From an optimization exercise on the open Yosys and OpenROAD flow, aimed at small area, a short achievable clock period and few clock cycles per item; shortcuts taken in it are not production practice. Function was checked by simulation only, so behaviour that the tests miss may differ from the original. Not every run is shown, and edits may drop behaviour that the tests do not exercise.

## flow/design.v in outline (module list and top-level ports)
// module mac_tree: 6800 lines
// module fin_mul: 1028 lines
// module net_proc: 469 lines
module net_proc (
    input logic clk,
    input logic start,
    output logic done,
    output logic [3:0] max_idx_10,
    input logic ext_mem_rst,
    input logic ext_mem_we,
    input logic [7:0] ext_mem_wdata,
    output logic [12:0] inst_addr,
    input logic [237:0] inst_data,
    output logic res_valid,
    output logic [7:0] res_data
);
  // ...
==> flow/run.sh <==
#!/bin/bash
# synth_recipe.tcl (not shown) runs the flow's synth.tcl, then flattens the netlist and writes it again
# the make line also repeats each setting of config.mk as NAME=value (left out here)
make -C /OpenROAD-flow-scripts/flow DESIGN_CONFIG=/design/flow/config.mk WORK_HOME=/design/flow/orfs CLKGATE_MAP_FILE= SYNTH_SCRIPT=/design/flow/synth_recipe.tcl finish
==> flow/config.mk <==
export PLATFORM = sky130hd
export DESIGN_NAME = net_proc
export DESIGN_NICKNAME = net_proc
export VERILOG_FILES = /design/flow/design.v
export SDC_FILE = /design/flow/constraint.sdc
export NUM_CORES = 8
export LEC_CHECK = 0
export CAP_MARGIN = 20
export CORE_MARGIN = 2
export CORE_UTILIZATION = 40
export CTS_CLUSTER_DIAMETER = 80
export CTS_CLUSTER_SIZE = 30
export SETUP_SLACK_MARGIN = 5
export SLEW_MARGIN = 20
==> flow/constraint.sdc <==
create_clock -name core_clock -period 10.0 [get_ports {clk}]
set_input_delay 2.0000 -clock core_clock [delete_from_list [all_inputs] [get_ports {clk}]]
set_output_delay 2.0000 -clock core_clock [all_outputs]
set_load 0.01 [all_outputs]
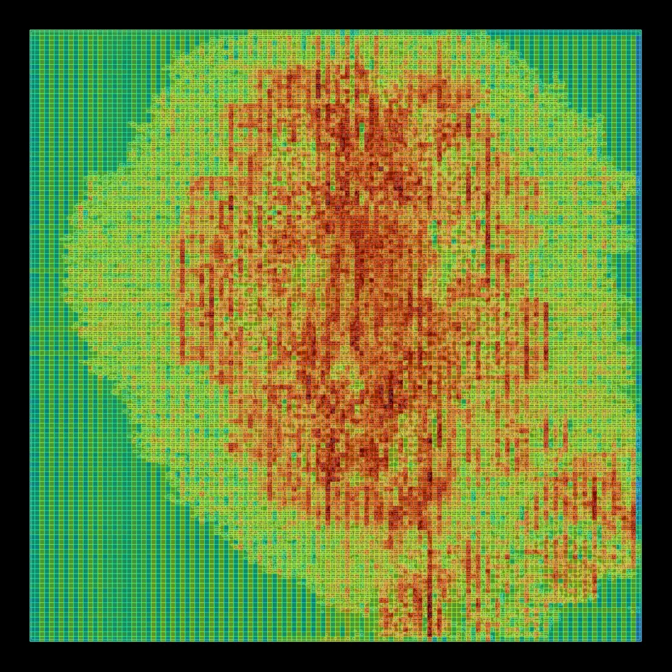
Figure 1: run 1, track usage over the die.
met3 Track Usage GR: 3.74%
met1 Usage GRT: 28.6%
wire per inst: 23.9 um
Post-Route Utilization: 44.1%

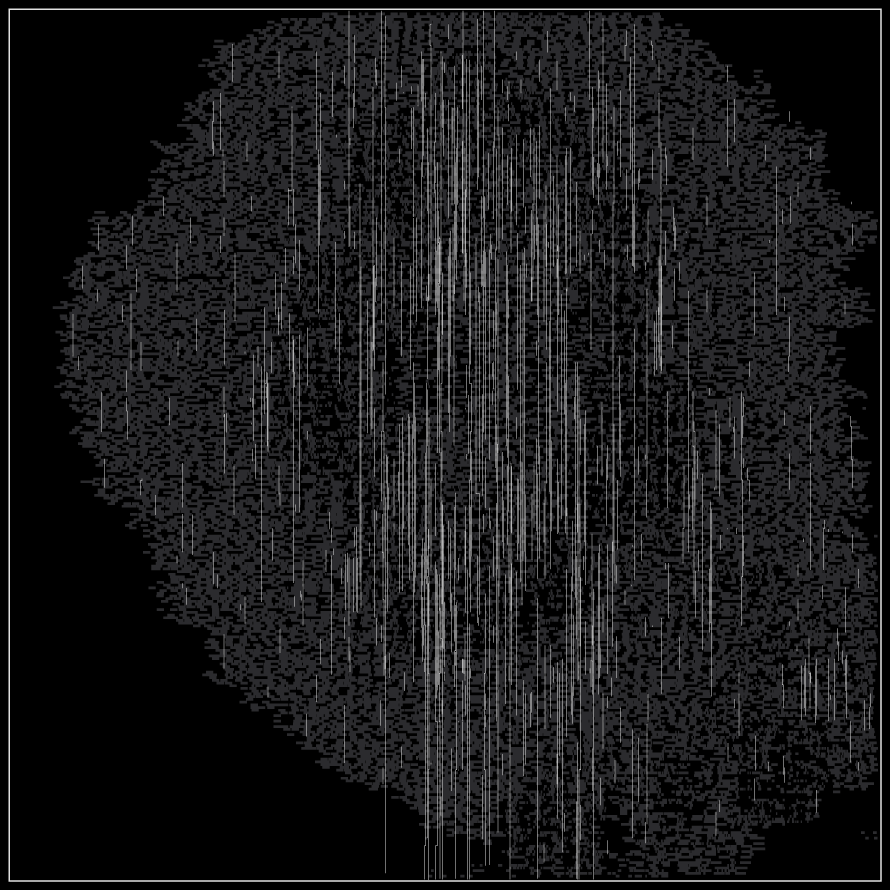
Figure 2: run 1, signal wires on met4.
(1 px per um) Cells faint in the background.
- share of all routed wire: 6.0%
- wire length on this layer: 49.9 mm
- nets with wire on the layer: 468
- main direction: vertical
- longest straight run: 481 um

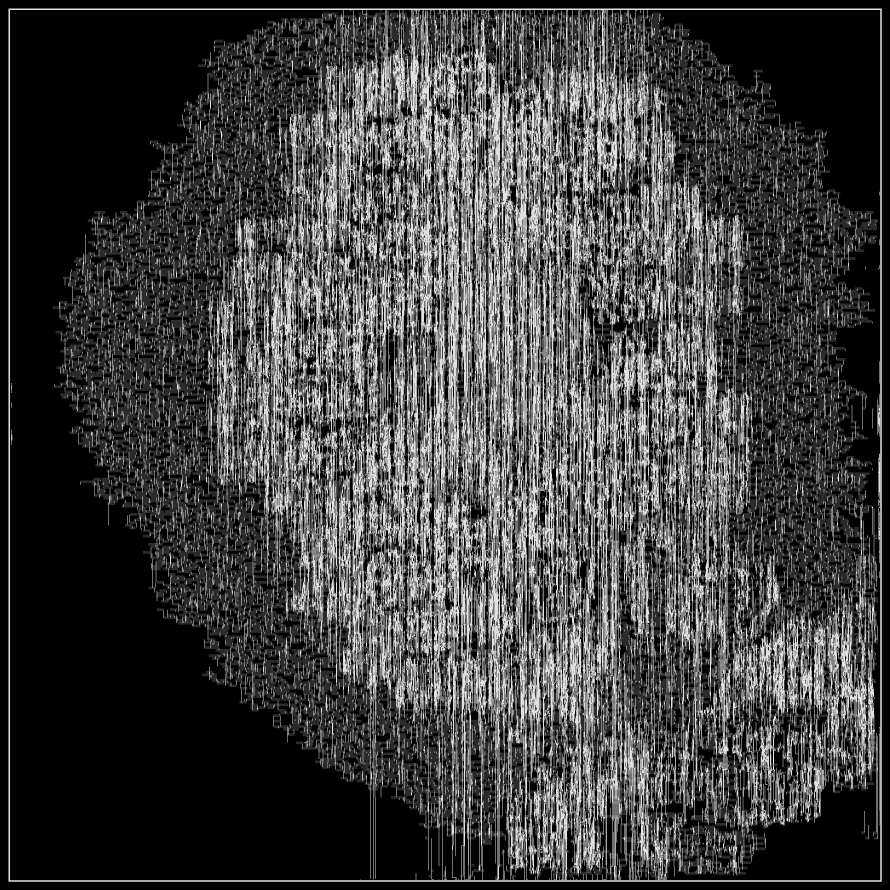
Figure 3: run 1, the metal 2 layer.
(1 px per um) Cells faint in the background.
- main direction: vertical
- longest straight run: 272 um

==> summary.txt, run 1 <==
* Achievable Freq at 197 MHz
* Commonest cells after routing, fill and taps aside: dfxtp_1 (7503), nand2_1 (2055), nor2_1 (1525)
* Sequential area share after synthesis at 63.7%
* Post-DP Area at 0.312 mm^2
* Setup TNS at 0 ps
* MaxCap Viol Count at 0
* Cells after DPL at 33844
* Starting density of the core at 40.1%
* Vias in the first global route at 166967
* Initial antenna violation count at 198
* Final Instance Count excl. Fillers at 34870
* Critical path class: primary input to flop
* Number of flip-flops in the largest register at 6264
* WL met3 at 68.2 mm
* Crit path DAT at 6070 ps
* CTS max path bufs at 4
* Area delta synth->final at 10.1%
* Min Tclk post-route at 5080 ps
* Pre-Repair DR Iteration Count at 15
* Unique masters post-synth at 113
* Setup crit end kind: flop
* Hold WS at 246 ps
* Worst slew pin tran at 1150 ps
* Post-synthesis cell count at 24958
* Post-DRT Antenna Nets at 0
* Nets at 26313
* Register clock-pin slew on the reported worst setup and hold paths at 100 ps
* Status: timing/DRC/antenna clean
* Leading cell type in the layout, fill and taps excluded: dfxtp_1
* Syn nets at 26742
* Overall routing resource usage at 20.9%
* Worst-case clock skew at 96.5 ps
* Chip width at 870 um
* Post-synth EDFFs at 1353
* Setup slack at placement at 2990 ps
* Post-synth ARST share at 0%
* Final WS setup at 4920 ps
Testbench counts for the RTL of run 1, summed over its fixed seeds: cycles 47,496, inferences 12.
run 1: cell type report:
class,count,area (um^2)
fill,67943,418000
sequential,8872,191000
multi-input combinational,13158,101000
tap,9920,12400
clock buffer,459,10100
timing repair buffer,839,8120
inverter,1264,4810
clock inverter,143,2660
antenna,211,528
timing repair inverter,4,30.0
run 1: Yosys cell counts (all sizes together), types with 97 or more instances:
| master | number | share of area (%) |
|---|---|---|
| dfxtp | 7519 | 50 |
| nand2 | 2065 | 2.6 |
| nor2 | 1549 | 1.9 |
| a21oi | 1483 | 2.5 |
| clkbuf | 1436 | 1.8 |
| edfxtp | 1353 | 14 |
| o21ai | 1339 | 2.2 |
| inv | 1255 | 1.6 |
| fa | 1229 | 8.2 |
| o22ai | 464 | 0.97 |
| maj3 | 422 | 1.4 |
| xnor2 | 417 | 1.2 |
| a222oi | 391 | 1.3 |
| a22oi | 361 | 0.90 |
| ha | 305 | 1.3 |
| mux2 | 286 | 1.1 |
| o211ai | 273 | 0.69 |
| buf | 231 | 0.30 |
| nand3 | 230 | 0.38 |
| a21o | 225 | 0.56 |
| xor2 | 221 | 0.65 |
| mux2i | 180 | 0.60 |
| a31oi | 168 | 0.36 |
| and3 | 145 | 0.30 |
| o221ai | 123 | 0.36 |
| nor2b | 113 | 0.24 |
| nor3 | 113 | 0.19 |
| o31ai | 112 | 0.28 |
| nand2b | 106 | 0.22 |
| o21a | 97 | 0.24 |
run 1: repair_timing:
item,CTS,global route
hold buffers,0,0
pin swaps,28,69
cloned,15,16
endpoints found under the setup margin,263,181
resized for setup,424,325
setup buffers,99,82
run 1: worst max-delay path: stages:
cell and delay [ps]:
clkdlybuf4s50_1 460, buf_4 440, inv_2 260, nand3_1 150, o211ai_1 90, o21ai_0 120
o21ai_0 160, fa_1 520, inv_1 50, fa_1 590, fa_1 730, fa_1 470
run 1: cell families after synthesis:
logic type / synth area share (%)
DFF: 63.7
AOI/OAI and AO/OA: 11.7
and+or+nand+nor: 6.52
muxes: 1.70
buffers and inverters: 3.68
xor gates and xnor gates: 1.87
adders and majority gates: 10.9
run 1: routing by layer:
layer  up-vias  GRT usage [%]
met5         -              0
met3      1530           3.74
met2      7461           31.8
met4        54           11.0
li1      84356              -
met1     89394           28.6
--- run 2: outline of the changes from run 1 ---
flow/design.v: 8346 -> 8787 lines; modules unchanged: 1
  mac_tree: edited, 6800 -> 7223 lines
  net_proc: edited, 469 -> 487 lines
==> flow/flow/run.sh (new file) <==
#!/bin/bash
set -euo pipefail
MARGIN=${MARGIN:-6.2}
W=$(pwd)
R=$W/orfs/results/$FLOW_PLATFORM/net_proc/base
bash standard.sh "$R/1_2_yosys.v" > "$W/synth.log" 2>&1
cp "$R/1_2_yosys.v" "$W/1_2_yosys.std.v"
python3 flow/fapol.py "$W/1_2_yosys.std.v" "$W/1_2_yosys.pol.v" > "$W/fapol.log" 2>&1
cp "$W/1_2_yosys.pol.v" "$R/1_2_yosys.v"
bash standard.sh SETUP_SLACK_MARGIN=$MARGIN finish > "$W/finish.log" 2>&1
==> flow/flow/fapol.py (new file) <==
#!/usr/bin/env python3
"""Re-choose the polarity of full-adder cells in a flat sky130 netlist to remove
inverters.  A full adder is self-dual: FA(~a,~b,~c) = (~sum, ~cout).  Inverters
next to full adders (the ones Yosys' extract_fa leaves) are removed, every full
adder is given a polarity (flipped or not) chosen greedily to need as few
inverters as possible, and the inverters that are still needed are re-inserted,
one per driver net and polarity.

usage: fapol.py IN.v OUT.v
"""
import re
import sys
from collections import defaultdict

src = open(sys.argv[1]).read()

# ---- parse the (single) module
m = re.search(r'^module\s+(\S+)\s*\((.*?)\);', src, re.S | re.M)
body_start = m.end()
body_end = src.rindex('endmodule')
head = src[:body_start]
body = src[body_start:body_end]
tail = src[body_end:]

cell_re = re.compile(r'^\s*(sky130_fd_sc_hd__\w+)\s+(\S+)\s*\((.*?)\);\s*$', re.S | re.M)
pin_re = re.compile(r'\.(\w+)\(\s*(.*?)\s*\)(?=\s*,|\s*$)', re.S)

OUTPINS = {'X', 'Y', 'Q', 'Q_N', 'SUM', 'COUT', 'HI', 'LO'}

cells = []      # dict(type, name, pins{pin: net}, span)
for cm in cell_re.finditer(body):
    typ, name, pinstr = cm.group(1), cm.group(2), cm.group(3)
    pins = {}
    for pm in pin_re.finditer(pinstr):
        pins[pm.group(1)] = pm.group(2).strip()
    cells.append({'type': typ, 'name': name, 'pins': pins, 'span': cm.span()})

# nets used outside cell instances (assign statements, ports): keep their polarity
rest = body
for c in reversed(cells):
    a, b = c['span']
    rest = rest[:a] + rest[b:]
frozen_text = "\n".join(l for l in rest.split("\n") if l.strip().startswith("assign")) + head
for l in rest.split("\n"):
    mm = re.match(r'\s*(input|output|inout)\b(.*);', l)
    if mm:
        frozen_text += "\n" + mm.group(2)


def is_fa(c):
    return re.match(r'sky130_fd_sc_hd__fa_\d', c['type']) is not None


def is_inv(c):
    return re.match(r'sky130_fd_sc_hd__inv_\d', c['type']) is not None


driver = {}
loads = defaultdict(list)   # net -> [(cell index, pin)]
for i, c in enumerate(cells):
    for p, n in c['pins'].items():
        if p in OUTPINS:
            driver[n] = (i, p)
        else:
            loads[n].append((i, p))


def net_in_text(n, text):
    return re.search(r'(?<![\w\\$.])' + re.escape(n) + r'(?![\w\[])', text) is not None


fa_ids = [i for i, c in enumerate(cells) if is_fa(c)]
fa_set = set(fa_ids)
# removable inverters: input driven by a full adder, or output feeding a full adder
rem_inv = set()
for i, c in enumerate(cells):
    if not is_inv(c):
        continue
    a, y = c['pins']['A'], c['pins']['Y']
    d = driver.get(a)
    if (d and d[0] in fa_set) or any(l[0] in fa_set for l in loads[y]):
        rem_inv.add(i)
# inverters whose output is used outside cells (ports, assigns) stay
for i in list(rem_inv):
    if net_in_text(cells[i]['pins']['Y'], frozen_text):
        rem_inv.discard(i)


def resolve(net):
    """Logical source of a net: (root net, inverted) through removable inverters."""
    inv = 0
    seen = 0
    while True:
        d = driver.get(net)
        if d and d[0] in rem_inv:
            net = cells[d[0]]['pins']['A']
            inv ^= 1
            seen += 1
            if seen > 20:
                raise SystemExit("inverter loop")
        else:
            return net, inv


# full adders whose outputs are used outside cells cannot flip
fixed = set()
for i in fa_ids:
    for p in ('SUM', 'COUT'):
        if net_in_text(cells[i]['pins'][p], frozen_text):
            fixed.add(i)

# consumers: every input pin of every non-removable cell
cons = []   # (cell, pin, root, inv)
for i, c in enumerate(cells):
    if i in rem_inv:
        continue
    for p, n in c['pins'].items():
        if p in OUTPINS:
            continue
        root, inv = resolve(n)
        cons.append((i, p, root, inv))

# per root net, who consumes it and how
by_root = defaultdict(list)
for k, (i, p, root, inv) in enumerate(cons):
    by_root[root].append(k)

phi = defaultdict(int)


def root_pol(root):
    d = driver.get(root)
    if d and d[0] in fa_set:
        return phi[d[0]]
    return 0


def need(k):
    """Physical polarity this consumer needs relative to the physical root net (1 = inverted)."""
    i, p, root, inv = cons[k]
    want = inv ^ (phi[i] if i in fa_set else 0)
    return want ^ root_pol(root)


def root_cost(root):
    ks = by_root[root]
    return 1 if any(need(k) for k in ks) else 0


# roots touched by flipping a given FA: its output roots and the roots of its inputs
fa_roots = {}
for i in fa_ids:
    rs = set()
    for p in ('SUM', 'COUT'):
        rs.add(cells[i]['pins'][p])
    for p in ('A', 'B', 'CIN'):
        rs.add(resolve(cells[i]['pins'][p])[0])
    fa_roots[i] = rs

before = sum(root_cost(r) for r in by_root)
improved = True
it = 0
while improved and it < 50:
    improved = False
    it += 1
    for i in fa_ids:
        if i in fixed:
            continue
        rs = fa_roots[i]
        c0 = sum(root_cost(r) for r in rs)
        phi[i] ^= 1
        c1 = sum(root_cost(r) for r in rs)
        if c1 < c0:
            improved = True
        else:
            phi[i] ^= 1
after = sum(root_cost(r) for r in by_root)
sys.stderr.write(f"fapol: {len(fa_ids)} full adders, {len(rem_inv)} removable inverters, "
                 f"inverted roots {before} -> {after}, flipped {sum(phi[i] for i in fa_ids)}\n")

# ---- rewrite
newpins = {i: dict(cells[i]['pins']) for i in range(len(cells))}
inv_of = {}
new_cells = []
cnt = [0]


def esc(n):
    return n + " " if n.startswith("\\") else n


def inverted(root):
    if root not in inv_of:
        cnt[0] += 1
        n = f"fapol_n{cnt[0]}"
        inv_of[root] = n
        new_cells.append(f"  sky130_fd_sc_hd__inv_1 fapol_i{cnt[0]} (\n    .A({esc(root)}),\n    .Y({n})\n  );\n")
    return inv_of[root]


for k, (i, p, root, inv) in enumerate(cons):
    newpins[i][p] = inverted(root) if need(k) else root

decls = "".join(f"  wire {n};\n" for n in sorted(inv_of.values(), key=lambda s: int(s[7:])))

out = []
pos = 0
for i, c in enumerate(cells):
    a, b = c['span']
    out.append(body[pos:a])
    pos = b
    if i in rem_inv:
        continue
    pins = newpins[i]
    ptxt = ",\n".join(f"    .{p}({esc(n)})" for p, n in pins.items())
    out.append(f"  {c['type']} {c['name']} (\n{ptxt}\n  );")
out.append(body[pos:])
newbody = decls + "".join(out) + "".join(new_cells)
open(sys.argv[2], "w").write(head + newbody + tail)
==> flow/standard.sh (new file) <==
#!/bin/bash
# synth_recipe.tcl (not shown) runs the flow's synth.tcl, then flattens the netlist and writes it again
# the make line also repeats each setting of config.mk as NAME=value (left out here)
make -C /OpenROAD-flow-scripts/flow DESIGN_CONFIG=/design/flow/config.mk WORK_HOME=/design/flow/orfs CLKGATE_MAP_FILE= SYNTH_SCRIPT=/design/flow/synth_recipe.tcl "${@:-finish}"
--- a/flow/config.mk
+++ b/flow/config.mk
@@ -11,4 +11,3 @@
 export CTS_CLUSTER_DIAMETER = 80
 export CTS_CLUSTER_SIZE = 30
-export SETUP_SLACK_MARGIN = 5
 export SLEW_MARGIN = 20
removed: flow/run.sh
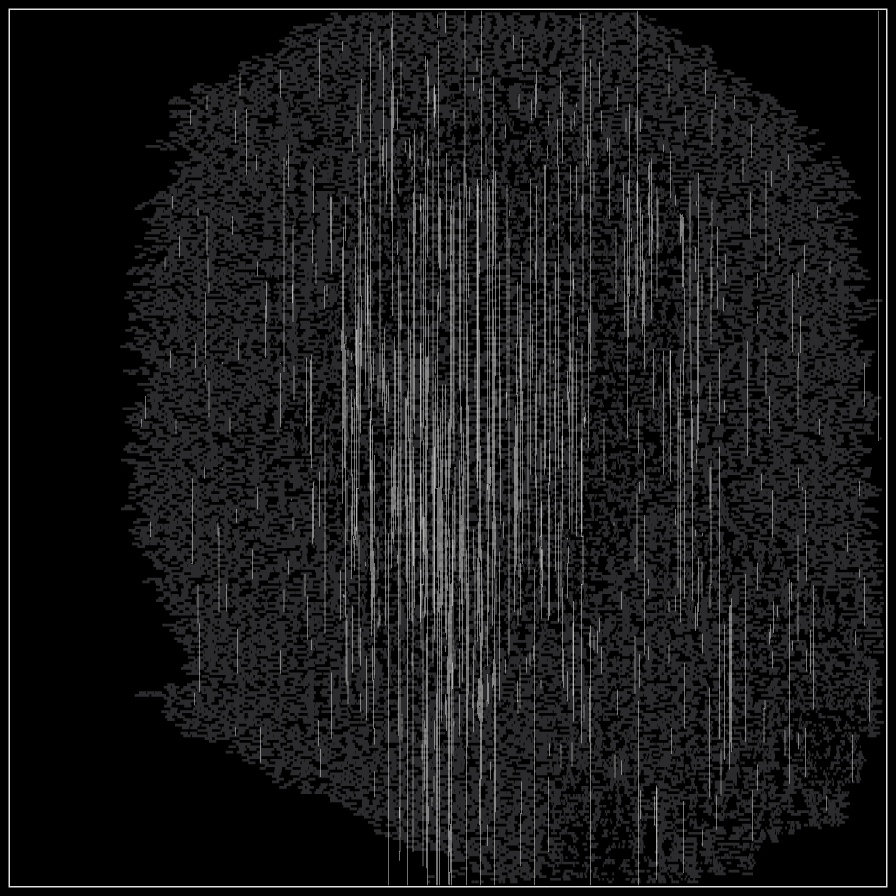
Figure 4: run 2, signal wires on met4.
Cells faint in the background.
- nets with wire on the layer: 454
- longest straight run: 476 um

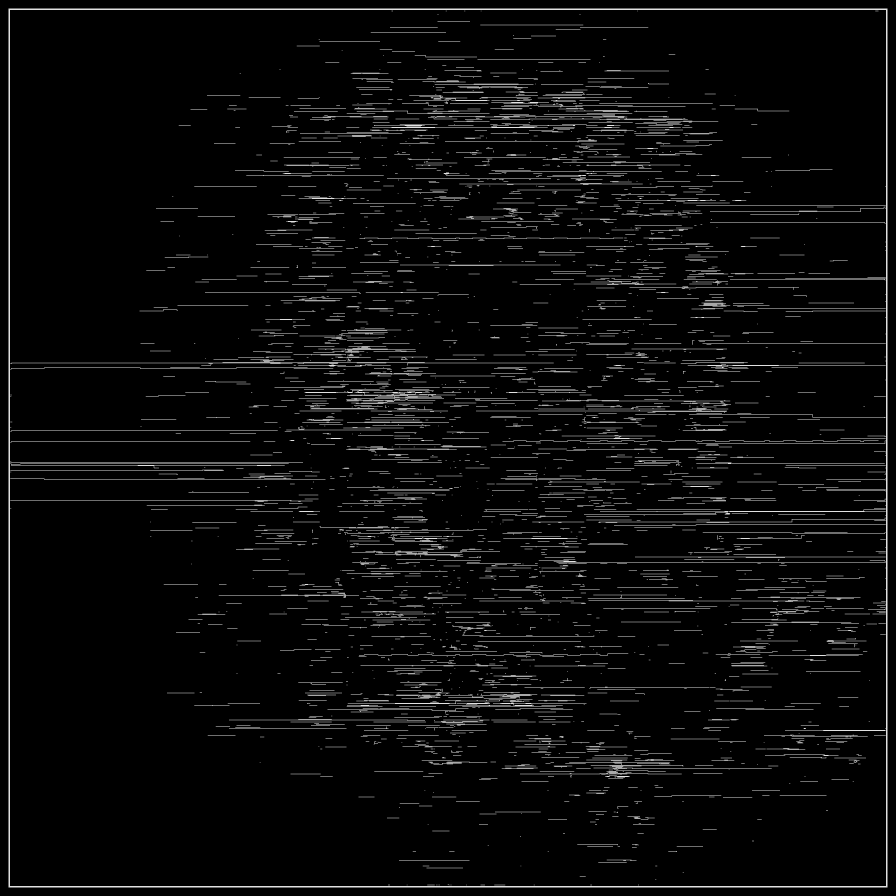
Figure 5: run 2, signal wires on met3.
- wire length on this layer: 61.9 mm
- nets with wire on the layer: 1946
- longest straight run: 331 um
- main direction: horizontal

==> summary.txt, run 2 <==
* Overall routing resource usage at 21.0%
* Chip width at 881 um
* Most frequent CP cell: buf_12
* Layout fillers at 68506
* Cells after DPL at 33052
* Setup crit end kind: flop
* Area delta synth->final at 12.8%
* CP Cell Sequence: or4_4, buf_12, nor3_4, buf_4, nor3b_2, buf_6, a211oi_4, nor2_4, a21o_4, buf_12, buf_12, clkbuf_16, a222oi_1, nand2_1, o21ai_1, a21oi_1
* Critical path class: flop to flop
* Starting density of the core at 40.1%
* Pre-Repair DR Iteration Count at 8
* Status: timing/DRC/antenna clean
* Wire per inst at 24.9 um
* Number of flip-flops in the largest register at 6264
* MaxCap Viol Count at 0
* Worst path max stage delay at 590 ps
* Nets at 25419
* Hold WS at 268 ps
* Crit path max-delay cell type: or4_4
* Post-Route Utilization at 45.2%
* Post-synthesis cell count at 23971
* Worst slew pin tran at 1160 ps
* Post-DRT Antenna Nets at 0
* Initial antenna violation count at 213
* CTS max path bufs at 4
* Achievable Freq at 238 MHz
* Min Tclk post-route at 4190 ps
* FF/Latch Area at 0.201 mm^2
* Post-CTS Hold Buffers at 0
* Syn nets at 25773
* Leading cell type in the layout, fill and taps excluded: dfxtp_1
Testbench counts for the RTL of run 2, summed over its fixed seeds: cycles 47,556, inferences 12.
-- run 2: cell types whose count changed in the layout (fill, tap and decap cells not counted), sizes merged, moves of 127 or more --
cell | before | now
dfxtp | 7519 | 7992
xor2 | 221 | 406
a21oi | 1485 | 1291
mux4 | 3 | 217
a21o | 225 | 82
o21ai | 1339 | 1132
clkdlybuf4s50 | 152 | 25
nand2 | 2065 | 1687
a222oi | 391 | 102
a221oi | 77 | 283
nor2 | 1549 | 1303
o22ai | 464 | 263
inv | 1315 | 798
nor2b | 113 | 340
-- run 2: layout make-up --
type                       count  share of cell area, %
timing repair buffer         836                   3.22
multi-input combinational  12255                   30.5
antenna                      167                  0.120
clock inverter               116                  0.648
sequential                  9369                   58.0
inverter                     760                  0.834
clock buffer                 499                   3.01
tap                        10206                   3.68
-- run 2: what timing repair did --
item                                   4_1_cts  5_1_grt
cloned                                      90       39
pin swaps                                  165      285
endpoints found under the hold margin        0        0
buffers inserted                           126      118
resized for setup                         1409      613
setup endpoints to repair                 1597      778
-- run 2: layer usage --
layer	track usage [%]	routed length [um]	vias to the layer above	share of wire [%]
met1	28.3	358000	88562	42
met2	32.2	378000	6462	44
li1	-	-	81461	-
met4	11.6	55200	48	6.5
met3	3.56	61900	1480	7.3
met5	0	302	-	0.035
-- run 2: through the flow --
| stage | cell area [um^2] | setup WS [ps] |
|---|---|---|
| 5_1_grt | 347000 | 5900 |
| 2_1_floorplan | 319000 | 5500 |
| 6_report | 347000 | 5810 |
| 3_5_place_dp | 324000 | 3710 |
| 3_3_place_gp | 324000 | 3750 |
| 4_1_cts | 343000 | 6060 |
-- run 2: worst max-delay path: cells and delay by family (launching register included) --
| family | cells | cell delay (ps) |
|---|---|---|
| AOI/OAI and AO/OA | 5 | 1080 |
| buffers and inverters | 6 | 1250 |
| DFF | 1 | 380 |
| and+or+nand+nor | 5 | 980 |
==> run 3, diff against run 2 <==
--- a/flow/design.v
+++ b/flow/design.v
@@ -8346,2 +8346,6 @@
     end
+    logic [26:0] wp_oh;
+    always_ff @(posedge clk) begin
+        for (int j = 0; j < 27; j++) wp_oh[j] <= (wp_j_n == j);
+    end
     logic [7:0] p783, p9;
@@ -8363,3 +8367,3 @@
                     always_ff @(posedge clk)
-                        if (hw_v && hw_k == k && wp_j == j) hid[k][j] <= hw_d;
+                        if (hw_v && hw_k == k && wp_oh[j]) hid[k][j] <= hw_d;
                 end else begin : g_none
@@ -8514,6 +8518,8 @@
     always_comb begin
-        nx_hid = n_m_g || n_m_l2;
+        nx_hid = (m_g && !(g_end && pc == 30)) || m_l1b || m_l2;
         nx_p783 = m_l1 && f_pos == 28;
         if (m_g) nx_k = {1'b0, (g_mid ? pc[1:0] : gc[1:0])};
-        else nx_k = n_pos[2:0];
+        else if (m_l2 && f_pos != 4) nx_k = f_pos[2:0] + 3'd1;
+        else if (m_l2 && stall2) nx_k = 3'd4;
+        else nx_k = 3'd0;
     end
@@ -8784,3 +8790,4 @@
         end
-        if (t_fin) max_idx_10 <= (t_lv >= t_rv) ? t_li : t_ri;
+        if (start) max_idx_10 <= 4'd0;
+        else if (t_fin) max_idx_10 <= (t_lv >= t_rv) ? t_li : t_ri;
     end
--- a/flow/flow/run.sh
+++ b/flow/flow/run.sh
@@ -2,3 +2,4 @@
 set -euo pipefail
-MARGIN=${MARGIN:-6.2}
+MARGIN=${MARGIN:-6.3}
+CTS="-sink_clustering_enable -repair_clock_nets -sink_clustering_size 20 -sink_clustering_max_diameter 60 -sink_clustering_buffer sky130_fd_sc_hd__clkbuf_8 -dont_use_dummy_load"
 W=$(pwd)
@@ -9,2 +10,2 @@
 cp "$W/1_2_yosys.pol.v" "$R/1_2_yosys.v"
-bash standard.sh SETUP_SLACK_MARGIN=$MARGIN finish > "$W/finish.log" 2>&1
+bash standard.sh "SETUP_SLACK_MARGIN=$MARGIN" "CTS_ARGS=$CTS" finish > "$W/finish.log" 2>&1
--- a/flow/config.mk
+++ b/flow/config.mk
@@ -10,4 +10,3 @@
 export CORE_UTILIZATION = 40
-export CTS_CLUSTER_DIAMETER = 80
-export CTS_CLUSTER_SIZE = 30
 export SLEW_MARGIN = 20
+export SYNTH_MEMORY_MAX_BITS = 16384
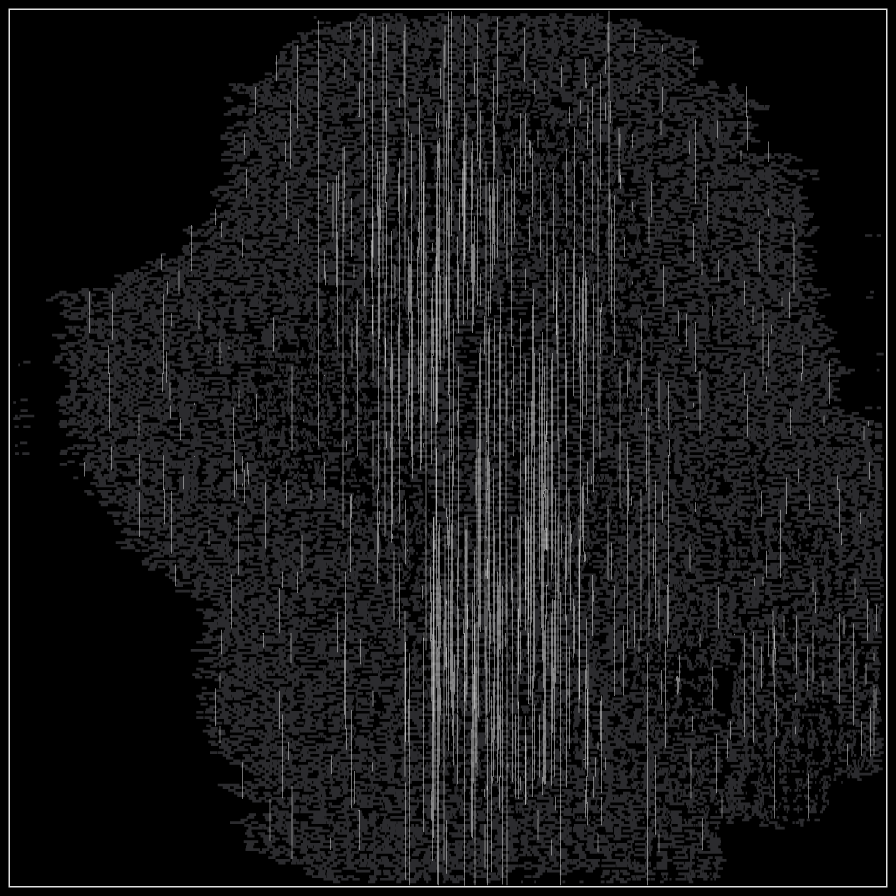
Figure 6: run 3, signal wires on met4.
Cells faint in the background.
- main direction: vertical
- longest straight run: 429 um
- share of all routed wire: 6.2%
- nets with wire on the layer: 434

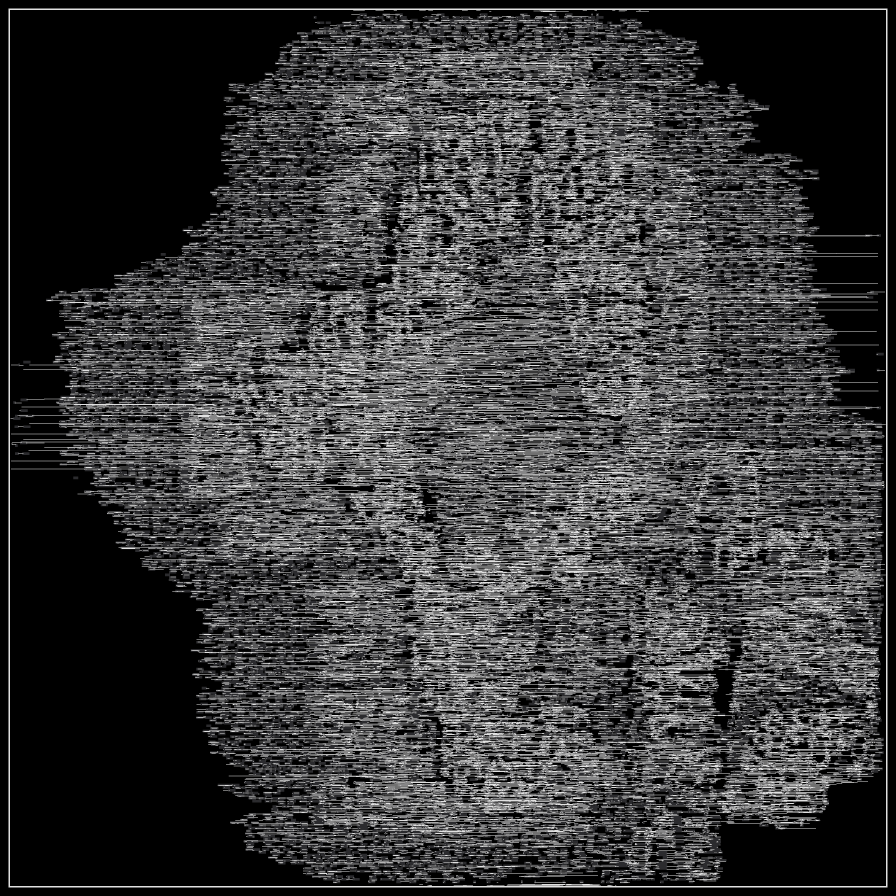
Figure 7: run 3, M1 wires.
Cells faint in the background.
- longest straight run: 236 um
- nets with wire on the layer: 24673
- share of all routed wire: 42%
- wire length on this layer: 347 mm
- main direction: horizontal

==> summary.txt, run 3 <==
* Status: timing/DRC/antenna clean
* CP Depth at 9
* CP Cell Sequence: buf_2, buf_12, or2_2, a21oi_1, nor3_1, fa_2, inv_1, fa_2, fa_2
* Worst path max stage delay at 800 ps
* Cells after DPL at 33533
* Post-DRT Antenna Nets at 0
* Vias in the first global route at 167997
* Setup TNS at 0 ps
* Nets at 25923
* Worst slew pin tran at 1140 ps
* Register clock-pin slew on the reported worst setup and hold paths at 110 ps
* Initial antenna violation count at 197
* Critical path class: primary input to flop
* Overall routing resource usage at 20.2%
* Vias at 178054
* Final Instance Count excl. Fillers at 34531
* Syn nets at 26252
* Leading cell type in the layout, fill and taps excluded: dfxtp_1
* Min Tclk post-route at 3790 ps
* Pre-Repair DR Iteration Count at 12
* Clock tree sinks at 9396
* Crit path DAT at 4780 ps
* Wire per inst at 23.9 um
* Setup crit end kind: flop
* MaxCap Viol Count at 0
* Worst-case clock skew at 148 ps
* Worst-Skew Late Latency at 1140 ps
* Most frequent CP cell: fa_2
* Number of flip-flops in the largest register at 6264
* CTS max path bufs at 4
* Drt drc at 0
* CTS root buf: clkbuf_16
* First-pass GRT wire length at 1170 mm
* CP delay by family, top: adder cells
* Buf+Inv Stages, Crit Path at 3
* Starting density of the core at 40.1%
* GRT overflow at 0
* Chip width at 885 um
Testbench counts for the RTL of run 3, summed over its fixed seeds: cycles 47,556, inferences 12.
[run 3: final cells by class]
type	count	area [um^2]	area share (%)
Sequential cell	9396	202000	59.1
Tap cell	10237	12800	3.75
Antenna cell	175	438	0.128
Multi-Input combinational cell	12689	106000	31.0
Timing Repair Buffer	665	8610	2.52
Inverter	756	2920	0.853
Clock buffer	613	9210	2.70
[run 3: stage by stage]
stage	util (%)	area [um^2]	setup WS [ps]	hold slack, ps
after floorplan	-	319000	4880	310
after global placement	42.1	325000	4010	309
after detailed placement	42.1	325000	4070	312
after CTS	43.9	339000	6200	239
after global routing	44.2	342000	6220	229
final	44.2	342000	6210	245
[run 3: routing by layer]
layer / vias to the layer above / global-route usage, % / wire length, um
li1: 82583 / - / -
met1: 88078 / 27.1 / 347000
met2: 5907 / 31.3 / 372000
met3: 1448 / 3.34 / 55000
met4: 38 / 11.6 / 51000
met5: - / 0 / 282
[run 3: timing repair]
action / in CTS / in global routing
hold buffers: 0 / 0
pin swaps: 110 / 122
setup buffers: 75 / 55
resized for setup: 1598 / 494
endpoints found under the setup margin: 884 / 410
cloned: 60 / 20
==> run 4, diff against run 3 <==
--- a/flow/design.v
+++ b/flow/design.v
@@ -8323,3 +8323,2 @@
     logic [8:0] res1_hd;          
-    logic       wp_clr;           
     logic       load_done;
@@ -8328,6 +8327,6 @@
         wp_ch_n = wp_ch;
-        if (ext_mem_rst || wp_clr) begin
+        if (ext_mem_rst) begin
             wp_j_n = 0;
             wp_ch_n = 0;
-        end else if (we_q || res1_wr) begin
+        end else if (we_q) begin
             if (wp_j == 26) begin
@@ -8346,5 +8345,13 @@
     end
-    logic [26:0] wp_oh;
+    logic [26:0] wp_oh, rs_oh;
+    logic [2:0] rs_ch;
     always_ff @(posedge clk) begin
         for (int j = 0; j < 27; j++) wp_oh[j] <= (wp_j_n == j);
+        if (ext_mem_rst) begin
+            rs_oh <= 27'd1;
+            rs_ch <= 3'd0;
+        end else if (res1_wr) begin
+            rs_oh <= {rs_oh[25:0], rs_oh[26]};
+            if (rs_oh[26]) rs_ch <= rs_ch + 3'd1;
+        end
     end
@@ -8359,4 +8366,6 @@
     logic [8:0] hw_d;
+    logic [26:0] hw_oh;
     assign hw_v = we_q || res1_wr;
-    assign hw_k = we_q ? {1'b0, wp_ch[1:0]} : wp_ch[2:0];
+    assign hw_k = we_q ? {1'b0, wp_ch[1:0]} : rs_ch;
+    assign hw_oh = we_q ? wp_oh : rs_oh;
     assign hw_d = we_q ? {1'b0, px_q} : res1_hd;
@@ -8367,3 +8376,3 @@
                     always_ff @(posedge clk)
-                        if (hw_v && hw_k == k && wp_oh[j]) hid[k][j] <= hw_d;
+                        if (hw_v && hw_k == k && hw_oh[j]) hid[k][j] <= hw_d;
                 end else begin : g_none
@@ -8432,3 +8441,2 @@
     assign stall2 = m_l2 && f_n == 0 && f_pos == 4 && !h127_dd;    
-    assign wp_clr = g_start && gc == 30;
     logic to_l1, l1_end_n, l2_end_n, l2_adv;
@@ -8515,11 +8523,22 @@
     assign d_in = inst_data[14:0];
-    logic nx_hid, nx_p783;
-    logic [2:0] nx_k;
-    always_comb begin
-        nx_hid = (m_g && !(g_end && pc == 30)) || m_l1b || m_l2;
-        nx_p783 = m_l1 && f_pos == 28;
-        if (m_g) nx_k = {1'b0, (g_mid ? pc[1:0] : gc[1:0])};
-        else if (m_l2 && f_pos != 4) nx_k = f_pos[2:0] + 3'd1;
-        else if (m_l2 && stall2) nx_k = 3'd4;
-        else nx_k = 3'd0;
+    logic n_g_run, n_gmid;
+    logic [4:0] n_pc, n_gc, n_gph;
+    assign n_g_run = ext_mem_rst ? 1'b0 : (g_start ? 1'b1 : (g_end ? 1'b0 : g_run));
+    assign n_pc = g_start ? gc : pc;
+    assign n_gc = ext_mem_rst ? 5'd0 : (g_start ? gc + 5'd1 : gc);
+    assign n_gph = (g_start && gc == 0) ? 5'd0 : ((gph == 26) ? 5'd0 : gph + 5'd1);
+    assign n_gmid = n_g_run && n_gph != 26;
+    logic n_stall2;    
+    assign n_stall2 = n_m_l2 && n_n == 0 && n_pos == 4 && !h127_done;
+    logic sel_hid, sel_p783;
+    logic [4:0] sel_oh;
+    always_ff @(posedge clk) begin
+        sel_hid <= (n_m_g && !(n_g_run && n_gph == 26 && n_pc == 30)) || n_m_l1b || n_m_l2;
+        sel_p783 <= n_m_l1 && n_pos == 28;
+        for (int k = 0; k < 5; k++) begin
+            if (n_m_g) sel_oh[k] <= (k < 4) && ((n_gmid ? n_pc[1:0] : n_gc[1:0]) == k);
+            else if (n_m_l2 && n_pos != 4) sel_oh[k] <= (n_pos[2:0] + 3'd1 == k);
+            else if (n_m_l2 && n_stall2) sel_oh[k] <= (k == 4);
+            else sel_oh[k] <= (k == 0);
+        end
     end
@@ -8528,12 +8547,8 @@
         for (int j = 0; j < 27; j++) begin
-            if (j == 0 && nx_p783) lx[j] <= {1'b0, p783};
-            else if (nx_hid) begin
-                case (nx_k)
-                    3'd0: lx[j] <= hid[0][j];
-                    3'd1: lx[j] <= hid[1][j];
-                    3'd2: lx[j] <= hid[2][j];
-                    3'd3: lx[j] <= hid[3][j];
-                    default: lx[j] <= hid[4][j];
-                endcase
-            end else lx[j] <= {1'b0, ring[1][j]};
+            if (j == 0 && sel_p783) lx[j] <= {1'b0, p783};
+            else if (sel_hid)
+                lx[j] <= ({9{sel_oh[0]}} & hid[0][j]) | ({9{sel_oh[1]}} & hid[1][j]) |
+                         ({9{sel_oh[2]}} & hid[2][j]) | ({9{sel_oh[3]}} & hid[3][j]) |
+                         ({9{sel_oh[4]}} & hid[4][j]);
+            else lx[j] <= {1'b0, ring[1][j]};
         end
@@ -8679,9 +8694,17 @@
     end
+    logic fq_v, fq_l2, fq_last;
+    logic [39:0] fq_q;
+    always_ff @(posedge clk) begin
+        fq_v <= f1_v && !ext_mem_rst;
+        fq_l2 <= f1_l2;
+        fq_last <= f1_last;
+        fq_q <= f1_s + f1_c;
+    end
     logic [5:0] f1_sh;
     logic signed [7:0] f1_oo, f1_ooe;
-    assign f1_sh = f1_l2 ? sh2 : sh1;
-    assign f1_oo = f1_l2 ? oo2 : oo1;
+    assign f1_sh = fq_l2 ? sh2 : sh1;
+    assign f1_oo = fq_l2 ? oo2 : oo1;
     assign f1_ooe = (f1_sh == 6'd38) ? {f1_oo[6], f1_oo[6:0]} : f1_oo;
     logic [39:0] f1_q;
-    assign f1_q = f1_s + f1_c;
+    assign f1_q = fq_q;
     logic signed [39:0] f1_qc;
@@ -8700,5 +8723,5 @@
     always_ff @(posedge clk) begin
-        f2_v <= f1_v && !ext_mem_rst;
-        f2_l2 <= f1_l2;
-        f2_last <= f1_last;
+        f2_v <= fq_v && !ext_mem_rst;
+        f2_l2 <= fq_l2;
+        f2_last <= fq_last;
         f2_qc <= f1_qc[17:0];
--- a/flow/flow/run.sh
+++ b/flow/flow/run.sh
@@ -4,2 +4,6 @@
 CTS="-sink_clustering_enable -repair_clock_nets -sink_clustering_size 20 -sink_clustering_max_diameter 60 -sink_clustering_buffer sky130_fd_sc_hd__clkbuf_8 -dont_use_dummy_load"
+DONT=$(awk '/^export DONT_USE_CELLS \+=/ {on=1; sub(/^export DONT_USE_CELLS \+=/, "")}
+           on {c = ($0 ~ /\\$/); sub(/\\$/, ""); printf "%s ", $0; if (!c) on=0}' \
+       "$FLOW_HOME/platforms/$FLOW_PLATFORM/config.mk" | tr -s ' ')
+DONT="$DONT sky130_fd_sc_hd__clkinvlp_2 sky130_fd_sc_hd__clkinvlp_4"
 W=$(pwd)
@@ -10,2 +14,3 @@
 cp "$W/1_2_yosys.pol.v" "$R/1_2_yosys.v"
-bash standard.sh "SETUP_SLACK_MARGIN=$MARGIN" "CTS_ARGS=$CTS" finish > "$W/finish.log" 2>&1
+echo "DONT_USE_CELLS=$DONT" > "$W/dont_use.log"
+bash standard.sh "SETUP_SLACK_MARGIN=$MARGIN" "CTS_ARGS=$CTS" "DONT_USE_CELLS=$DONT" finish > "$W/finish.log" 2>&1
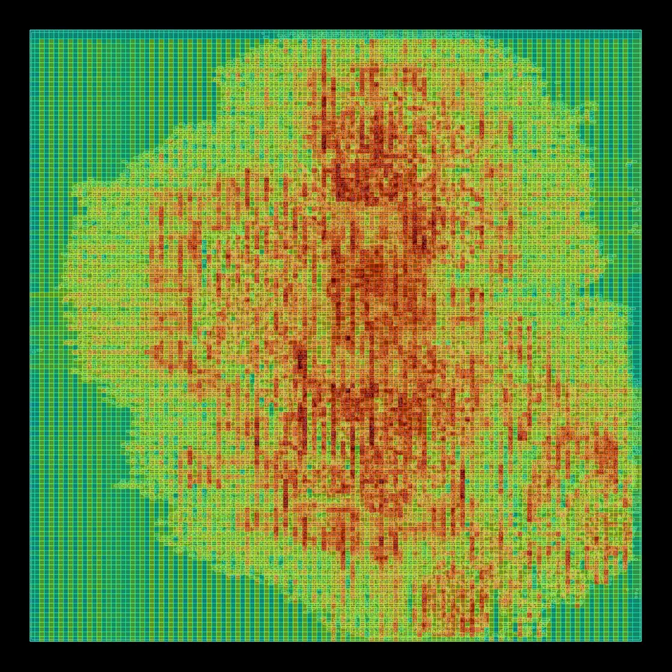
Figure 8: run 4, track usage over the die.
met3 Track Usage GR: 3.75%
GRT met2 Usage: 31.0%
overall routing resource usage: 20.0%
Post-Route Utilization: 44.2%

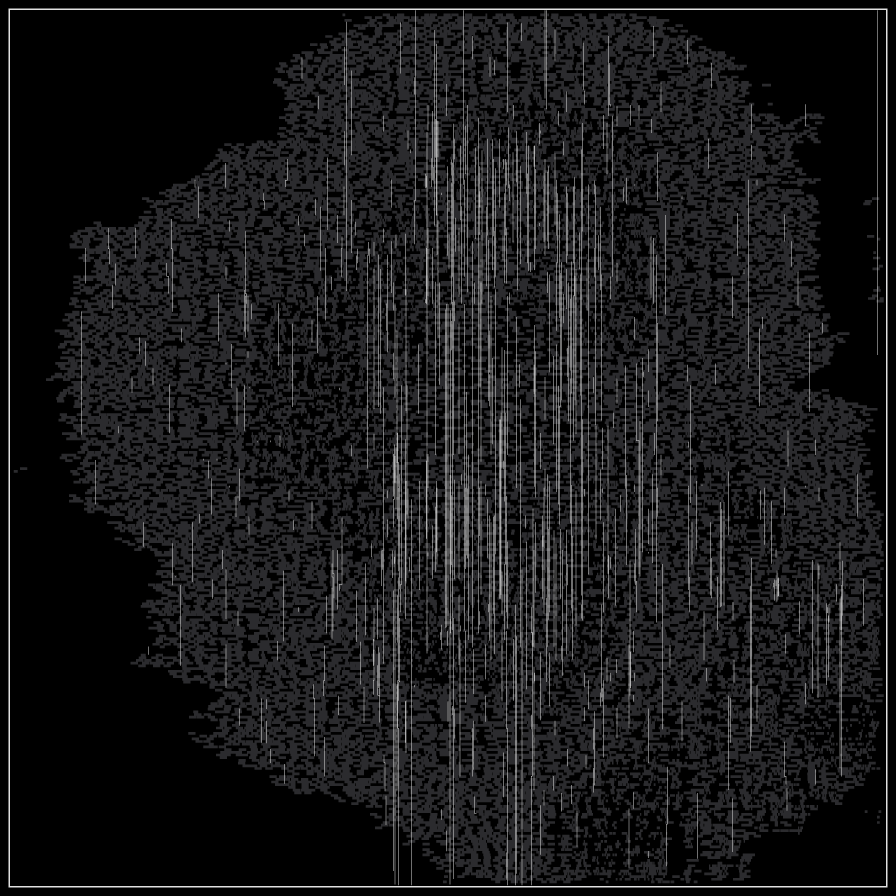
Figure 9: run 4, signal wires on met4.
Cells faint in the background.
- nets with wire on the layer: 434
- share of all routed wire: 5.3%
- longest straight run: 525 um

==> summary.txt, run 4 <==
* Post-DRT Antenna Nets at 0
* Worst path max stage delay at 730 ps
* Setup slack at placement at 4060 ps
* Crit path DAT at 4710 ps
* Pre-Repair DR Iteration Count at 8
* CP Cell Sequence: buf_8, buf_12, xor2_2, and2_4, a22oi_2, o21ai_2, fa_2, inv_2, fa_2, fa_2
* Syn nets at 25569
* GRT overflow at 0
* Chip width at 882 um
* Number of flip-flops in the largest register at 6264
* CTS root buf: clkbuf_16
* Post-synthesis cell count at 23767
* Hold WS at 193 ps
* Worst-Skew Late Latency at 1110 ps
* Worst slew pin tran at 1130 ps
* Setup crit end kind: flop
* Nets at 25271
* FF/Latch Area at 0.204 mm^2
* Number of DRC markers in iteration 0 at 16837
* Die area at 0.778 mm^2
* Vias at 174907
* CP delay by family, top: adder cells
* CTS max path bufs at 4
* Wire per inst at 23.9 um
* First-pass GRT wire length at 1150 mm
* Cells after DPL at 32866
* Drt drc at 0
* CP Depth at 10
* Layout fillers at 68950
* Initial antenna violation count at 192
* Worst-case clock skew at 129 ps
* Leading cell type in the layout, fill and taps excluded: dfxtp_1
* Met1 Usage GRT at 27.3%
* Min Tclk post-route at 3800 ps
* Crit path max-delay cell type: fa_2
* Setup TNS at 0 ps
* Final Instance Count excl. Fillers at 33865
* Status: timing/DRC/antenna clean
* Area of the multi-input gates at 0.102 mm^2
* Post-CTS Hold Buffers at 0
* Critical path class: primary input to flop
* Achievable Freq at 263 MHz
* Vias in the first global route at 164996
* Core box area at 0.769 mm^2
* Buf+Inv Stages, Crit Path at 3
* MaxCap Viol Count at 0
* Final WS setup at 6200 ps
* Starting density of the core at 40.1%
* Area delta synth->final at 10.1%
* Most frequent CP cell: fa_2
* Clock tree sinks at 9476
* Top Usage Layer GRT: met2
Testbench counts for the RTL of run 4, summed over its fixed seeds: cycles 47,580, inferences 12.
[run 4: cell types whose count changed in the layout (fill, tap and decap cells not counted), sizes merged, moves of 194 or more]
cell / change
o21ai: -226
nand2: -515
a211oi: -194
a22oi: +284
a31oi: +201
and2: -220
nor2: +294
[run 4: layout make-up]
cell class / instances / area share, %
diodes: 192 / 0.142
repair buffers: 618 / 2.31
clock buffers: 622 / 2.75
inverters: 779 / 0.872
multi-input cells: 11972 / 30.2
flip-flops and latches: 9476 / 60.0
well taps: 10206 / 3.76
[run 4: layer usage]
layer / part of all wire [%] / wire (um)
met1: 43 / 346000
met5: 0.042 / 339
met3: 7.3 / 59000
met4: 5.3 / 42900
met2: 45 / 361000
[run 4: through the flow]
| step | utilization (%) | cell area, um^2 |
|---|---|---|
| after floorplan | - | 317000 |
| after global placement | 42.1 | 324000 |
| after detailed placement | 42.1 | 324000 |
| after CTS | 43.8 | 337000 |
| after global routing | 44.1 | 339000 |
| final | 44.2 | 339000 |
[run 4: timing repair]
item,CTS,global route
gates cloned,56,13
gates resized for setup,1488,461
pin swaps,92,154
endpoints found under the setup margin,1633,722
buffers inserted,73,43
hold endpoints to repair,0,0
--- run 5: outline of the changes from run 4 ---
flow/design.v: 8817 -> 8734 lines; modules unchanged: 1
  mac_tree: edited, 7223 -> 7141 lines
  net_proc: edited, 517 -> 516 lines
--- a/flow/flow/run.sh
+++ b/flow/flow/run.sh
@@ -2,5 +2,5 @@
 set -euo pipefail
 MARGIN=${MARGIN:-6.3}
-CTS="-sink_clustering_enable -repair_clock_nets -sink_clustering_size 20 -sink_clustering_max_diameter 60 -sink_clustering_buffer sky130_fd_sc_hd__clkbuf_8 -dont_use_dummy_load"
+CTS="-sink_clustering_enable -repair_clock_nets -sink_clustering_size 18 -sink_clustering_max_diameter 50 -sink_clustering_buffer sky130_fd_sc_hd__clkbuf_8 -dont_use_dummy_load"
 DONT=$(awk '/^export DONT_USE_CELLS \+=/ {on=1; sub(/^export DONT_USE_CELLS \+=/, "")}
            on {c = ($0 ~ /\\$/); sub(/\\$/, ""); printf "%s ", $0; if (!c) on=0}' \
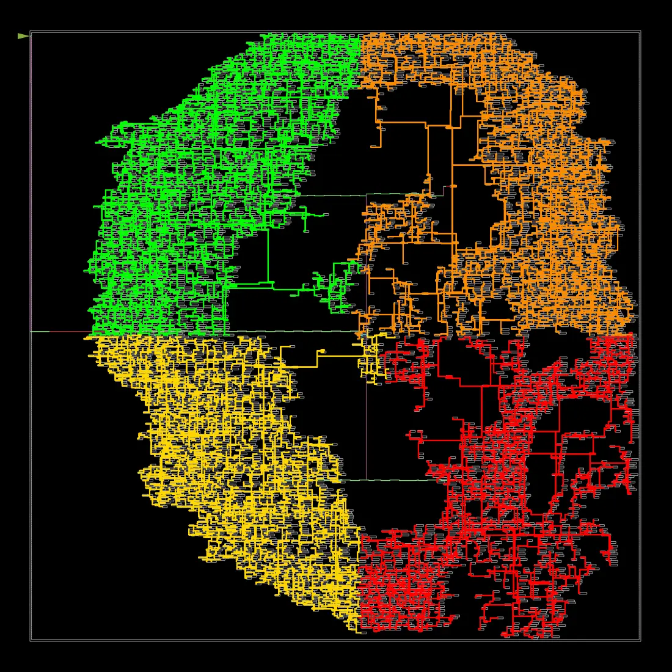
Figure 10: run 5, clock tree branches.
clock tree sinks: 9424
TritonCTS Buffers: 688

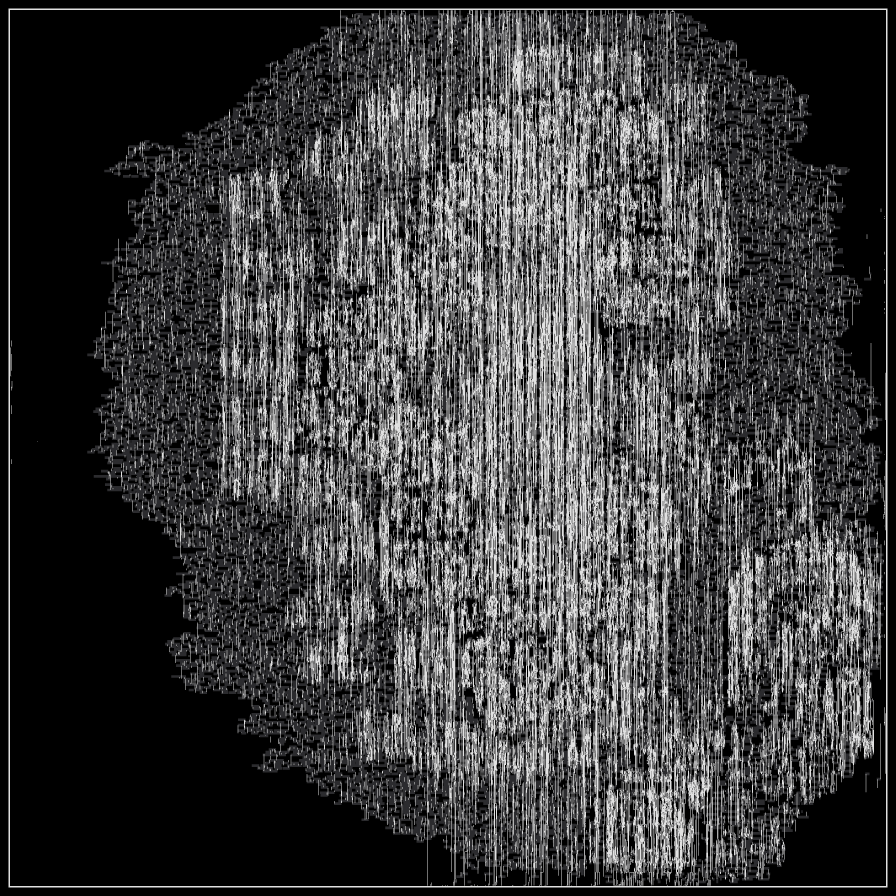
Figure 11: run 5, the metal 2 layer.
Cells faint in the background.
- nets with wire on the layer: 21161
- share of all routed wire: 44%
- main direction: vertical
- wire length on this layer: 356 mm

==> summary.txt, run 5 <==
* Chip width at 881 um
* Post-DP Area at 0.323 mm^2
* GRT overflow at 0
* Leading cell type in the layout, fill and taps excluded: dfxtp_1
* Worst-Skew Late Latency at 1120 ps
* Setup crit end kind: flop
* CTS root buf: clkbuf_16
* Status: timing/DRC/antenna clean
* Pre-Repair DR Iteration Count at 7
* Core box area at 0.768 mm^2
* Nets at 25300
* Setup TNS at 0 ps
* Area delta synth->final at 10.1%
* Register clock-pin slew on the reported worst setup and hold paths at 100 ps
* Met1 Usage GRT at 26.9%
* Cells after DPL at 32872
* Final Instance Count excl. Fillers at 33863
* Commonest cells after routing, fill and taps aside: dfxtp_1 (7996), nand2_1 (1514), edfxtp_1 (1373)
* Starting density of the core at 40.1%
* Post-DRT Antenna Nets at 0
* Crit path DAT at 4770 ps
* Drt drc at 0
* Worst slew pin tran at 1150 ps
Testbench counts for the RTL of run 5, summed over its fixed seeds: cycles 47,556, inferences 12.
## run 5: metrics by stage
step,hold slack [ps],setup slack (ps)
after floorplan,310,5500
after global routing,244,6210
after detailed placement,312,4040
final,254,6200
after CTS,246,6250
after global placement,310,4100
## run 5: layout make-up
type,count,area (um^2),share of cell area (%)
Clock buffer,688,10200,3.02
Sequential cell,9424,203000,59.7
Antenna cell,162,405,0.120
Tap cell,10206,12800,3.77
Inverter,771,2930,0.863
Multi-Input combinational cell,12034,103000,30.4
Timing Repair Buffer,578,7050,2.08
## run 5: timing repair
item                                    in CTS  in global routing
gates cloned                                47                  8
hold buffers                                 0                  0
pin swaps                                   85                137
buffers inserted                            54                 32
endpoints found under the setup margin    1921                368
gates resized for setup                   1429                478
## run 5: metal layers
metal / up-vias / routed length, um
met5: - / 400
met1: 86336 / 339000
met4: 60 / 49100
met2: 6304 / 356000
met3: 1479 / 60700
li1: 80726 / -
## run 5: worst max-delay path: stages
cell and delay, ps:
buf_12 100, buf_12 130, buf_4 130, and2_4 170, a221oi_2 280, o22ai_2 130, fa_1 710, fa_2 520
fa_2 530, inv_1 40
==> run 6, diff against run 5 <==
--- a/flow/design.v
+++ b/flow/design.v
@@ -8305,4 +8305,5 @@
     logic [28:0][26:0][7:0] ring;
-    logic [5:0] dch_n;
-    assign dch_n = {1'b0, wp_ch} - {1'b0, ph_n1};
+    logic [5:0] dq;             
+    logic [26:0] lt_wp;         
+    logic [26:0] gt_wp;         
     always_ff @(posedge clk) begin
@@ -8312,2 +8313,3 @@
             inj_active <= 1'b1;
+            dq <= 6'd0 - 6'd1;
         end else begin
@@ -8316,2 +8318,7 @@
             if (inj_last) inj_active <= 1'b0;
+            dq <= dq + ((we_q && wp_j == 26) ? 6'd1 : 6'd0) - ((ph_n1 == 28) ? 6'd0 - 6'd28 : 6'd1);
+        end
+        for (int j = 0; j < 27; j++) begin
+            lt_wp[j] <= j < wp_j_n;
+            gt_wp[j] <= j > wp_j_n;
         end
@@ -8320,4 +8327,4 @@
             inj_q[j] <= inj_active && !ext_mem_rst &&
-                        ((dch_n == 1) || (dch_n == 2) || (dch_n == 3) ||
-                         (dch_n == 0 && j < wp_j) || (dch_n == 4 && j > wp_j));
+                        ((dq == 1) || (dq == 2) || (dq == 3) ||
+                         (dq == 0 && lt_wp[j]) || (dq == 4 && gt_wp[j]));
     end
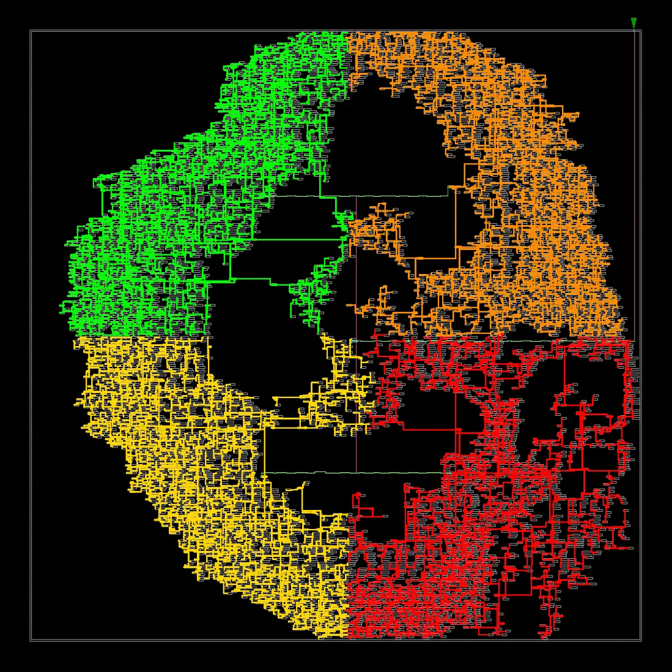
Figure 12: run 6, clock tree branches.
CTS root buf: clkbuf_16
H-tree depth: 6
clock tree sinks: 9483
Seq cells: 9483
TritonCTS Buffers: 708

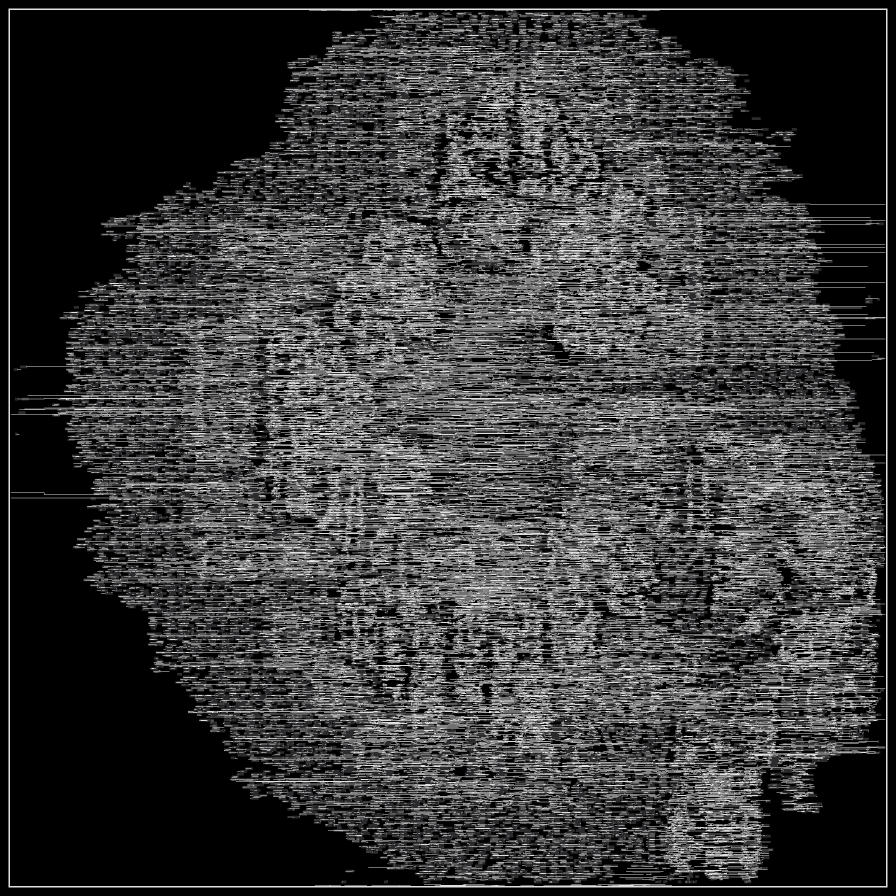
Figure 13: run 6, M1 wires.
Cells faint in the background.
- share of all routed wire: 43%
- nets with wire on the layer: 24190
- main direction: horizontal

==> summary.txt, run 6 <==
* Crit path DAT at 4760 ps
* MaxCap Viol Count at 0
* Post-DP Area at 0.324 mm^2
* Post-Route Utilization at 44.1%
* Crit path max-delay cell type: fa_2
* Final Instance Count excl. Fillers at 34014
* Nets at 25427
* First-pass GRT wire length at 1150 mm
* Wire per inst at 23.6 um
* Worst-case clock skew at 146 ps
* Chip width at 883 um
* Overall routing resource usage at 19.7%
* Drt drc at 0
* Leading cell type in the layout, fill and taps excluded: dfxtp_1
* Post-synthesis cell count at 23898
* Vias in the first global route at 165756
* Core box area at 0.772 mm^2
* Register clock-pin slew on the reported worst setup and hold paths at 100 ps
* Post-CTS Hold Buffers at 0
* Commonest cells after routing, fill and taps aside: dfxtp_1 (8052), nand2_1 (1514), edfxtp_1 (1373)
* Starting density of the core at 40.1%
* Cells after DPL at 33010
* Achievable Freq at 266 MHz
* Worst path max stage delay at 670 ps
* Synthesized area per cell at 12.9 um^2
* Worst slew pin tran at 1260 ps
* Pre-Repair DR Iteration Count at 10
* Post-route cell area at 0.340 mm^2
* CTS max path bufs at 4
* Status: timing/DRC/antenna clean
* GRT overflow at 0
* Die area at 0.780 mm^2
* CP delay by family, top: adder cells
* Crit start category: primary input
* Worst-Skew Late Latency at 1160 ps
* Post-DRT Antenna Nets at 0
* Buf+Inv Stages, Crit Path at 4
* CP Depth at 11
* Critical path class: primary input to flop
* Setup TNS at 0 ps
Testbench counts for the RTL of run 6, summed over its fixed seeds: cycles 47,556, inferences 12.
==> run 6: stage by stage <==
stage / setup slack [ps]
4_1_cts: 6070
6_report: 6230
5_1_grt: 6260
2_1_floorplan: 5530
3_3_place_gp: 3940
3_5_place_dp: 3910
==> run 6: layout make-up <==
cell class	instances	area [um^2]
Timing Repair Buffer	578	6850
Sequential cell	9483	204000
Tap cell	10237	12800
Inverter	804	3050
Clock buffer	708	10500
Multi-Input combinational cell	12048	103000
Fill cell	69136	432000
Antenna cell	156	390
==> run 6: repair_timing <==
item / CTS / global route
resized for setup: 1387 / 511
setup endpoints to repair: 1474 / 742
setup buffers: 57 / 36
cloned: 35 / 12
pin swaps: 70 / 130
==> run 6: metal layers <==
metal  track usage [%]  part of all wire [%]
met2              30.8                    45
met4              9.72                   5.7
met5                 0                 0.038
met3              3.51                   6.7
met1              26.7                    43
==> run 6: worst reg2reg max path: cells and delay by family, from the launching register on <==
kind	cells	cell delay (ps)
DFF	1	540
AOI/OAI and AO/OA	1	370
buffers and inverters	3	1270
and+or+nand+nor	2	1090
--- run 7: outline of the changes from run 6 ---
flow/design.v: 8741 -> 9704 lines; modules unchanged: 2
  mac_tree: edited, 7141 -> 8104 lines
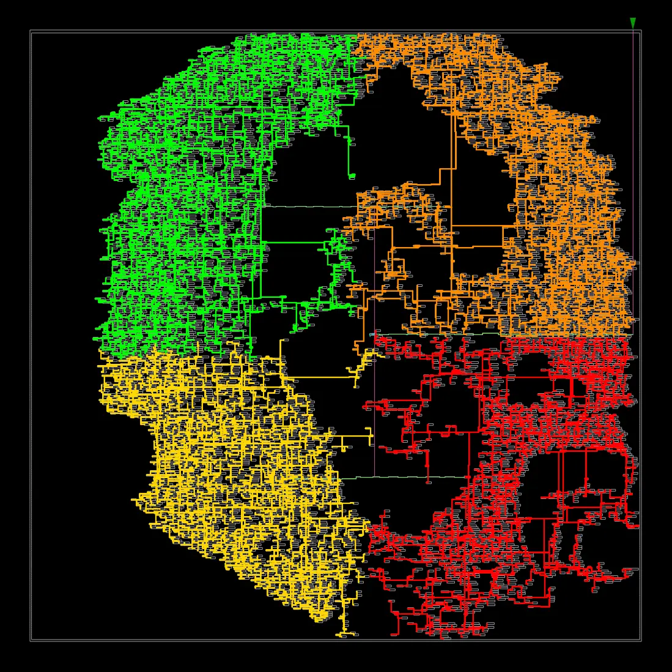
Figure 14: run 7, clock tree branches.
clock tree sinks: 9539
TritonCTS Buffers: 701
Seq cells: 9539

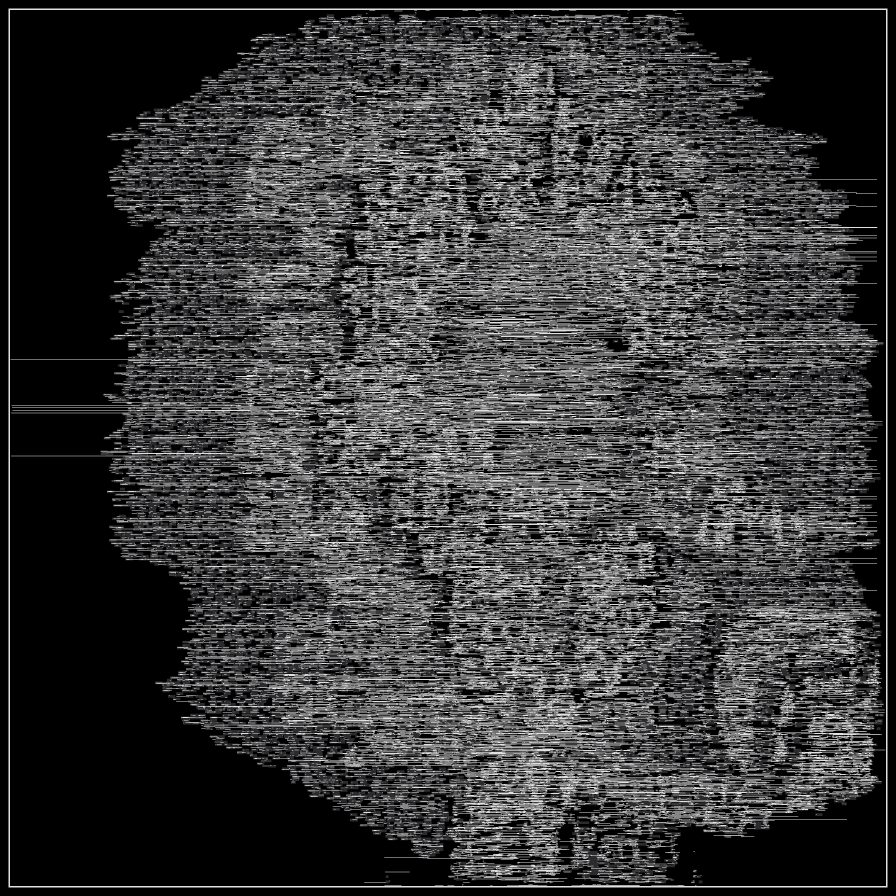
Figure 15: run 7, M1 wires.
Cells faint in the background.
- longest straight run: 275 um
- main direction: horizontal
- nets with wire on the layer: 24034
- share of all routed wire: 43%

==> summary.txt, run 7 <==
* Critical path class: flop to flop
* Initial antenna violation count at 245
* First-pass GRT wire length at 1150 mm
* Number of flip-flops in the largest register at 6264
* Post-DRT Antenna Nets at 0
* Vias at 172423
* Crit path DAT at 4490 ps
* Nets at 25157
* Crit path max-delay cell type: dfxtp_4
* CP Cell Sequence: inv_1, buf_4, o21ai_0, nand2_4, buf_4, nor2_2
* Setup crit end kind: flop
* Setup TNS at 0 ps
* Wire per inst at 24.0 um
* Status: timing/DRC/antenna clean
* Vias in the first global route at 163160
* Starting density of the core at 40.2%
* Synthesized area per cell at 13.3 um^2
* GRT overflow at 0
* MaxCap Viol Count at 0
* Most frequent CP cell: buf_4
* Die area at 0.784 mm^2
* Commonest cells after routing, fill and taps aside: dfxtp_1 (8082), nand2_1 (1373), edfxtp_1 (1373)
* Achievable Freq at 266 MHz
* Overall routing resource usage at 19.8%
* Worst slew pin tran at 1330 ps
* Core box area at 0.774 mm^2
Testbench counts for the RTL of run 7, summed over its fixed seeds: cycles 47,556, inferences 12.
run 7: changes by cell type in the layout (fill, tap and decap cells not counted), moves of 63 or more:
cell     delta
mux2i_1   +156
nor2_1    -109
buf_2     +114
a21oi_1   -104
nand2_1   -141
fa_1      +124
buf_12     -63
inv_1      +89
run 7: what timing repair did:
item,4_1_cts,5_1_grt
hold buffers,0,0
endpoints found under the setup margin,1906,795
resized for setup,1106,412
cloned,0,2
buffers inserted,35,17
pin swaps,15,15
run 7: layer usage:
layer,share of wire [%],GRT usage (%),routed length [um]
met4,5.4,10.0,43500
met1,43,27.2,348000
met5,0.024,0,195
met2,45,30.7,364000
met3,6.4,3.14,51600
run 7: metrics by stage:
step	setup WS [ps]	utilization [%]	area [um^2]
floorplan	5680	-	317000
global placement	4210	42.2	326000
detailed placement	4200	42.2	326000
CTS	5910	43.6	337000
global route	6200	43.6	338000
finish	6240	43.7	338000
run 7: final cells by class:
class / count / area (um^2)
Fill cell: 69389 / 436000
Sequential cell: 9539 / 205000
Multi-Input combinational cell: 11572 / 102000
Tap cell: 10237 / 12800
Clock buffer: 701 / 10400
Timing Repair Buffer: 549 / 4310
Inverter: 865 / 3260
Antenna cell: 182 / 455
run 7: worst register-to-register path, stage by stage, from the launching register on:
cell	delay, ps
dfxtp_4	680
inv_1	390
buf_4	320
o21ai_0	430
nand2_4	410
buf_4	430
nor2_2	740
==> run 8, diff against run 7 <==
--- a/flow/design.v
+++ b/flow/design.v
@@ -9227,11 +9227,13 @@
     logic [26:0] wp_oh, rs_oh;
-    logic [2:0] rs_ch;
+    logic [3:0] pk_oh;          
+    logic [4:0] rk_oh;          
     always_ff @(posedge clk) begin
         for (int j = 0; j < 27; j++) wp_oh[j] <= (wp_j_n == j);
+        for (int k = 0; k < 4; k++) pk_oh[k] <= (wp_ch_n[1:0] == k);
         if (ext_mem_rst) begin
             rs_oh <= 27'd1;
-            rs_ch <= 3'd0;
+            rk_oh <= 5'd1;
         end else if (res1_wr) begin
             rs_oh <= {rs_oh[25:0], rs_oh[26]};
-            if (rs_oh[26]) rs_ch <= rs_ch + 3'd1;
+            if (rs_oh[26]) rk_oh <= {rk_oh[3:0], rk_oh[4]};
         end
@@ -9244,9 +9246,7 @@
     logic [4:0][26:0][8:0] hid;
-    logic       hw_v;
-    logic [2:0] hw_k;
     logic [8:0] hw_d;
-    logic [26:0] hw_oh;
-    assign hw_v = we_q || res1_wr;
-    assign hw_k = we_q ? {1'b0, wp_ch[1:0]} : rs_ch;
-    assign hw_oh = we_q ? wp_oh : rs_oh;
+    logic [4:0] hw_row;
+    logic [26:0] hw_col;
+    assign hw_row = ({5{we_q}} & {1'b0, pk_oh}) | ({5{res1_wr}} & rk_oh);
+    assign hw_col = ({27{we_q}} & wp_oh) | ({27{res1_wr}} & rs_oh);
     assign hw_d = we_q ? {1'b0, px_q} : res1_hd;
@@ -9257,3 +9257,3 @@
                     always_ff @(posedge clk)
-                        if (hw_v && hw_k == k && hw_oh[j]) hid[k][j] <= hw_d;
+                        if (hw_row[k] && hw_col[j]) hid[k][j] <= hw_d;
                 end else begin : g_none
--- a/flow/flow/run.sh
+++ b/flow/flow/run.sh
@@ -15,2 +15,3 @@
 echo "DONT_USE_CELLS=$DONT" > "$W/dont_use.log"
-bash standard.sh "SETUP_SLACK_MARGIN=$MARGIN" "CTS_ARGS=$CTS" "DONT_USE_CELLS=$DONT" finish > "$W/finish.log" 2>&1
+bash standard.sh "SETUP_SLACK_MARGIN=$MARGIN" "CTS_ARGS=$CTS" "DONT_USE_CELLS=$DONT" \
+    "BUFFER_PORTS_ARGS=-buffer_cell sky130_fd_sc_hd__buf_4" finish > "$W/finish.log" 2>&1
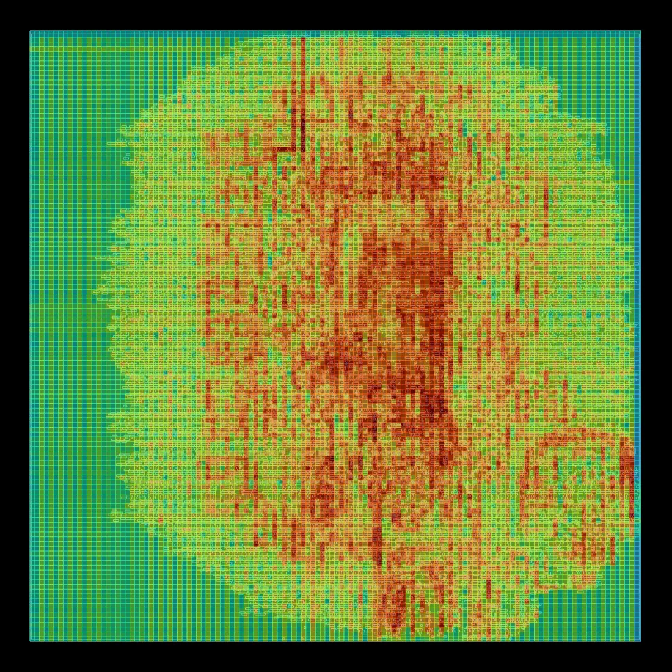
Figure 16: run 8, track usage over the die.
met3 Track Usage GR: 3.55%
Post-Route Utilization: 43.6%

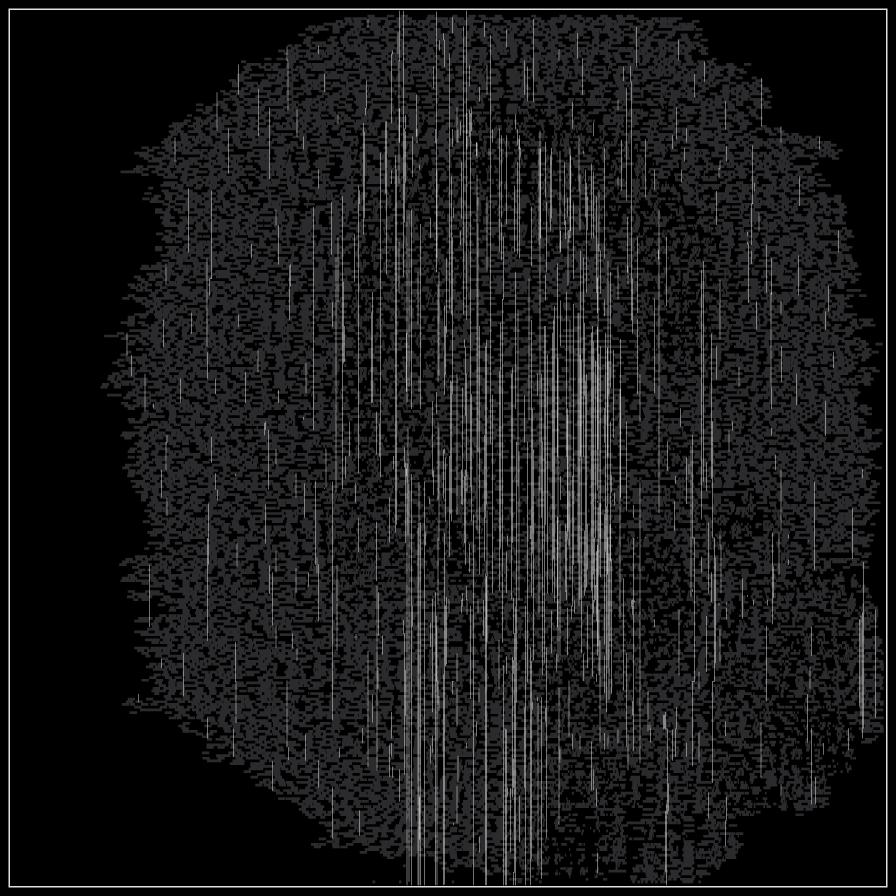
Figure 17: run 8, signal wires on met4.
Cells faint in the background.
final wirelength: 818 mm
Vias: 172471

==> summary.txt, run 8 <==
* Hold WS at 251 ps
* Most frequent CP cell: fa_2
* Worst slew pin tran at 1490 ps
* Initial antenna violation count at 230
* CTS root buf: clkbuf_16
* Wire per inst at 24.4 um
* Achievable Freq at 269 MHz
* H-tree depth at 6
* Number of flip-flops in the largest register at 6264
* Crit path DAT at 4770 ps
* CTS max path bufs at 4
* Min Tclk post-route at 3710 ps
* Worst path max stage delay at 570 ps
* Cells after DPL at 32706
* Overall routing resource usage at 20.2%
* Status: timing/DRC/antenna clean
* Starting density of the core at 40.2%
* Critical path class: primary input to flop
* Clock tree sinks at 9545
* Crit path max-delay cell type: fa_2
* Final Instance Count excl. Fillers at 33574
* Worst-Skew Late Latency at 1150 ps
* Die area at 0.785 mm^2
* Crit start category: primary input
* Syn nets at 25368
* Post-synthesis cell count at 23440
* Synthesized area per cell at 13.3 um^2
* Register clock-pin slew on the reported worst setup and hold paths at 100 ps
Testbench counts for the RTL of run 8, summed over its fixed seeds: cycles 47,556, inferences 12.
-- run 8: critical path, delay by kind of cell --
kind                       cells  cell delay [ps]
AOI/OAI and AO/OA              1              330
adders and majority gates      4             2040
buffers and inverters          2              360
-- run 8: what timing repair did --
action                     4_1_cts  5_1_grt
cloned                           1        1
setup endpoints to repair      375      381
pin swaps                        3        5
gates resized for setup        105       90
buffers inserted                22        9
-- run 8: metrics by stage --
| step | utilization (%) | area, um^2 | setup WS, ps |
|---|---|---|---|
| floorplan | - | 317000 | 5670 |
| global placement | 42.1 | 326000 | 4830 |
| detailed placement | 42.1 | 326000 | 4840 |
| CTS | 43.5 | 337000 | 6210 |
| global route | 43.6 | 338000 | 6170 |
| finish | 43.6 | 338000 | 6290 |
-- run 8: per-layer routing --
metal	GRT usage [%]	vias to the layer above	part of all wire (%)
met4	11.2	42	6.1
li1	-	79419	-
met1	27.0	85672	42
met3	3.55	1428	6.8
met5	0	-	0.032
met2	31.1	5910	45
-- run 8: layout make-up --
type                            count  area [um^2]
Antenna cell                      132          330
Clock buffer                      699        10400
Fill cell                       69843       437000
Inverter                          867         3260
Multi-Input combinational cell  11567       102000
Sequential cell                  9545       205000
Tap cell                        10237        12800
Timing Repair Buffer              527         4350
==> run 9, diff against run 8 <==
--- a/flow/flow/run.sh
+++ b/flow/flow/run.sh
@@ -2,3 +2,3 @@
 set -euo pipefail
-MARGIN=${MARGIN:-6.3}
+MARGIN=${MARGIN:-6.5}
 CTS="-sink_clustering_enable -repair_clock_nets -sink_clustering_size 18 -sink_clustering_max_diameter 50 -sink_clustering_buffer sky130_fd_sc_hd__clkbuf_8 -dont_use_dummy_load"
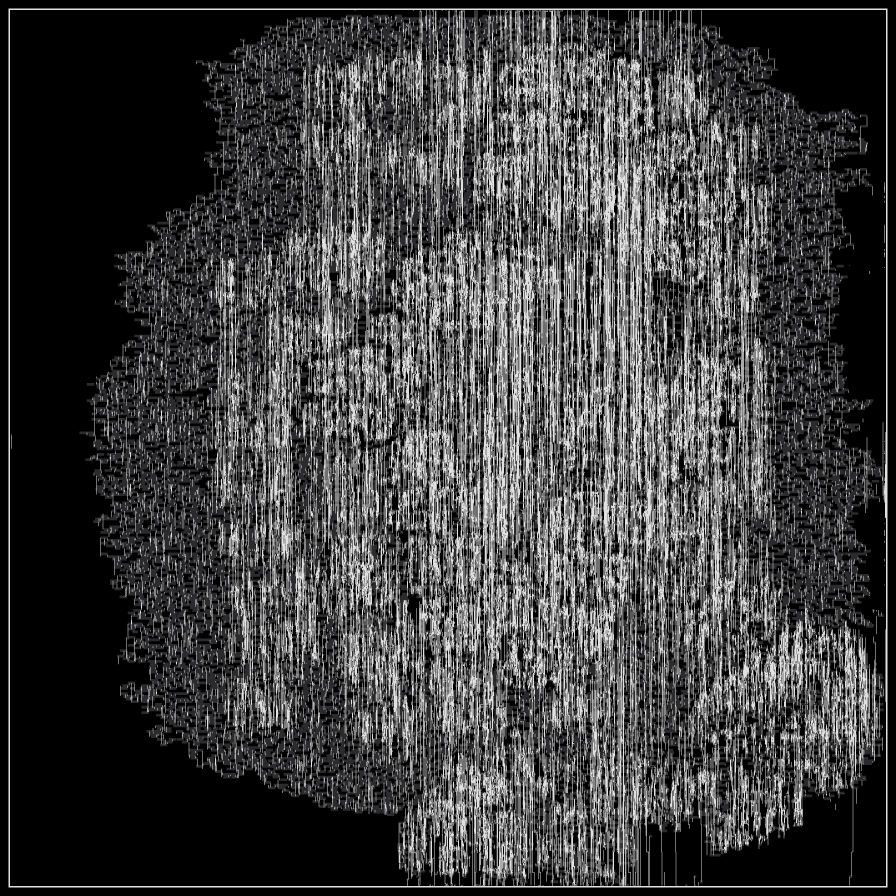
Figure 18: run 9, the metal 2 layer.
Cells faint in the background.
- main direction: vertical
- nets with wire on the layer: 21228
- share of all routed wire: 44%

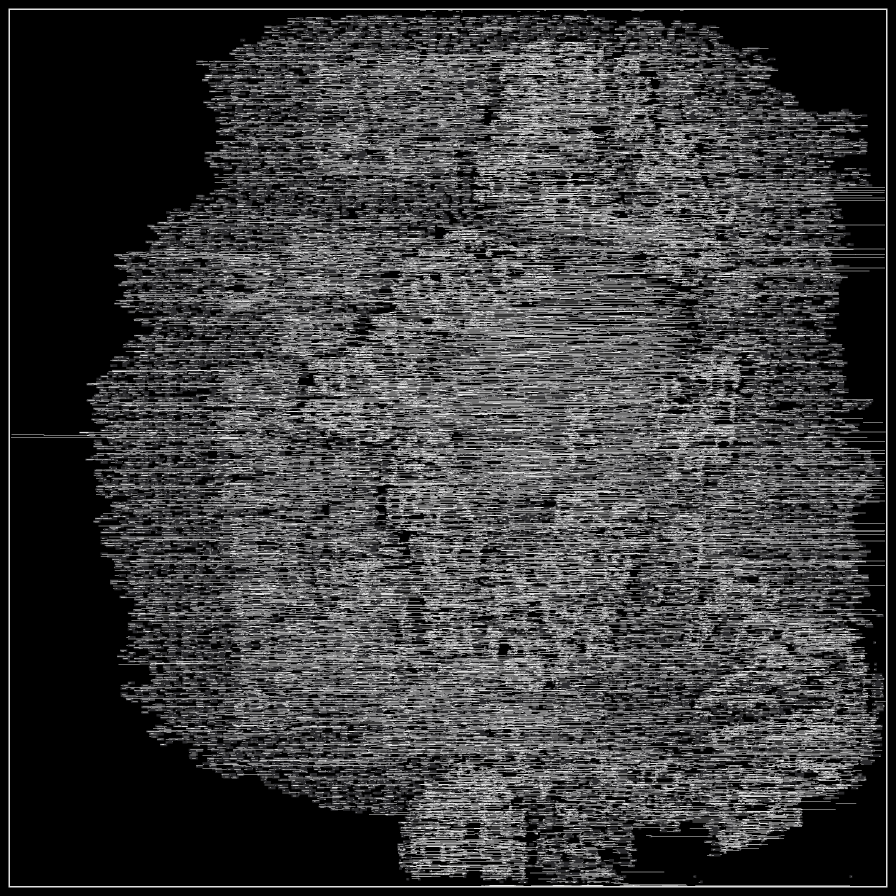
Figure 19: run 9, M1 wires.
Cells faint in the background.
Vias: 173119
met1 Usage GRT: 28.1%

==> summary.txt, run 9 <==
* Setup slack at placement at 4890 ps
* Number of flip-flops in the largest register at 6264
* H-tree depth at 6
* First-pass GRT wire length at 1180 mm
* CP delay by family, top: flip-flops
* Post-synthesis cell count at 23440
* GRT overflow at 0
* Chip width at 886 um
* Worst slew pin tran at 1260 ps
* TritonCTS Buffers at 717
* Critical path class: flop to output pin
* Synthesized area per cell at 13.3 um^2
* Achievable Freq at 274 MHz
* Hold WS at 225 ps
* Initial antenna violation count at 192
* Crit path max-delay cell type: dfxtp_4
* Final WS setup at 6350 ps
* Area delta synth->final at 9.65%
* Wire per inst at 25.0 um
* Pre-Repair DR Iteration Count at 10
* Number of DRC markers in iteration 0 at 16246
* Register clock-pin slew on the reported worst setup and hold paths at 100 ps
* Setup TNS at 0 ps
* Leading cell type in the layout, fill and taps excluded: dfxtp_1
* Commonest cells after routing, fill and taps aside: dfxtp_1 (8018), nand2_1 (1375), edfxtp_1 (1373)
* Worst-Skew Late Latency at 1160 ps
* Vias in the first global route at 165237
* Die area at 0.785 mm^2
* GRT met2 Usage at 31.4%
* Status: timing/DRC/antenna clean
* Crit start category: flop
==> run 9: area by class of cell <==
| class | count | area, um^2 |
|---|---|---|
| multi-input combinational | 11566 | 103000 |
| timing repair buffer | 608 | 6020 |
| clock buffer | 717 | 10600 |
| antenna | 130 | 325 |
| sequential | 9545 | 205000 |
| inverter | 867 | 3270 |
| tap | 10237 | 12800 |
| fill | 69592 | 433000 |
==> run 9: timing repair <==
item                        CTS  global route
resized for setup           392           485
pin swaps                    56           142
gates cloned                  1             8
hold buffers                  0             0
buffers inserted             43            45
setup endpoints to repair  1003           405
==> run 9: routing by layer <==
metal	part of all wire, %	vias to the layer above
met4	6.3	60
met3	6.5	1442
met5	0.044	-
met2	44	5652
met1	43	86331
li1	-	79634
==> run 9: metrics by stage <==
stage,instance area [um^2],cells
3_5_place_dp,326000,32723
3_3_place_gp,326000,32723
6_report,341000,33670
2_1_floorplan,318000,23440
4_1_cts,339000,33484
5_1_grt,341000,33617
==> run 10, diff against run 9 <==
--- a/flow/config.mk
+++ b/flow/config.mk
@@ -7,2 +7,3 @@
 export LEC_CHECK = 0
+export ABC_AREA = 1
 export CAP_MARGIN = 20
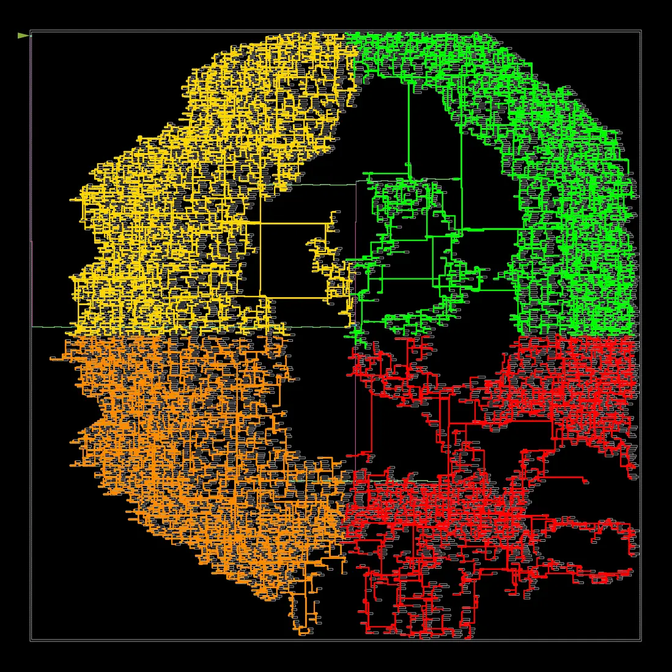
Figure 20: run 10, clock tree branches.
clock tree sinks: 9545
Seq cells: 9545
TritonCTS Buffers: 708

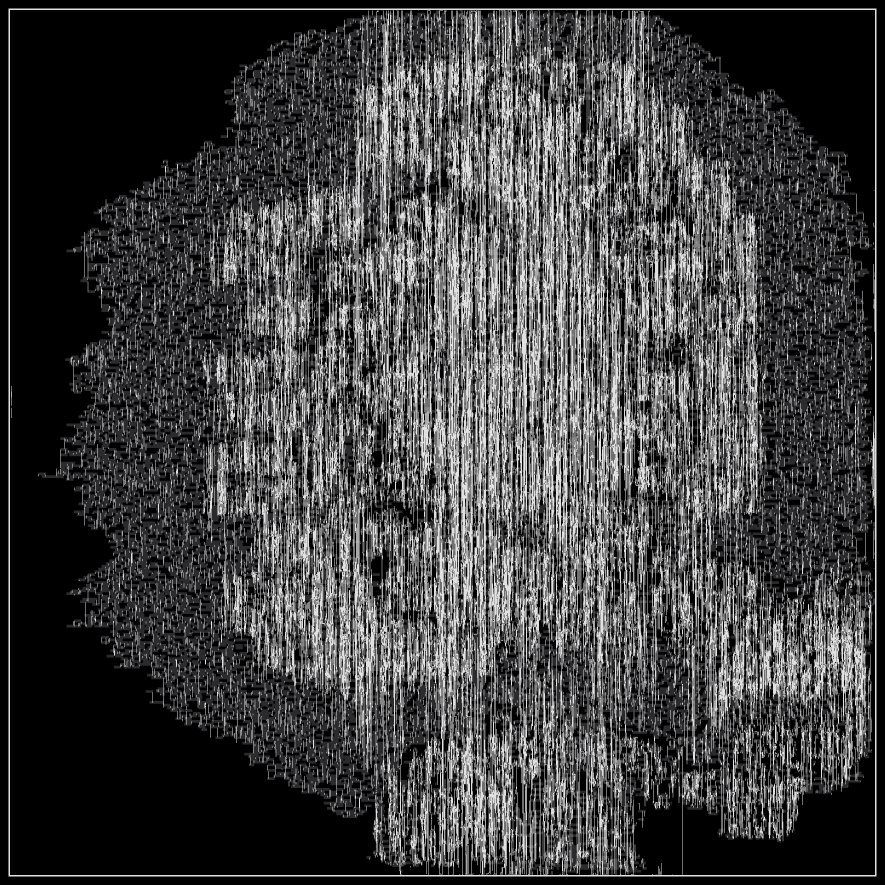
Figure 21: run 10, the metal 2 layer.
(1 px per um) Cells faint in the background.
- longest straight run: 276 um
- wire length on this layer: 364 mm
- nets with wire on the layer: 21283
- share of all routed wire: 44%

==> summary.txt, run 10 <==
* Status: finished with violations
* Violated checks: antenna rules
* CP Depth at 6
* Vias at 165053
* Number of DRC markers in iteration 0 at 14914
* Cells after DPL at 32689
* First-pass GRT wire length at 1150 mm
* Min Tclk post-route at 3740 ps
* Commonest cells after routing, fill and taps aside: dfxtp_1 (8077), nand2_1 (2754), inv_1 (1576)
* GRT overflow at 0
* Vias in the first global route at 159636
* Post-DRT Antenna Nets at 1
* Pre-Repair DR Iteration Count at 6
* Buf+Inv Stages, Crit Path at 3
* Area delta synth->final at 11.3%
* Overall routing resource usage at 21.2%
* CTS max path bufs at 4
* Post-synthesis cell count at 23025
* Leading cell type in the layout, fill and taps excluded: dfxtp_1
* CP Cell Sequence: nand2_1, inv_6, buf_6, buf_12, a221oi_1, o21ai_0
* Crit start category: flop
* Achievable Freq at 267 MHz
* Worst-Skew Late Latency at 1160 ps
* Nets at 25516
[run 10: cell type report]
| type | instances | area, um^2 | share of cell area, % |
|---|---|---|---|
| Timing Repair Buffer | 448 | 3680 | 1.12 |
| Antenna cell | 138 | 345 | 0.105 |
| Tap cell | 9858 | 12300 | 3.74 |
| Clock buffer | 708 | 10500 | 3.19 |
| Sequential cell | 9545 | 205000 | 62.1 |
| Multi-Input combinational cell | 10826 | 87600 | 26.5 |
| Inverter | 2059 | 10600 | 3.20 |
[run 10: routing by layer]
layer  track usage [%]  share of wire (%)  routed length, um  up-vias
met4              10.3                5.4              44100       48
li1                  -                  -                  -    76494
met3              3.73                6.8              55800     1441
met2              32.8                 44             364000     5663
met1              29.0                 43             354000    81407
met5                 0              0.041                337        -
[run 10: worst register-to-register path, cell delays in order, from the launching register on]
cell and delay [ps]:
dfxtp_1 550, nand2_1 180, inv_6 360, buf_6 530, buf_12 450, a221oi_1 710
o21ai_0 730
[run 10: stage by stage]
stage / util, % / worst slack, ps
global placement: 42.9 / 5140
floorplan: - / 5930
finish: 44.6 / 6260
CTS: 44.5 / 6260
global route: 44.6 / 6300
detailed placement: 42.9 / 5140
[run 10: repair_timing]
item / CTS / global route
gates resized for setup: 287 / 144
pin swaps: 9 / 12
setup buffers: 35 / 11
setup endpoints to repair: 1973 / 445
==> run 11, diff against run 10 <==
--- a/flow/config.mk
+++ b/flow/config.mk
@@ -10,3 +10,3 @@
 export CORE_MARGIN = 2
-export CORE_UTILIZATION = 40
+export CORE_UTILIZATION = 55
 export SLEW_MARGIN = 20
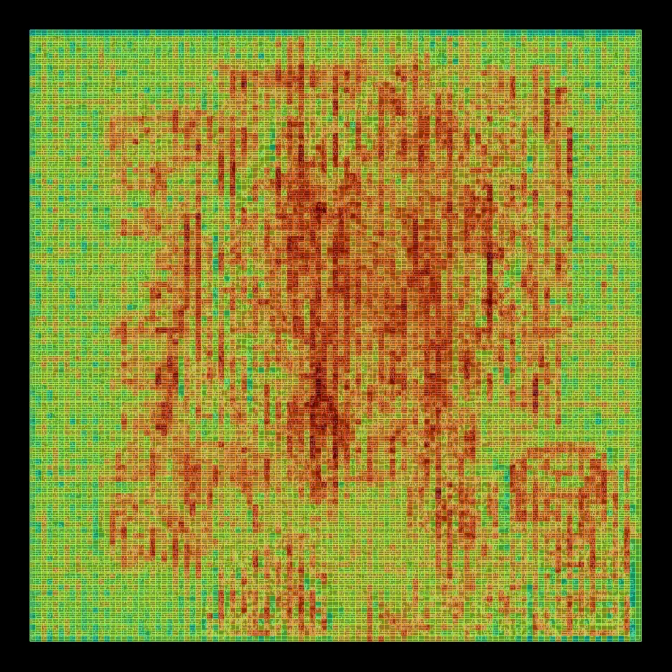
Figure 22: run 11, track usage over the die.
GRT met2 Usage: 43.4%
met3 Track Usage GR: 5.50%
wire per inst: 26.2 um
met1 Usage GRT: 42.3%
Top Usage Layer GRT: met2

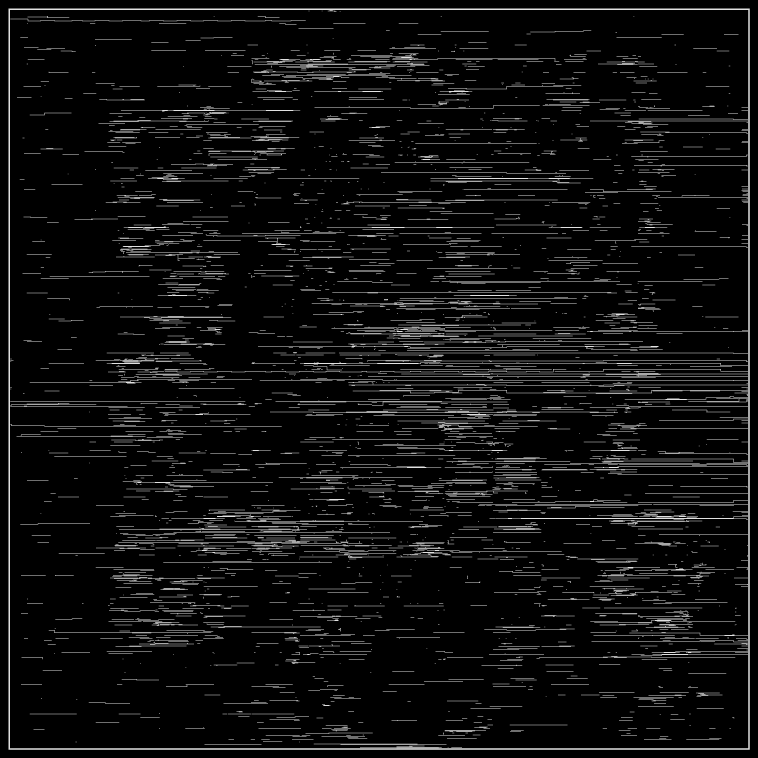
Figure 23: run 11, signal wires on met3.
(1 px per um)
- main direction: horizontal
- nets with wire on the layer: 1862
- longest straight run: 394 um

==> summary.txt, run 11 <==
* Critical path class: flop to flop
* Achievable Freq at 271 MHz
* Vias at 166323
* Min Tclk post-route at 3690 ps
* Status: timing/DRC/antenna clean
* Post-route cell area at 0.327 mm^2
* Post-DP Area at 0.314 mm^2
* TritonCTS Buffers at 703
* Starting density of the core at 55.3%
* Syn nets at 24953
* Setup TNS at 0 ps
* Overall routing resource usage at 29.0%
* Leading cell type in the layout, fill and taps excluded: dfxtp_1
* Register clock-pin slew on the reported worst setup and hold paths at 90 ps
* Vias in the first global route at 158751
* Post-Route Utilization at 60.9%
* Commonest cells after routing, fill and taps aside: dfxtp_1 (8061), nand2_1 (2753), inv_1 (1584)
* Die area at 0.545 mm^2
* Crit start category: flop
* First-pass GRT wire length at 1140 mm
* CTS root buf: clkbuf_16
* Post-DRT Antenna Nets at 0
* Worst slew pin tran at 1260 ps
* Worst-case clock skew at 149 ps
==> run 11: worst max-delay path, cell delays in order (launching register included) <==
cell and delay, ps:
dfxtp_1 490, nand2_1 170, inv_6 380, buf_4 600, buf_6 520, a221oi_1 210
o21ai_0 930
==> run 11: cell type report <==
type | count | area [um^2] | share of cell area, %
antenna | 111 | 278 | 0.0850
clock buffer | 703 | 10500 | 3.20
inverter | 2059 | 10600 | 3.24
multi-input combinational | 10828 | 87700 | 26.8
sequential | 9545 | 205000 | 62.8
tap | 7181 | 8980 | 2.75
timing repair buffer | 453 | 3700 | 1.13
==> run 11: metrics by stage <==
stage | setup WS, ps | std cells
4_1_cts | 6330 | 30753
3_3_place_gp | 5290 | 30017
6_report | 6310 | 30880
2_1_floorplan | 5930 | 23025
3_5_place_dp | 5300 | 30018
5_1_grt | 6350 | 30816
==> run 11: repair_timing <==
action | 4_1_cts | 5_1_grt
pin swaps | 2 | 13
resized for setup | 310 | 141
gates cloned | 0 | 2
hold buffers | 0 | 0
setup endpoints to repair | 1267 | 365
setup buffers | 32 | 13
==> run 11: routing by layer <==
metal | share of wire [%] | vias up
li1 | - | 76442
met1 | 44 | 81869
met2 | 43 | 6507
met3 | 8.1 | 1435
met4 | 4.4 | 70
met5 | 0.055 | -
==> run 12, diff against run 11 <==
--- a/flow/design.v
+++ b/flow/design.v
@@ -9293,12 +9293,12 @@
     end
+    logic [3:0] phb_oh;         
+    always_ff @(posedge clk) begin
+        for (int k = 0; k < 4; k++)
+            phb_oh[k] <= ext_mem_rst ? (k == 0) : (ph_n1[1:0] == k);
+    end
     logic [26:0][7:0] hidB;      
     always_comb begin
-        for (int j = 0; j < 27; j++) begin
-            case (ph[1:0])
-                2'd0: hidB[j] = hid[0][j][7:0];
-                2'd1: hidB[j] = hid[1][j][7:0];
-                2'd2: hidB[j] = hid[2][j][7:0];
-                default: hidB[j] = hid[3][j][7:0];
-            endcase
-        end
+        for (int j = 0; j < 27; j++)
+            hidB[j] = ({8{phb_oh[0]}} & hid[0][j][7:0]) | ({8{phb_oh[1]}} & hid[1][j][7:0]) |
+                      ({8{phb_oh[2]}} & hid[2][j][7:0]) | ({8{phb_oh[3]}} & hid[3][j][7:0]);
     end
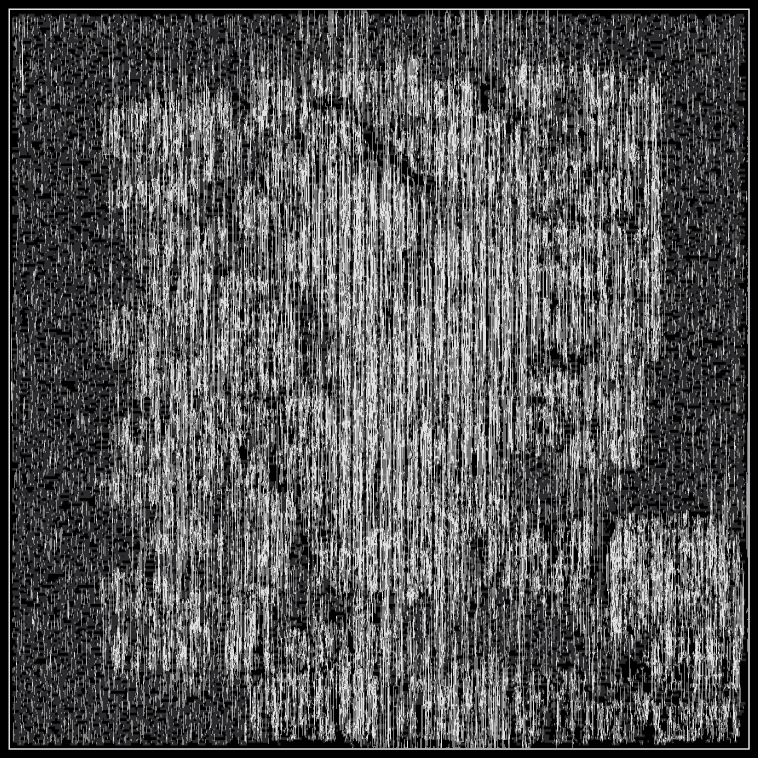
Figure 24: run 12, the metal 2 layer.
(1 px per um) Cells faint in the background.
- wire length on this layer: 348 mm
- nets with wire on the layer: 21350

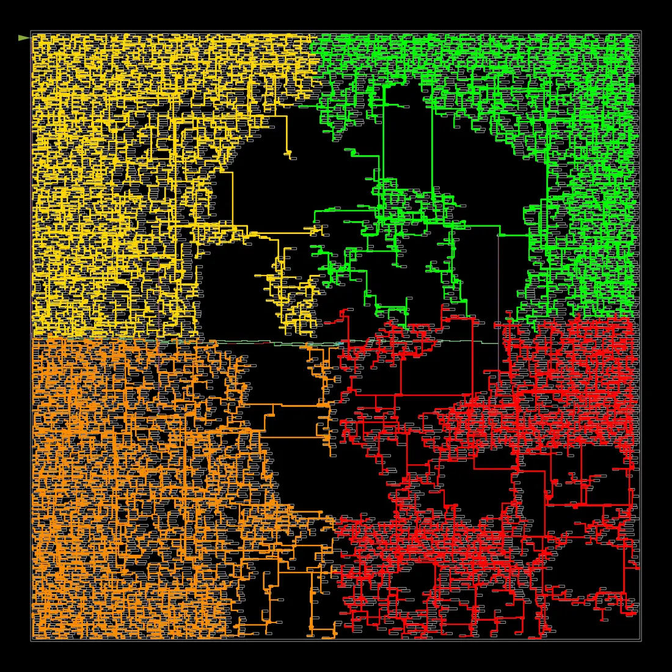
Figure 25: run 12, clock tree branches.
clock tree sinks: 9549
TritonCTS Buffers: 702
Seq cells: 9549

==> summary.txt, run 12 <==
* Status: timing/DRC/antenna clean
* Chip width at 738 um
* Hold WS at 266 ps
* Post-Route Utilization at 60.8%
* Drt drc at 0
* Register clock-pin slew on the reported worst setup and hold paths at 100 ps
* Die area at 0.545 mm^2
* First-pass GRT wire length at 1130 mm
* Buf+Inv Stages, Crit Path at 1
* Final WS setup at 6370 ps
* Min Tclk post-route at 3630 ps
* Crit start category: flop
* Starting density of the core at 55.2%
* CP Cell Sequence: buf_6
* CTS max path bufs at 4
* Achievable Freq at 275 MHz
* Number of DRC markers in iteration 0 at 16995
* Wire per inst at 26.3 um
* Syn nets at 24922
* Worst-case clock skew at 134 ps
* Post-synthesis cell count at 22993
* Leading cell type in the layout, fill and taps excluded: dfxtp_1
* Max layer used: met5
* H-tree depth at 6
* Post-CTS Hold Buffers at 0
* CP Depth at 1
* WL met3 at 65.2 mm
* Met1 wire length at 357 mm
* Setup crit end kind: output pin
* Crit path DAT at 1630 ps
* Worst slew pin tran at 1440 ps
* Number of flip-flops in the largest register at 6264
* CP delay by family, top: flip-flops
* MaxCap Viol Count at 0
* Pre-Repair DR Iteration Count at 9
* Nets at 25442
* Worst-Skew Late Latency at 1110 ps
* Vias in the first global route at 158605
* Crit path max-delay cell type: dfxtp_4
* Setup slack at placement at 5040 ps
* Metal2 WL at 348 mm
* Critical path class: flop to output pin
* Vias at 166161
* Final wirelength at 809 mm
* CTS root buf: clkbuf_16
* Worst path max stage delay at 410 ps
* Post-DRT Antenna Nets at 0
Testbench counts for the RTL of run 12, summed over its fixed seeds: cycles 47,556, inferences 12.
## run 12: changes by cell type in the layout (fill, tap and decap cells not counted), sizes merged, moves of 22 or more
cell,delta
a21oi,+132
a221oi,+47
a22o,-22
inv,+93
nand2,-501
nor2,+200
o22ai,+50
## run 12: repair_timing
item | 4_1_cts | 5_1_grt
pin swaps | 13 | 29
gates resized for setup | 295 | 156
buffers inserted | 30 | 8
gates cloned | 2 | 0
endpoints found under the hold margin | 0 | 0
setup endpoints to repair | 1719 | 519
## run 12: cell type report
class                           instances  area (um^2)
Tap cell                             7181         8980
Multi-Input combinational cell      10674        87200
Inverter                             2145        10900
Fill cell                           42370       210000
Antenna cell                          113          283
Sequential cell                      9549       205000
Clock buffer                          702        10400
Timing Repair Buffer                  441         3700
## run 12: metal layers
layer	track usage, %	up-vias
li1	-	76334
met1	42.4	82053
met2	43.4	6282
met3	5.40	1428
met4	11.8	64
met5	0	-
## run 12: stage by stage
stage | cell area [um^2] | instances
after detailed placement | 314000 | 29948
after global routing | 326000 | 30757
final | 327000 | 30805
after global placement | 314000 | 29945
after CTS | 326000 | 30682
after floorplan | 304000 | 22993
==> run 13, diff against run 12 <==
--- a/flow/flow/run.sh
+++ b/flow/flow/run.sh
@@ -2,3 +2,3 @@
 set -euo pipefail
-MARGIN=${MARGIN:-6.5}
+MARGIN=${MARGIN:-6.7}
 CTS="-sink_clustering_enable -repair_clock_nets -sink_clustering_size 18 -sink_clustering_max_diameter 50 -sink_clustering_buffer sky130_fd_sc_hd__clkbuf_8 -dont_use_dummy_load"
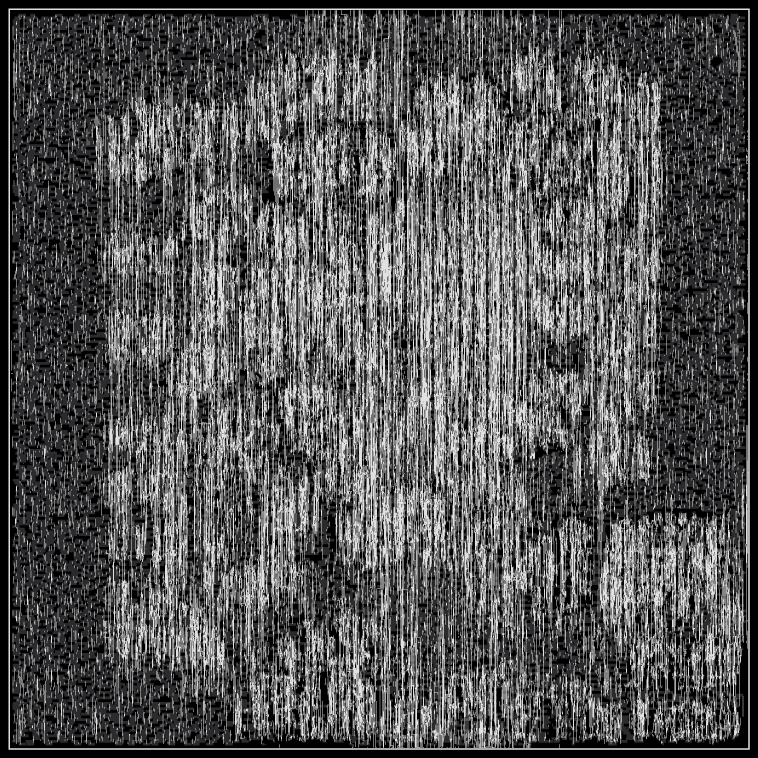
Figure 26: run 13, the metal 2 layer.
(1 px per um) Cells faint in the background.
- nets with wire on the layer: 21435
- share of all routed wire: 43%
- longest straight run: 266 um
- main direction: vertical

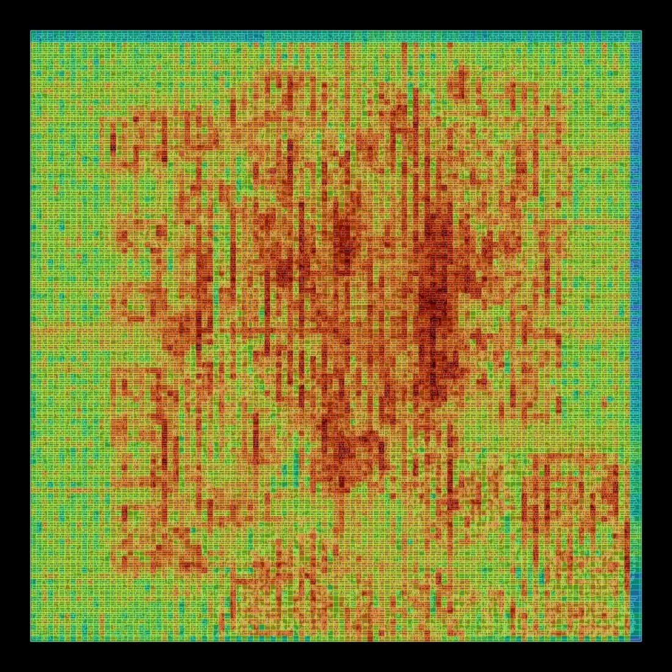
Figure 27: run 13, track usage over the die.
GRT met2 Usage: 42.8%
Post-Route Utilization: 61.9%

==> summary.txt, run 13 <==
* Crit path max-delay cell type: dfxtp_4
* Status: timing/DRC/antenna clean
* Worst-Skew Late Latency at 1110 ps
* Starting density of the core at 55.2%
* Clock tree sinks at 9549
* GRT overflow at 0
* Commonest cells after routing, fill and taps aside: dfxtp_1 (8001), nand2_1 (2193), inv_1 (1630)
* Achievable Freq at 283 MHz
* Worst path max stage delay at 370 ps
* Post-synthesis cell count at 22993
* Post-route cell area at 0.332 mm^2
* Post-DRT Antenna Nets at 0
* Wire per inst at 26.1 um
* CP delay by family, top: flip-flops
* H-tree depth at 6
* Number of flip-flops in the largest register at 6264
* Synthesized area per cell at 12.9 um^2
* Syn nets at 24922
* Critical path class: flop to output pin
* Setup crit end kind: output pin
* Leading cell type in the layout, fill and taps excluded: dfxtp_1
* HP Class: flop to flop
* Setup TNS at 0 ps
* CTS max path bufs at 4
* CP Cell Sequence: buf_6
* Vias in the first global route at 158887
* Area delta synth->final at 12.1%
* Post-CTS Hold Buffers at 0
* Vias at 166856
* Number of DRC markers in iteration 0 at 16802
* CTS root buf: clkbuf_16
* Buf+Inv Stages, Crit Path at 1
* Pre-Repair DR Iteration Count at 8
* Final wirelength at 808 mm
* Core box area at 0.537 mm^2
* Layout fillers at 41954
* Worst slew pin tran at 1200 ps
* MaxCap Viol Count at 0
* Post-DP Area at 0.314 mm^2
* Worst-case clock skew at 140 ps
* Die area at 0.545 mm^2
-- run 13: cell types whose count changed in the layout (fill, tap and decap cells not counted), moves of 39 or more --
| cell | before | now |
|---|---|---|
| nand2_1 | 2276 | 2193 |
| o22ai_4 | 8 | 98 |
| inv_1 | 1682 | 1630 |
| buf_4 | 383 | 341 |
| xor2_2 | 28 | 206 |
| nand2_2 | 19 | 91 |
| buf_12 | 18 | 57 |
| dfxtp_1 | 8060 | 8001 |
| xor2_1 | 1064 | 886 |
| buf_6 | 37 | 148 |
| o22ai_1 | 649 | 580 |
-- run 13: layout make-up --
type | instances | area (um^2) | share of cell area, %
flip-flops and latches | 9549 | 205000 | 61.8
repair buffers | 580 | 5940 | 1.79
inverters | 2145 | 10900 | 3.27
multi-input cells | 10673 | 90300 | 27.2
clock buffers | 707 | 10500 | 3.16
well taps | 7181 | 8980 | 2.70
diodes | 149 | 373 | 0.112
-- run 13: metal layers --
layer / routed length, um / part of all wire [%] / global-route usage (%)
met5: 308 / 0.038 / 0
met4: 41800 / 5.2 / 12.8
met3: 66700 / 8.2 / 5.60
met2: 348000 / 43 / 42.8
met1: 352000 / 44 / 41.3
-- run 13: repair_timing --
action / 4_1_cts / 5_1_grt
pin swaps: 115 / 372
setup endpoints to repair: 1821 / 958
gates cloned: 0 / 9
resized for setup: 700 / 837
setup buffers: 77 / 103
-- run 13: worst register-to-register path, delay by kind of cell, from the launching register on --
family	cells	cell delay, ps
AOI/OAI and AO/OA	3	1210
buffers and inverters	2	1360
DFF	1	580
-- run 13: through the flow --
stage	setup slack (ps)	hold slack [ps]	util, %	cells
floorplan	5980	310	-	22993
global placement	5130	309	58.4	29939
detailed placement	5150	312	58.4	29939
CTS	6370	236	60.9	30723
global route	6390	239	61.9	30916
finish	6460	244	61.9	30984

==> notes/layouts.md <==
Pictures saved along the way, in no particular order.

Signal wires on met4.
panel A
(1 px per um) Cells faint in the background.
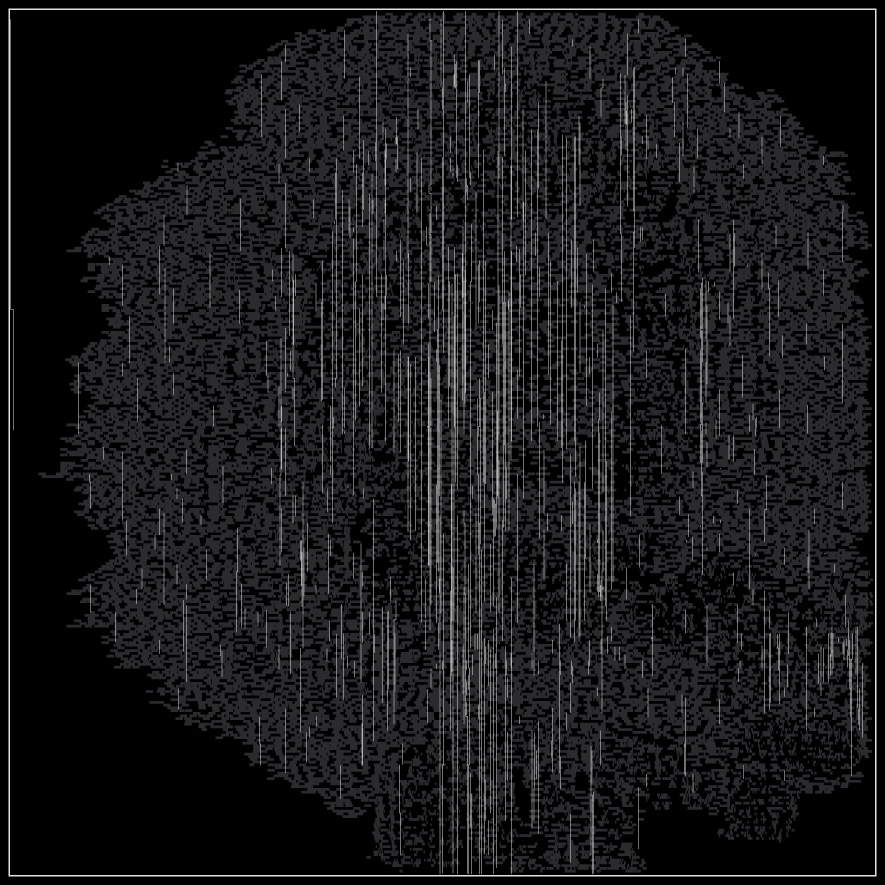
panel B
(1 px per um) Cells faint in the background.
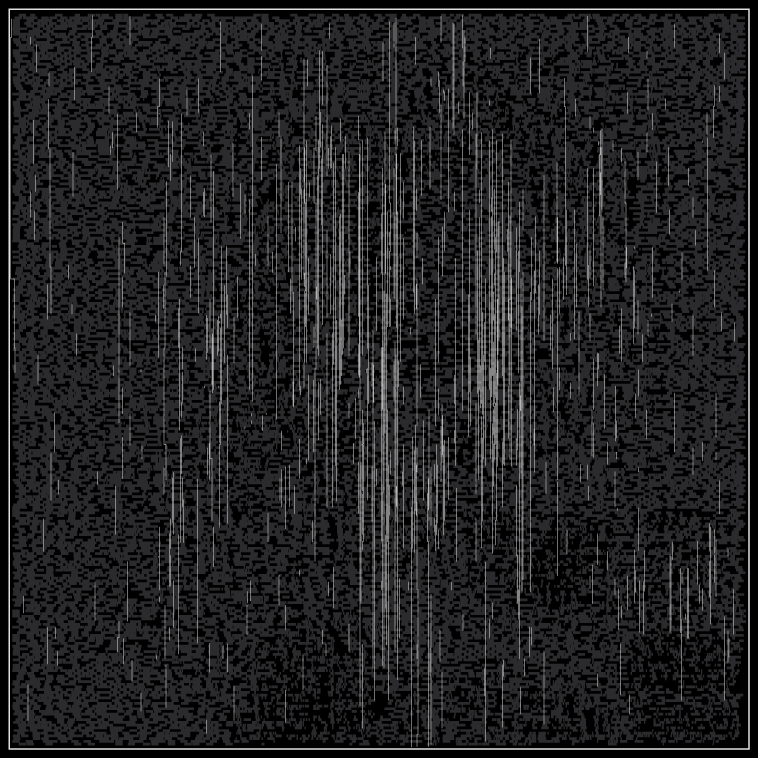
panel C
Cells faint in the background.
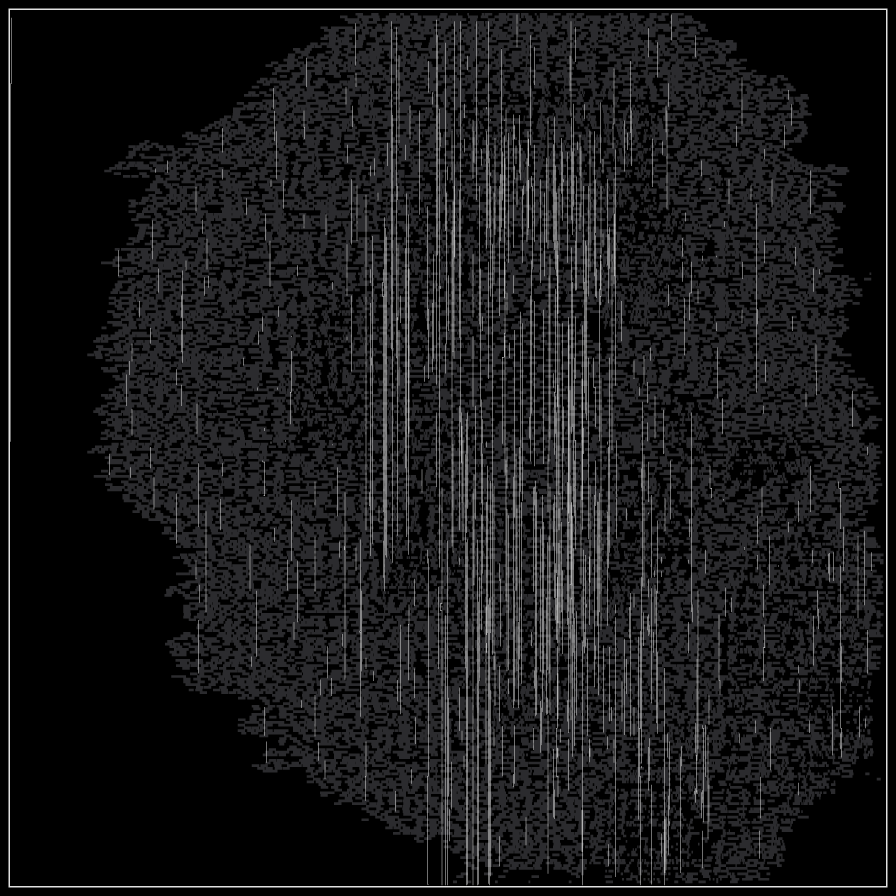
The one with the smallest die is panel B.
Run 10 is panel A.
Run 5 is panel C.
Run 13 is panel B.

Key to panel B:
- share of all routed wire: 5.2%
- wire length on this layer: 41.8 mm
- main direction: vertical
- longest straight run: 469 um

-- what the ideal ports hide --
The results above use ideal ports. As a check the final layouts listed here were re-extracted and re-timed, cells and wires unchanged.
Step 1, drivers: a clkbuf_16 drives clk and a buf_2 each remaining input, both assumed.
Step 2 adds t to the input delays and takes it off the output delays; t is the mean of the earliest and latest rising clock arrival at the registers after step 1. Input paths then give back, and output paths get back, about the clock's delay inside the block.
Slacks: no drivers / after step 1 / after step 2; pairs: no drivers / after step 1.
run | t (ns) | setup WS [ns] | slew at the worst register clock pin (ns) | worst data-port slew with drivers (ns) | cell pins on the clock port's net
run 1 | 1.248 | 4.918 / 4.766 / 3.519 | 0.12 / 0.12 | 0.45 | 1
run 2 | 1.226 | 5.807 / 5.807 / 4.739 | 0.12 / 0.12 | 0.44 | 1
run 3 | 1.228 | 6.209 / 6.004 / 4.775 | 0.12 / 0.12 | 0.43 | 1
run 4 | 1.210 | 6.198 / 6.128 / 4.919 | 0.12 / 0.12 | 0.39 | 1
run 5 | 1.203 | 6.198 / 6.066 / 4.863 | 0.11 / 0.11 | 0.41 | 1
run 6 | 1.221 | 6.234 / 6.018 / 4.797 | 0.11 / 0.11 | 0.49 | 1
run 7 | 1.222 | 6.238 / 6.079 / 4.857 | 0.11 / 0.11 | 0.40 | 1
run 8 | 1.248 | 6.286 / 6.056 / 4.809 | 0.11 / 0.11 | 0.47 | 1
run 9 | 1.229 | 6.348 / 6.196 / 4.967 | 0.11 / 0.11 | 0.60 | 1
run 10 | 1.212 | 6.256 / 6.245 / 5.045 | 0.11 / 0.11 | 0.43 | 1
run 11 | 1.188 | 6.307 / 6.253 / 5.065 | 0.11 / 0.11 | 0.46 | 1
run 12 | 1.165 | 6.370 / 6.198 / 5.033 | 0.11 / 0.11 | 0.47 | 1
run 13 | 1.165 | 6.461 / 6.336 / 5.213 | 0.11 / 0.11 | 0.46 | 1
For run 8, which loses most, drivers alone change the setup slack by -0.230 ns; drivers and shift together by -1.477 ns.
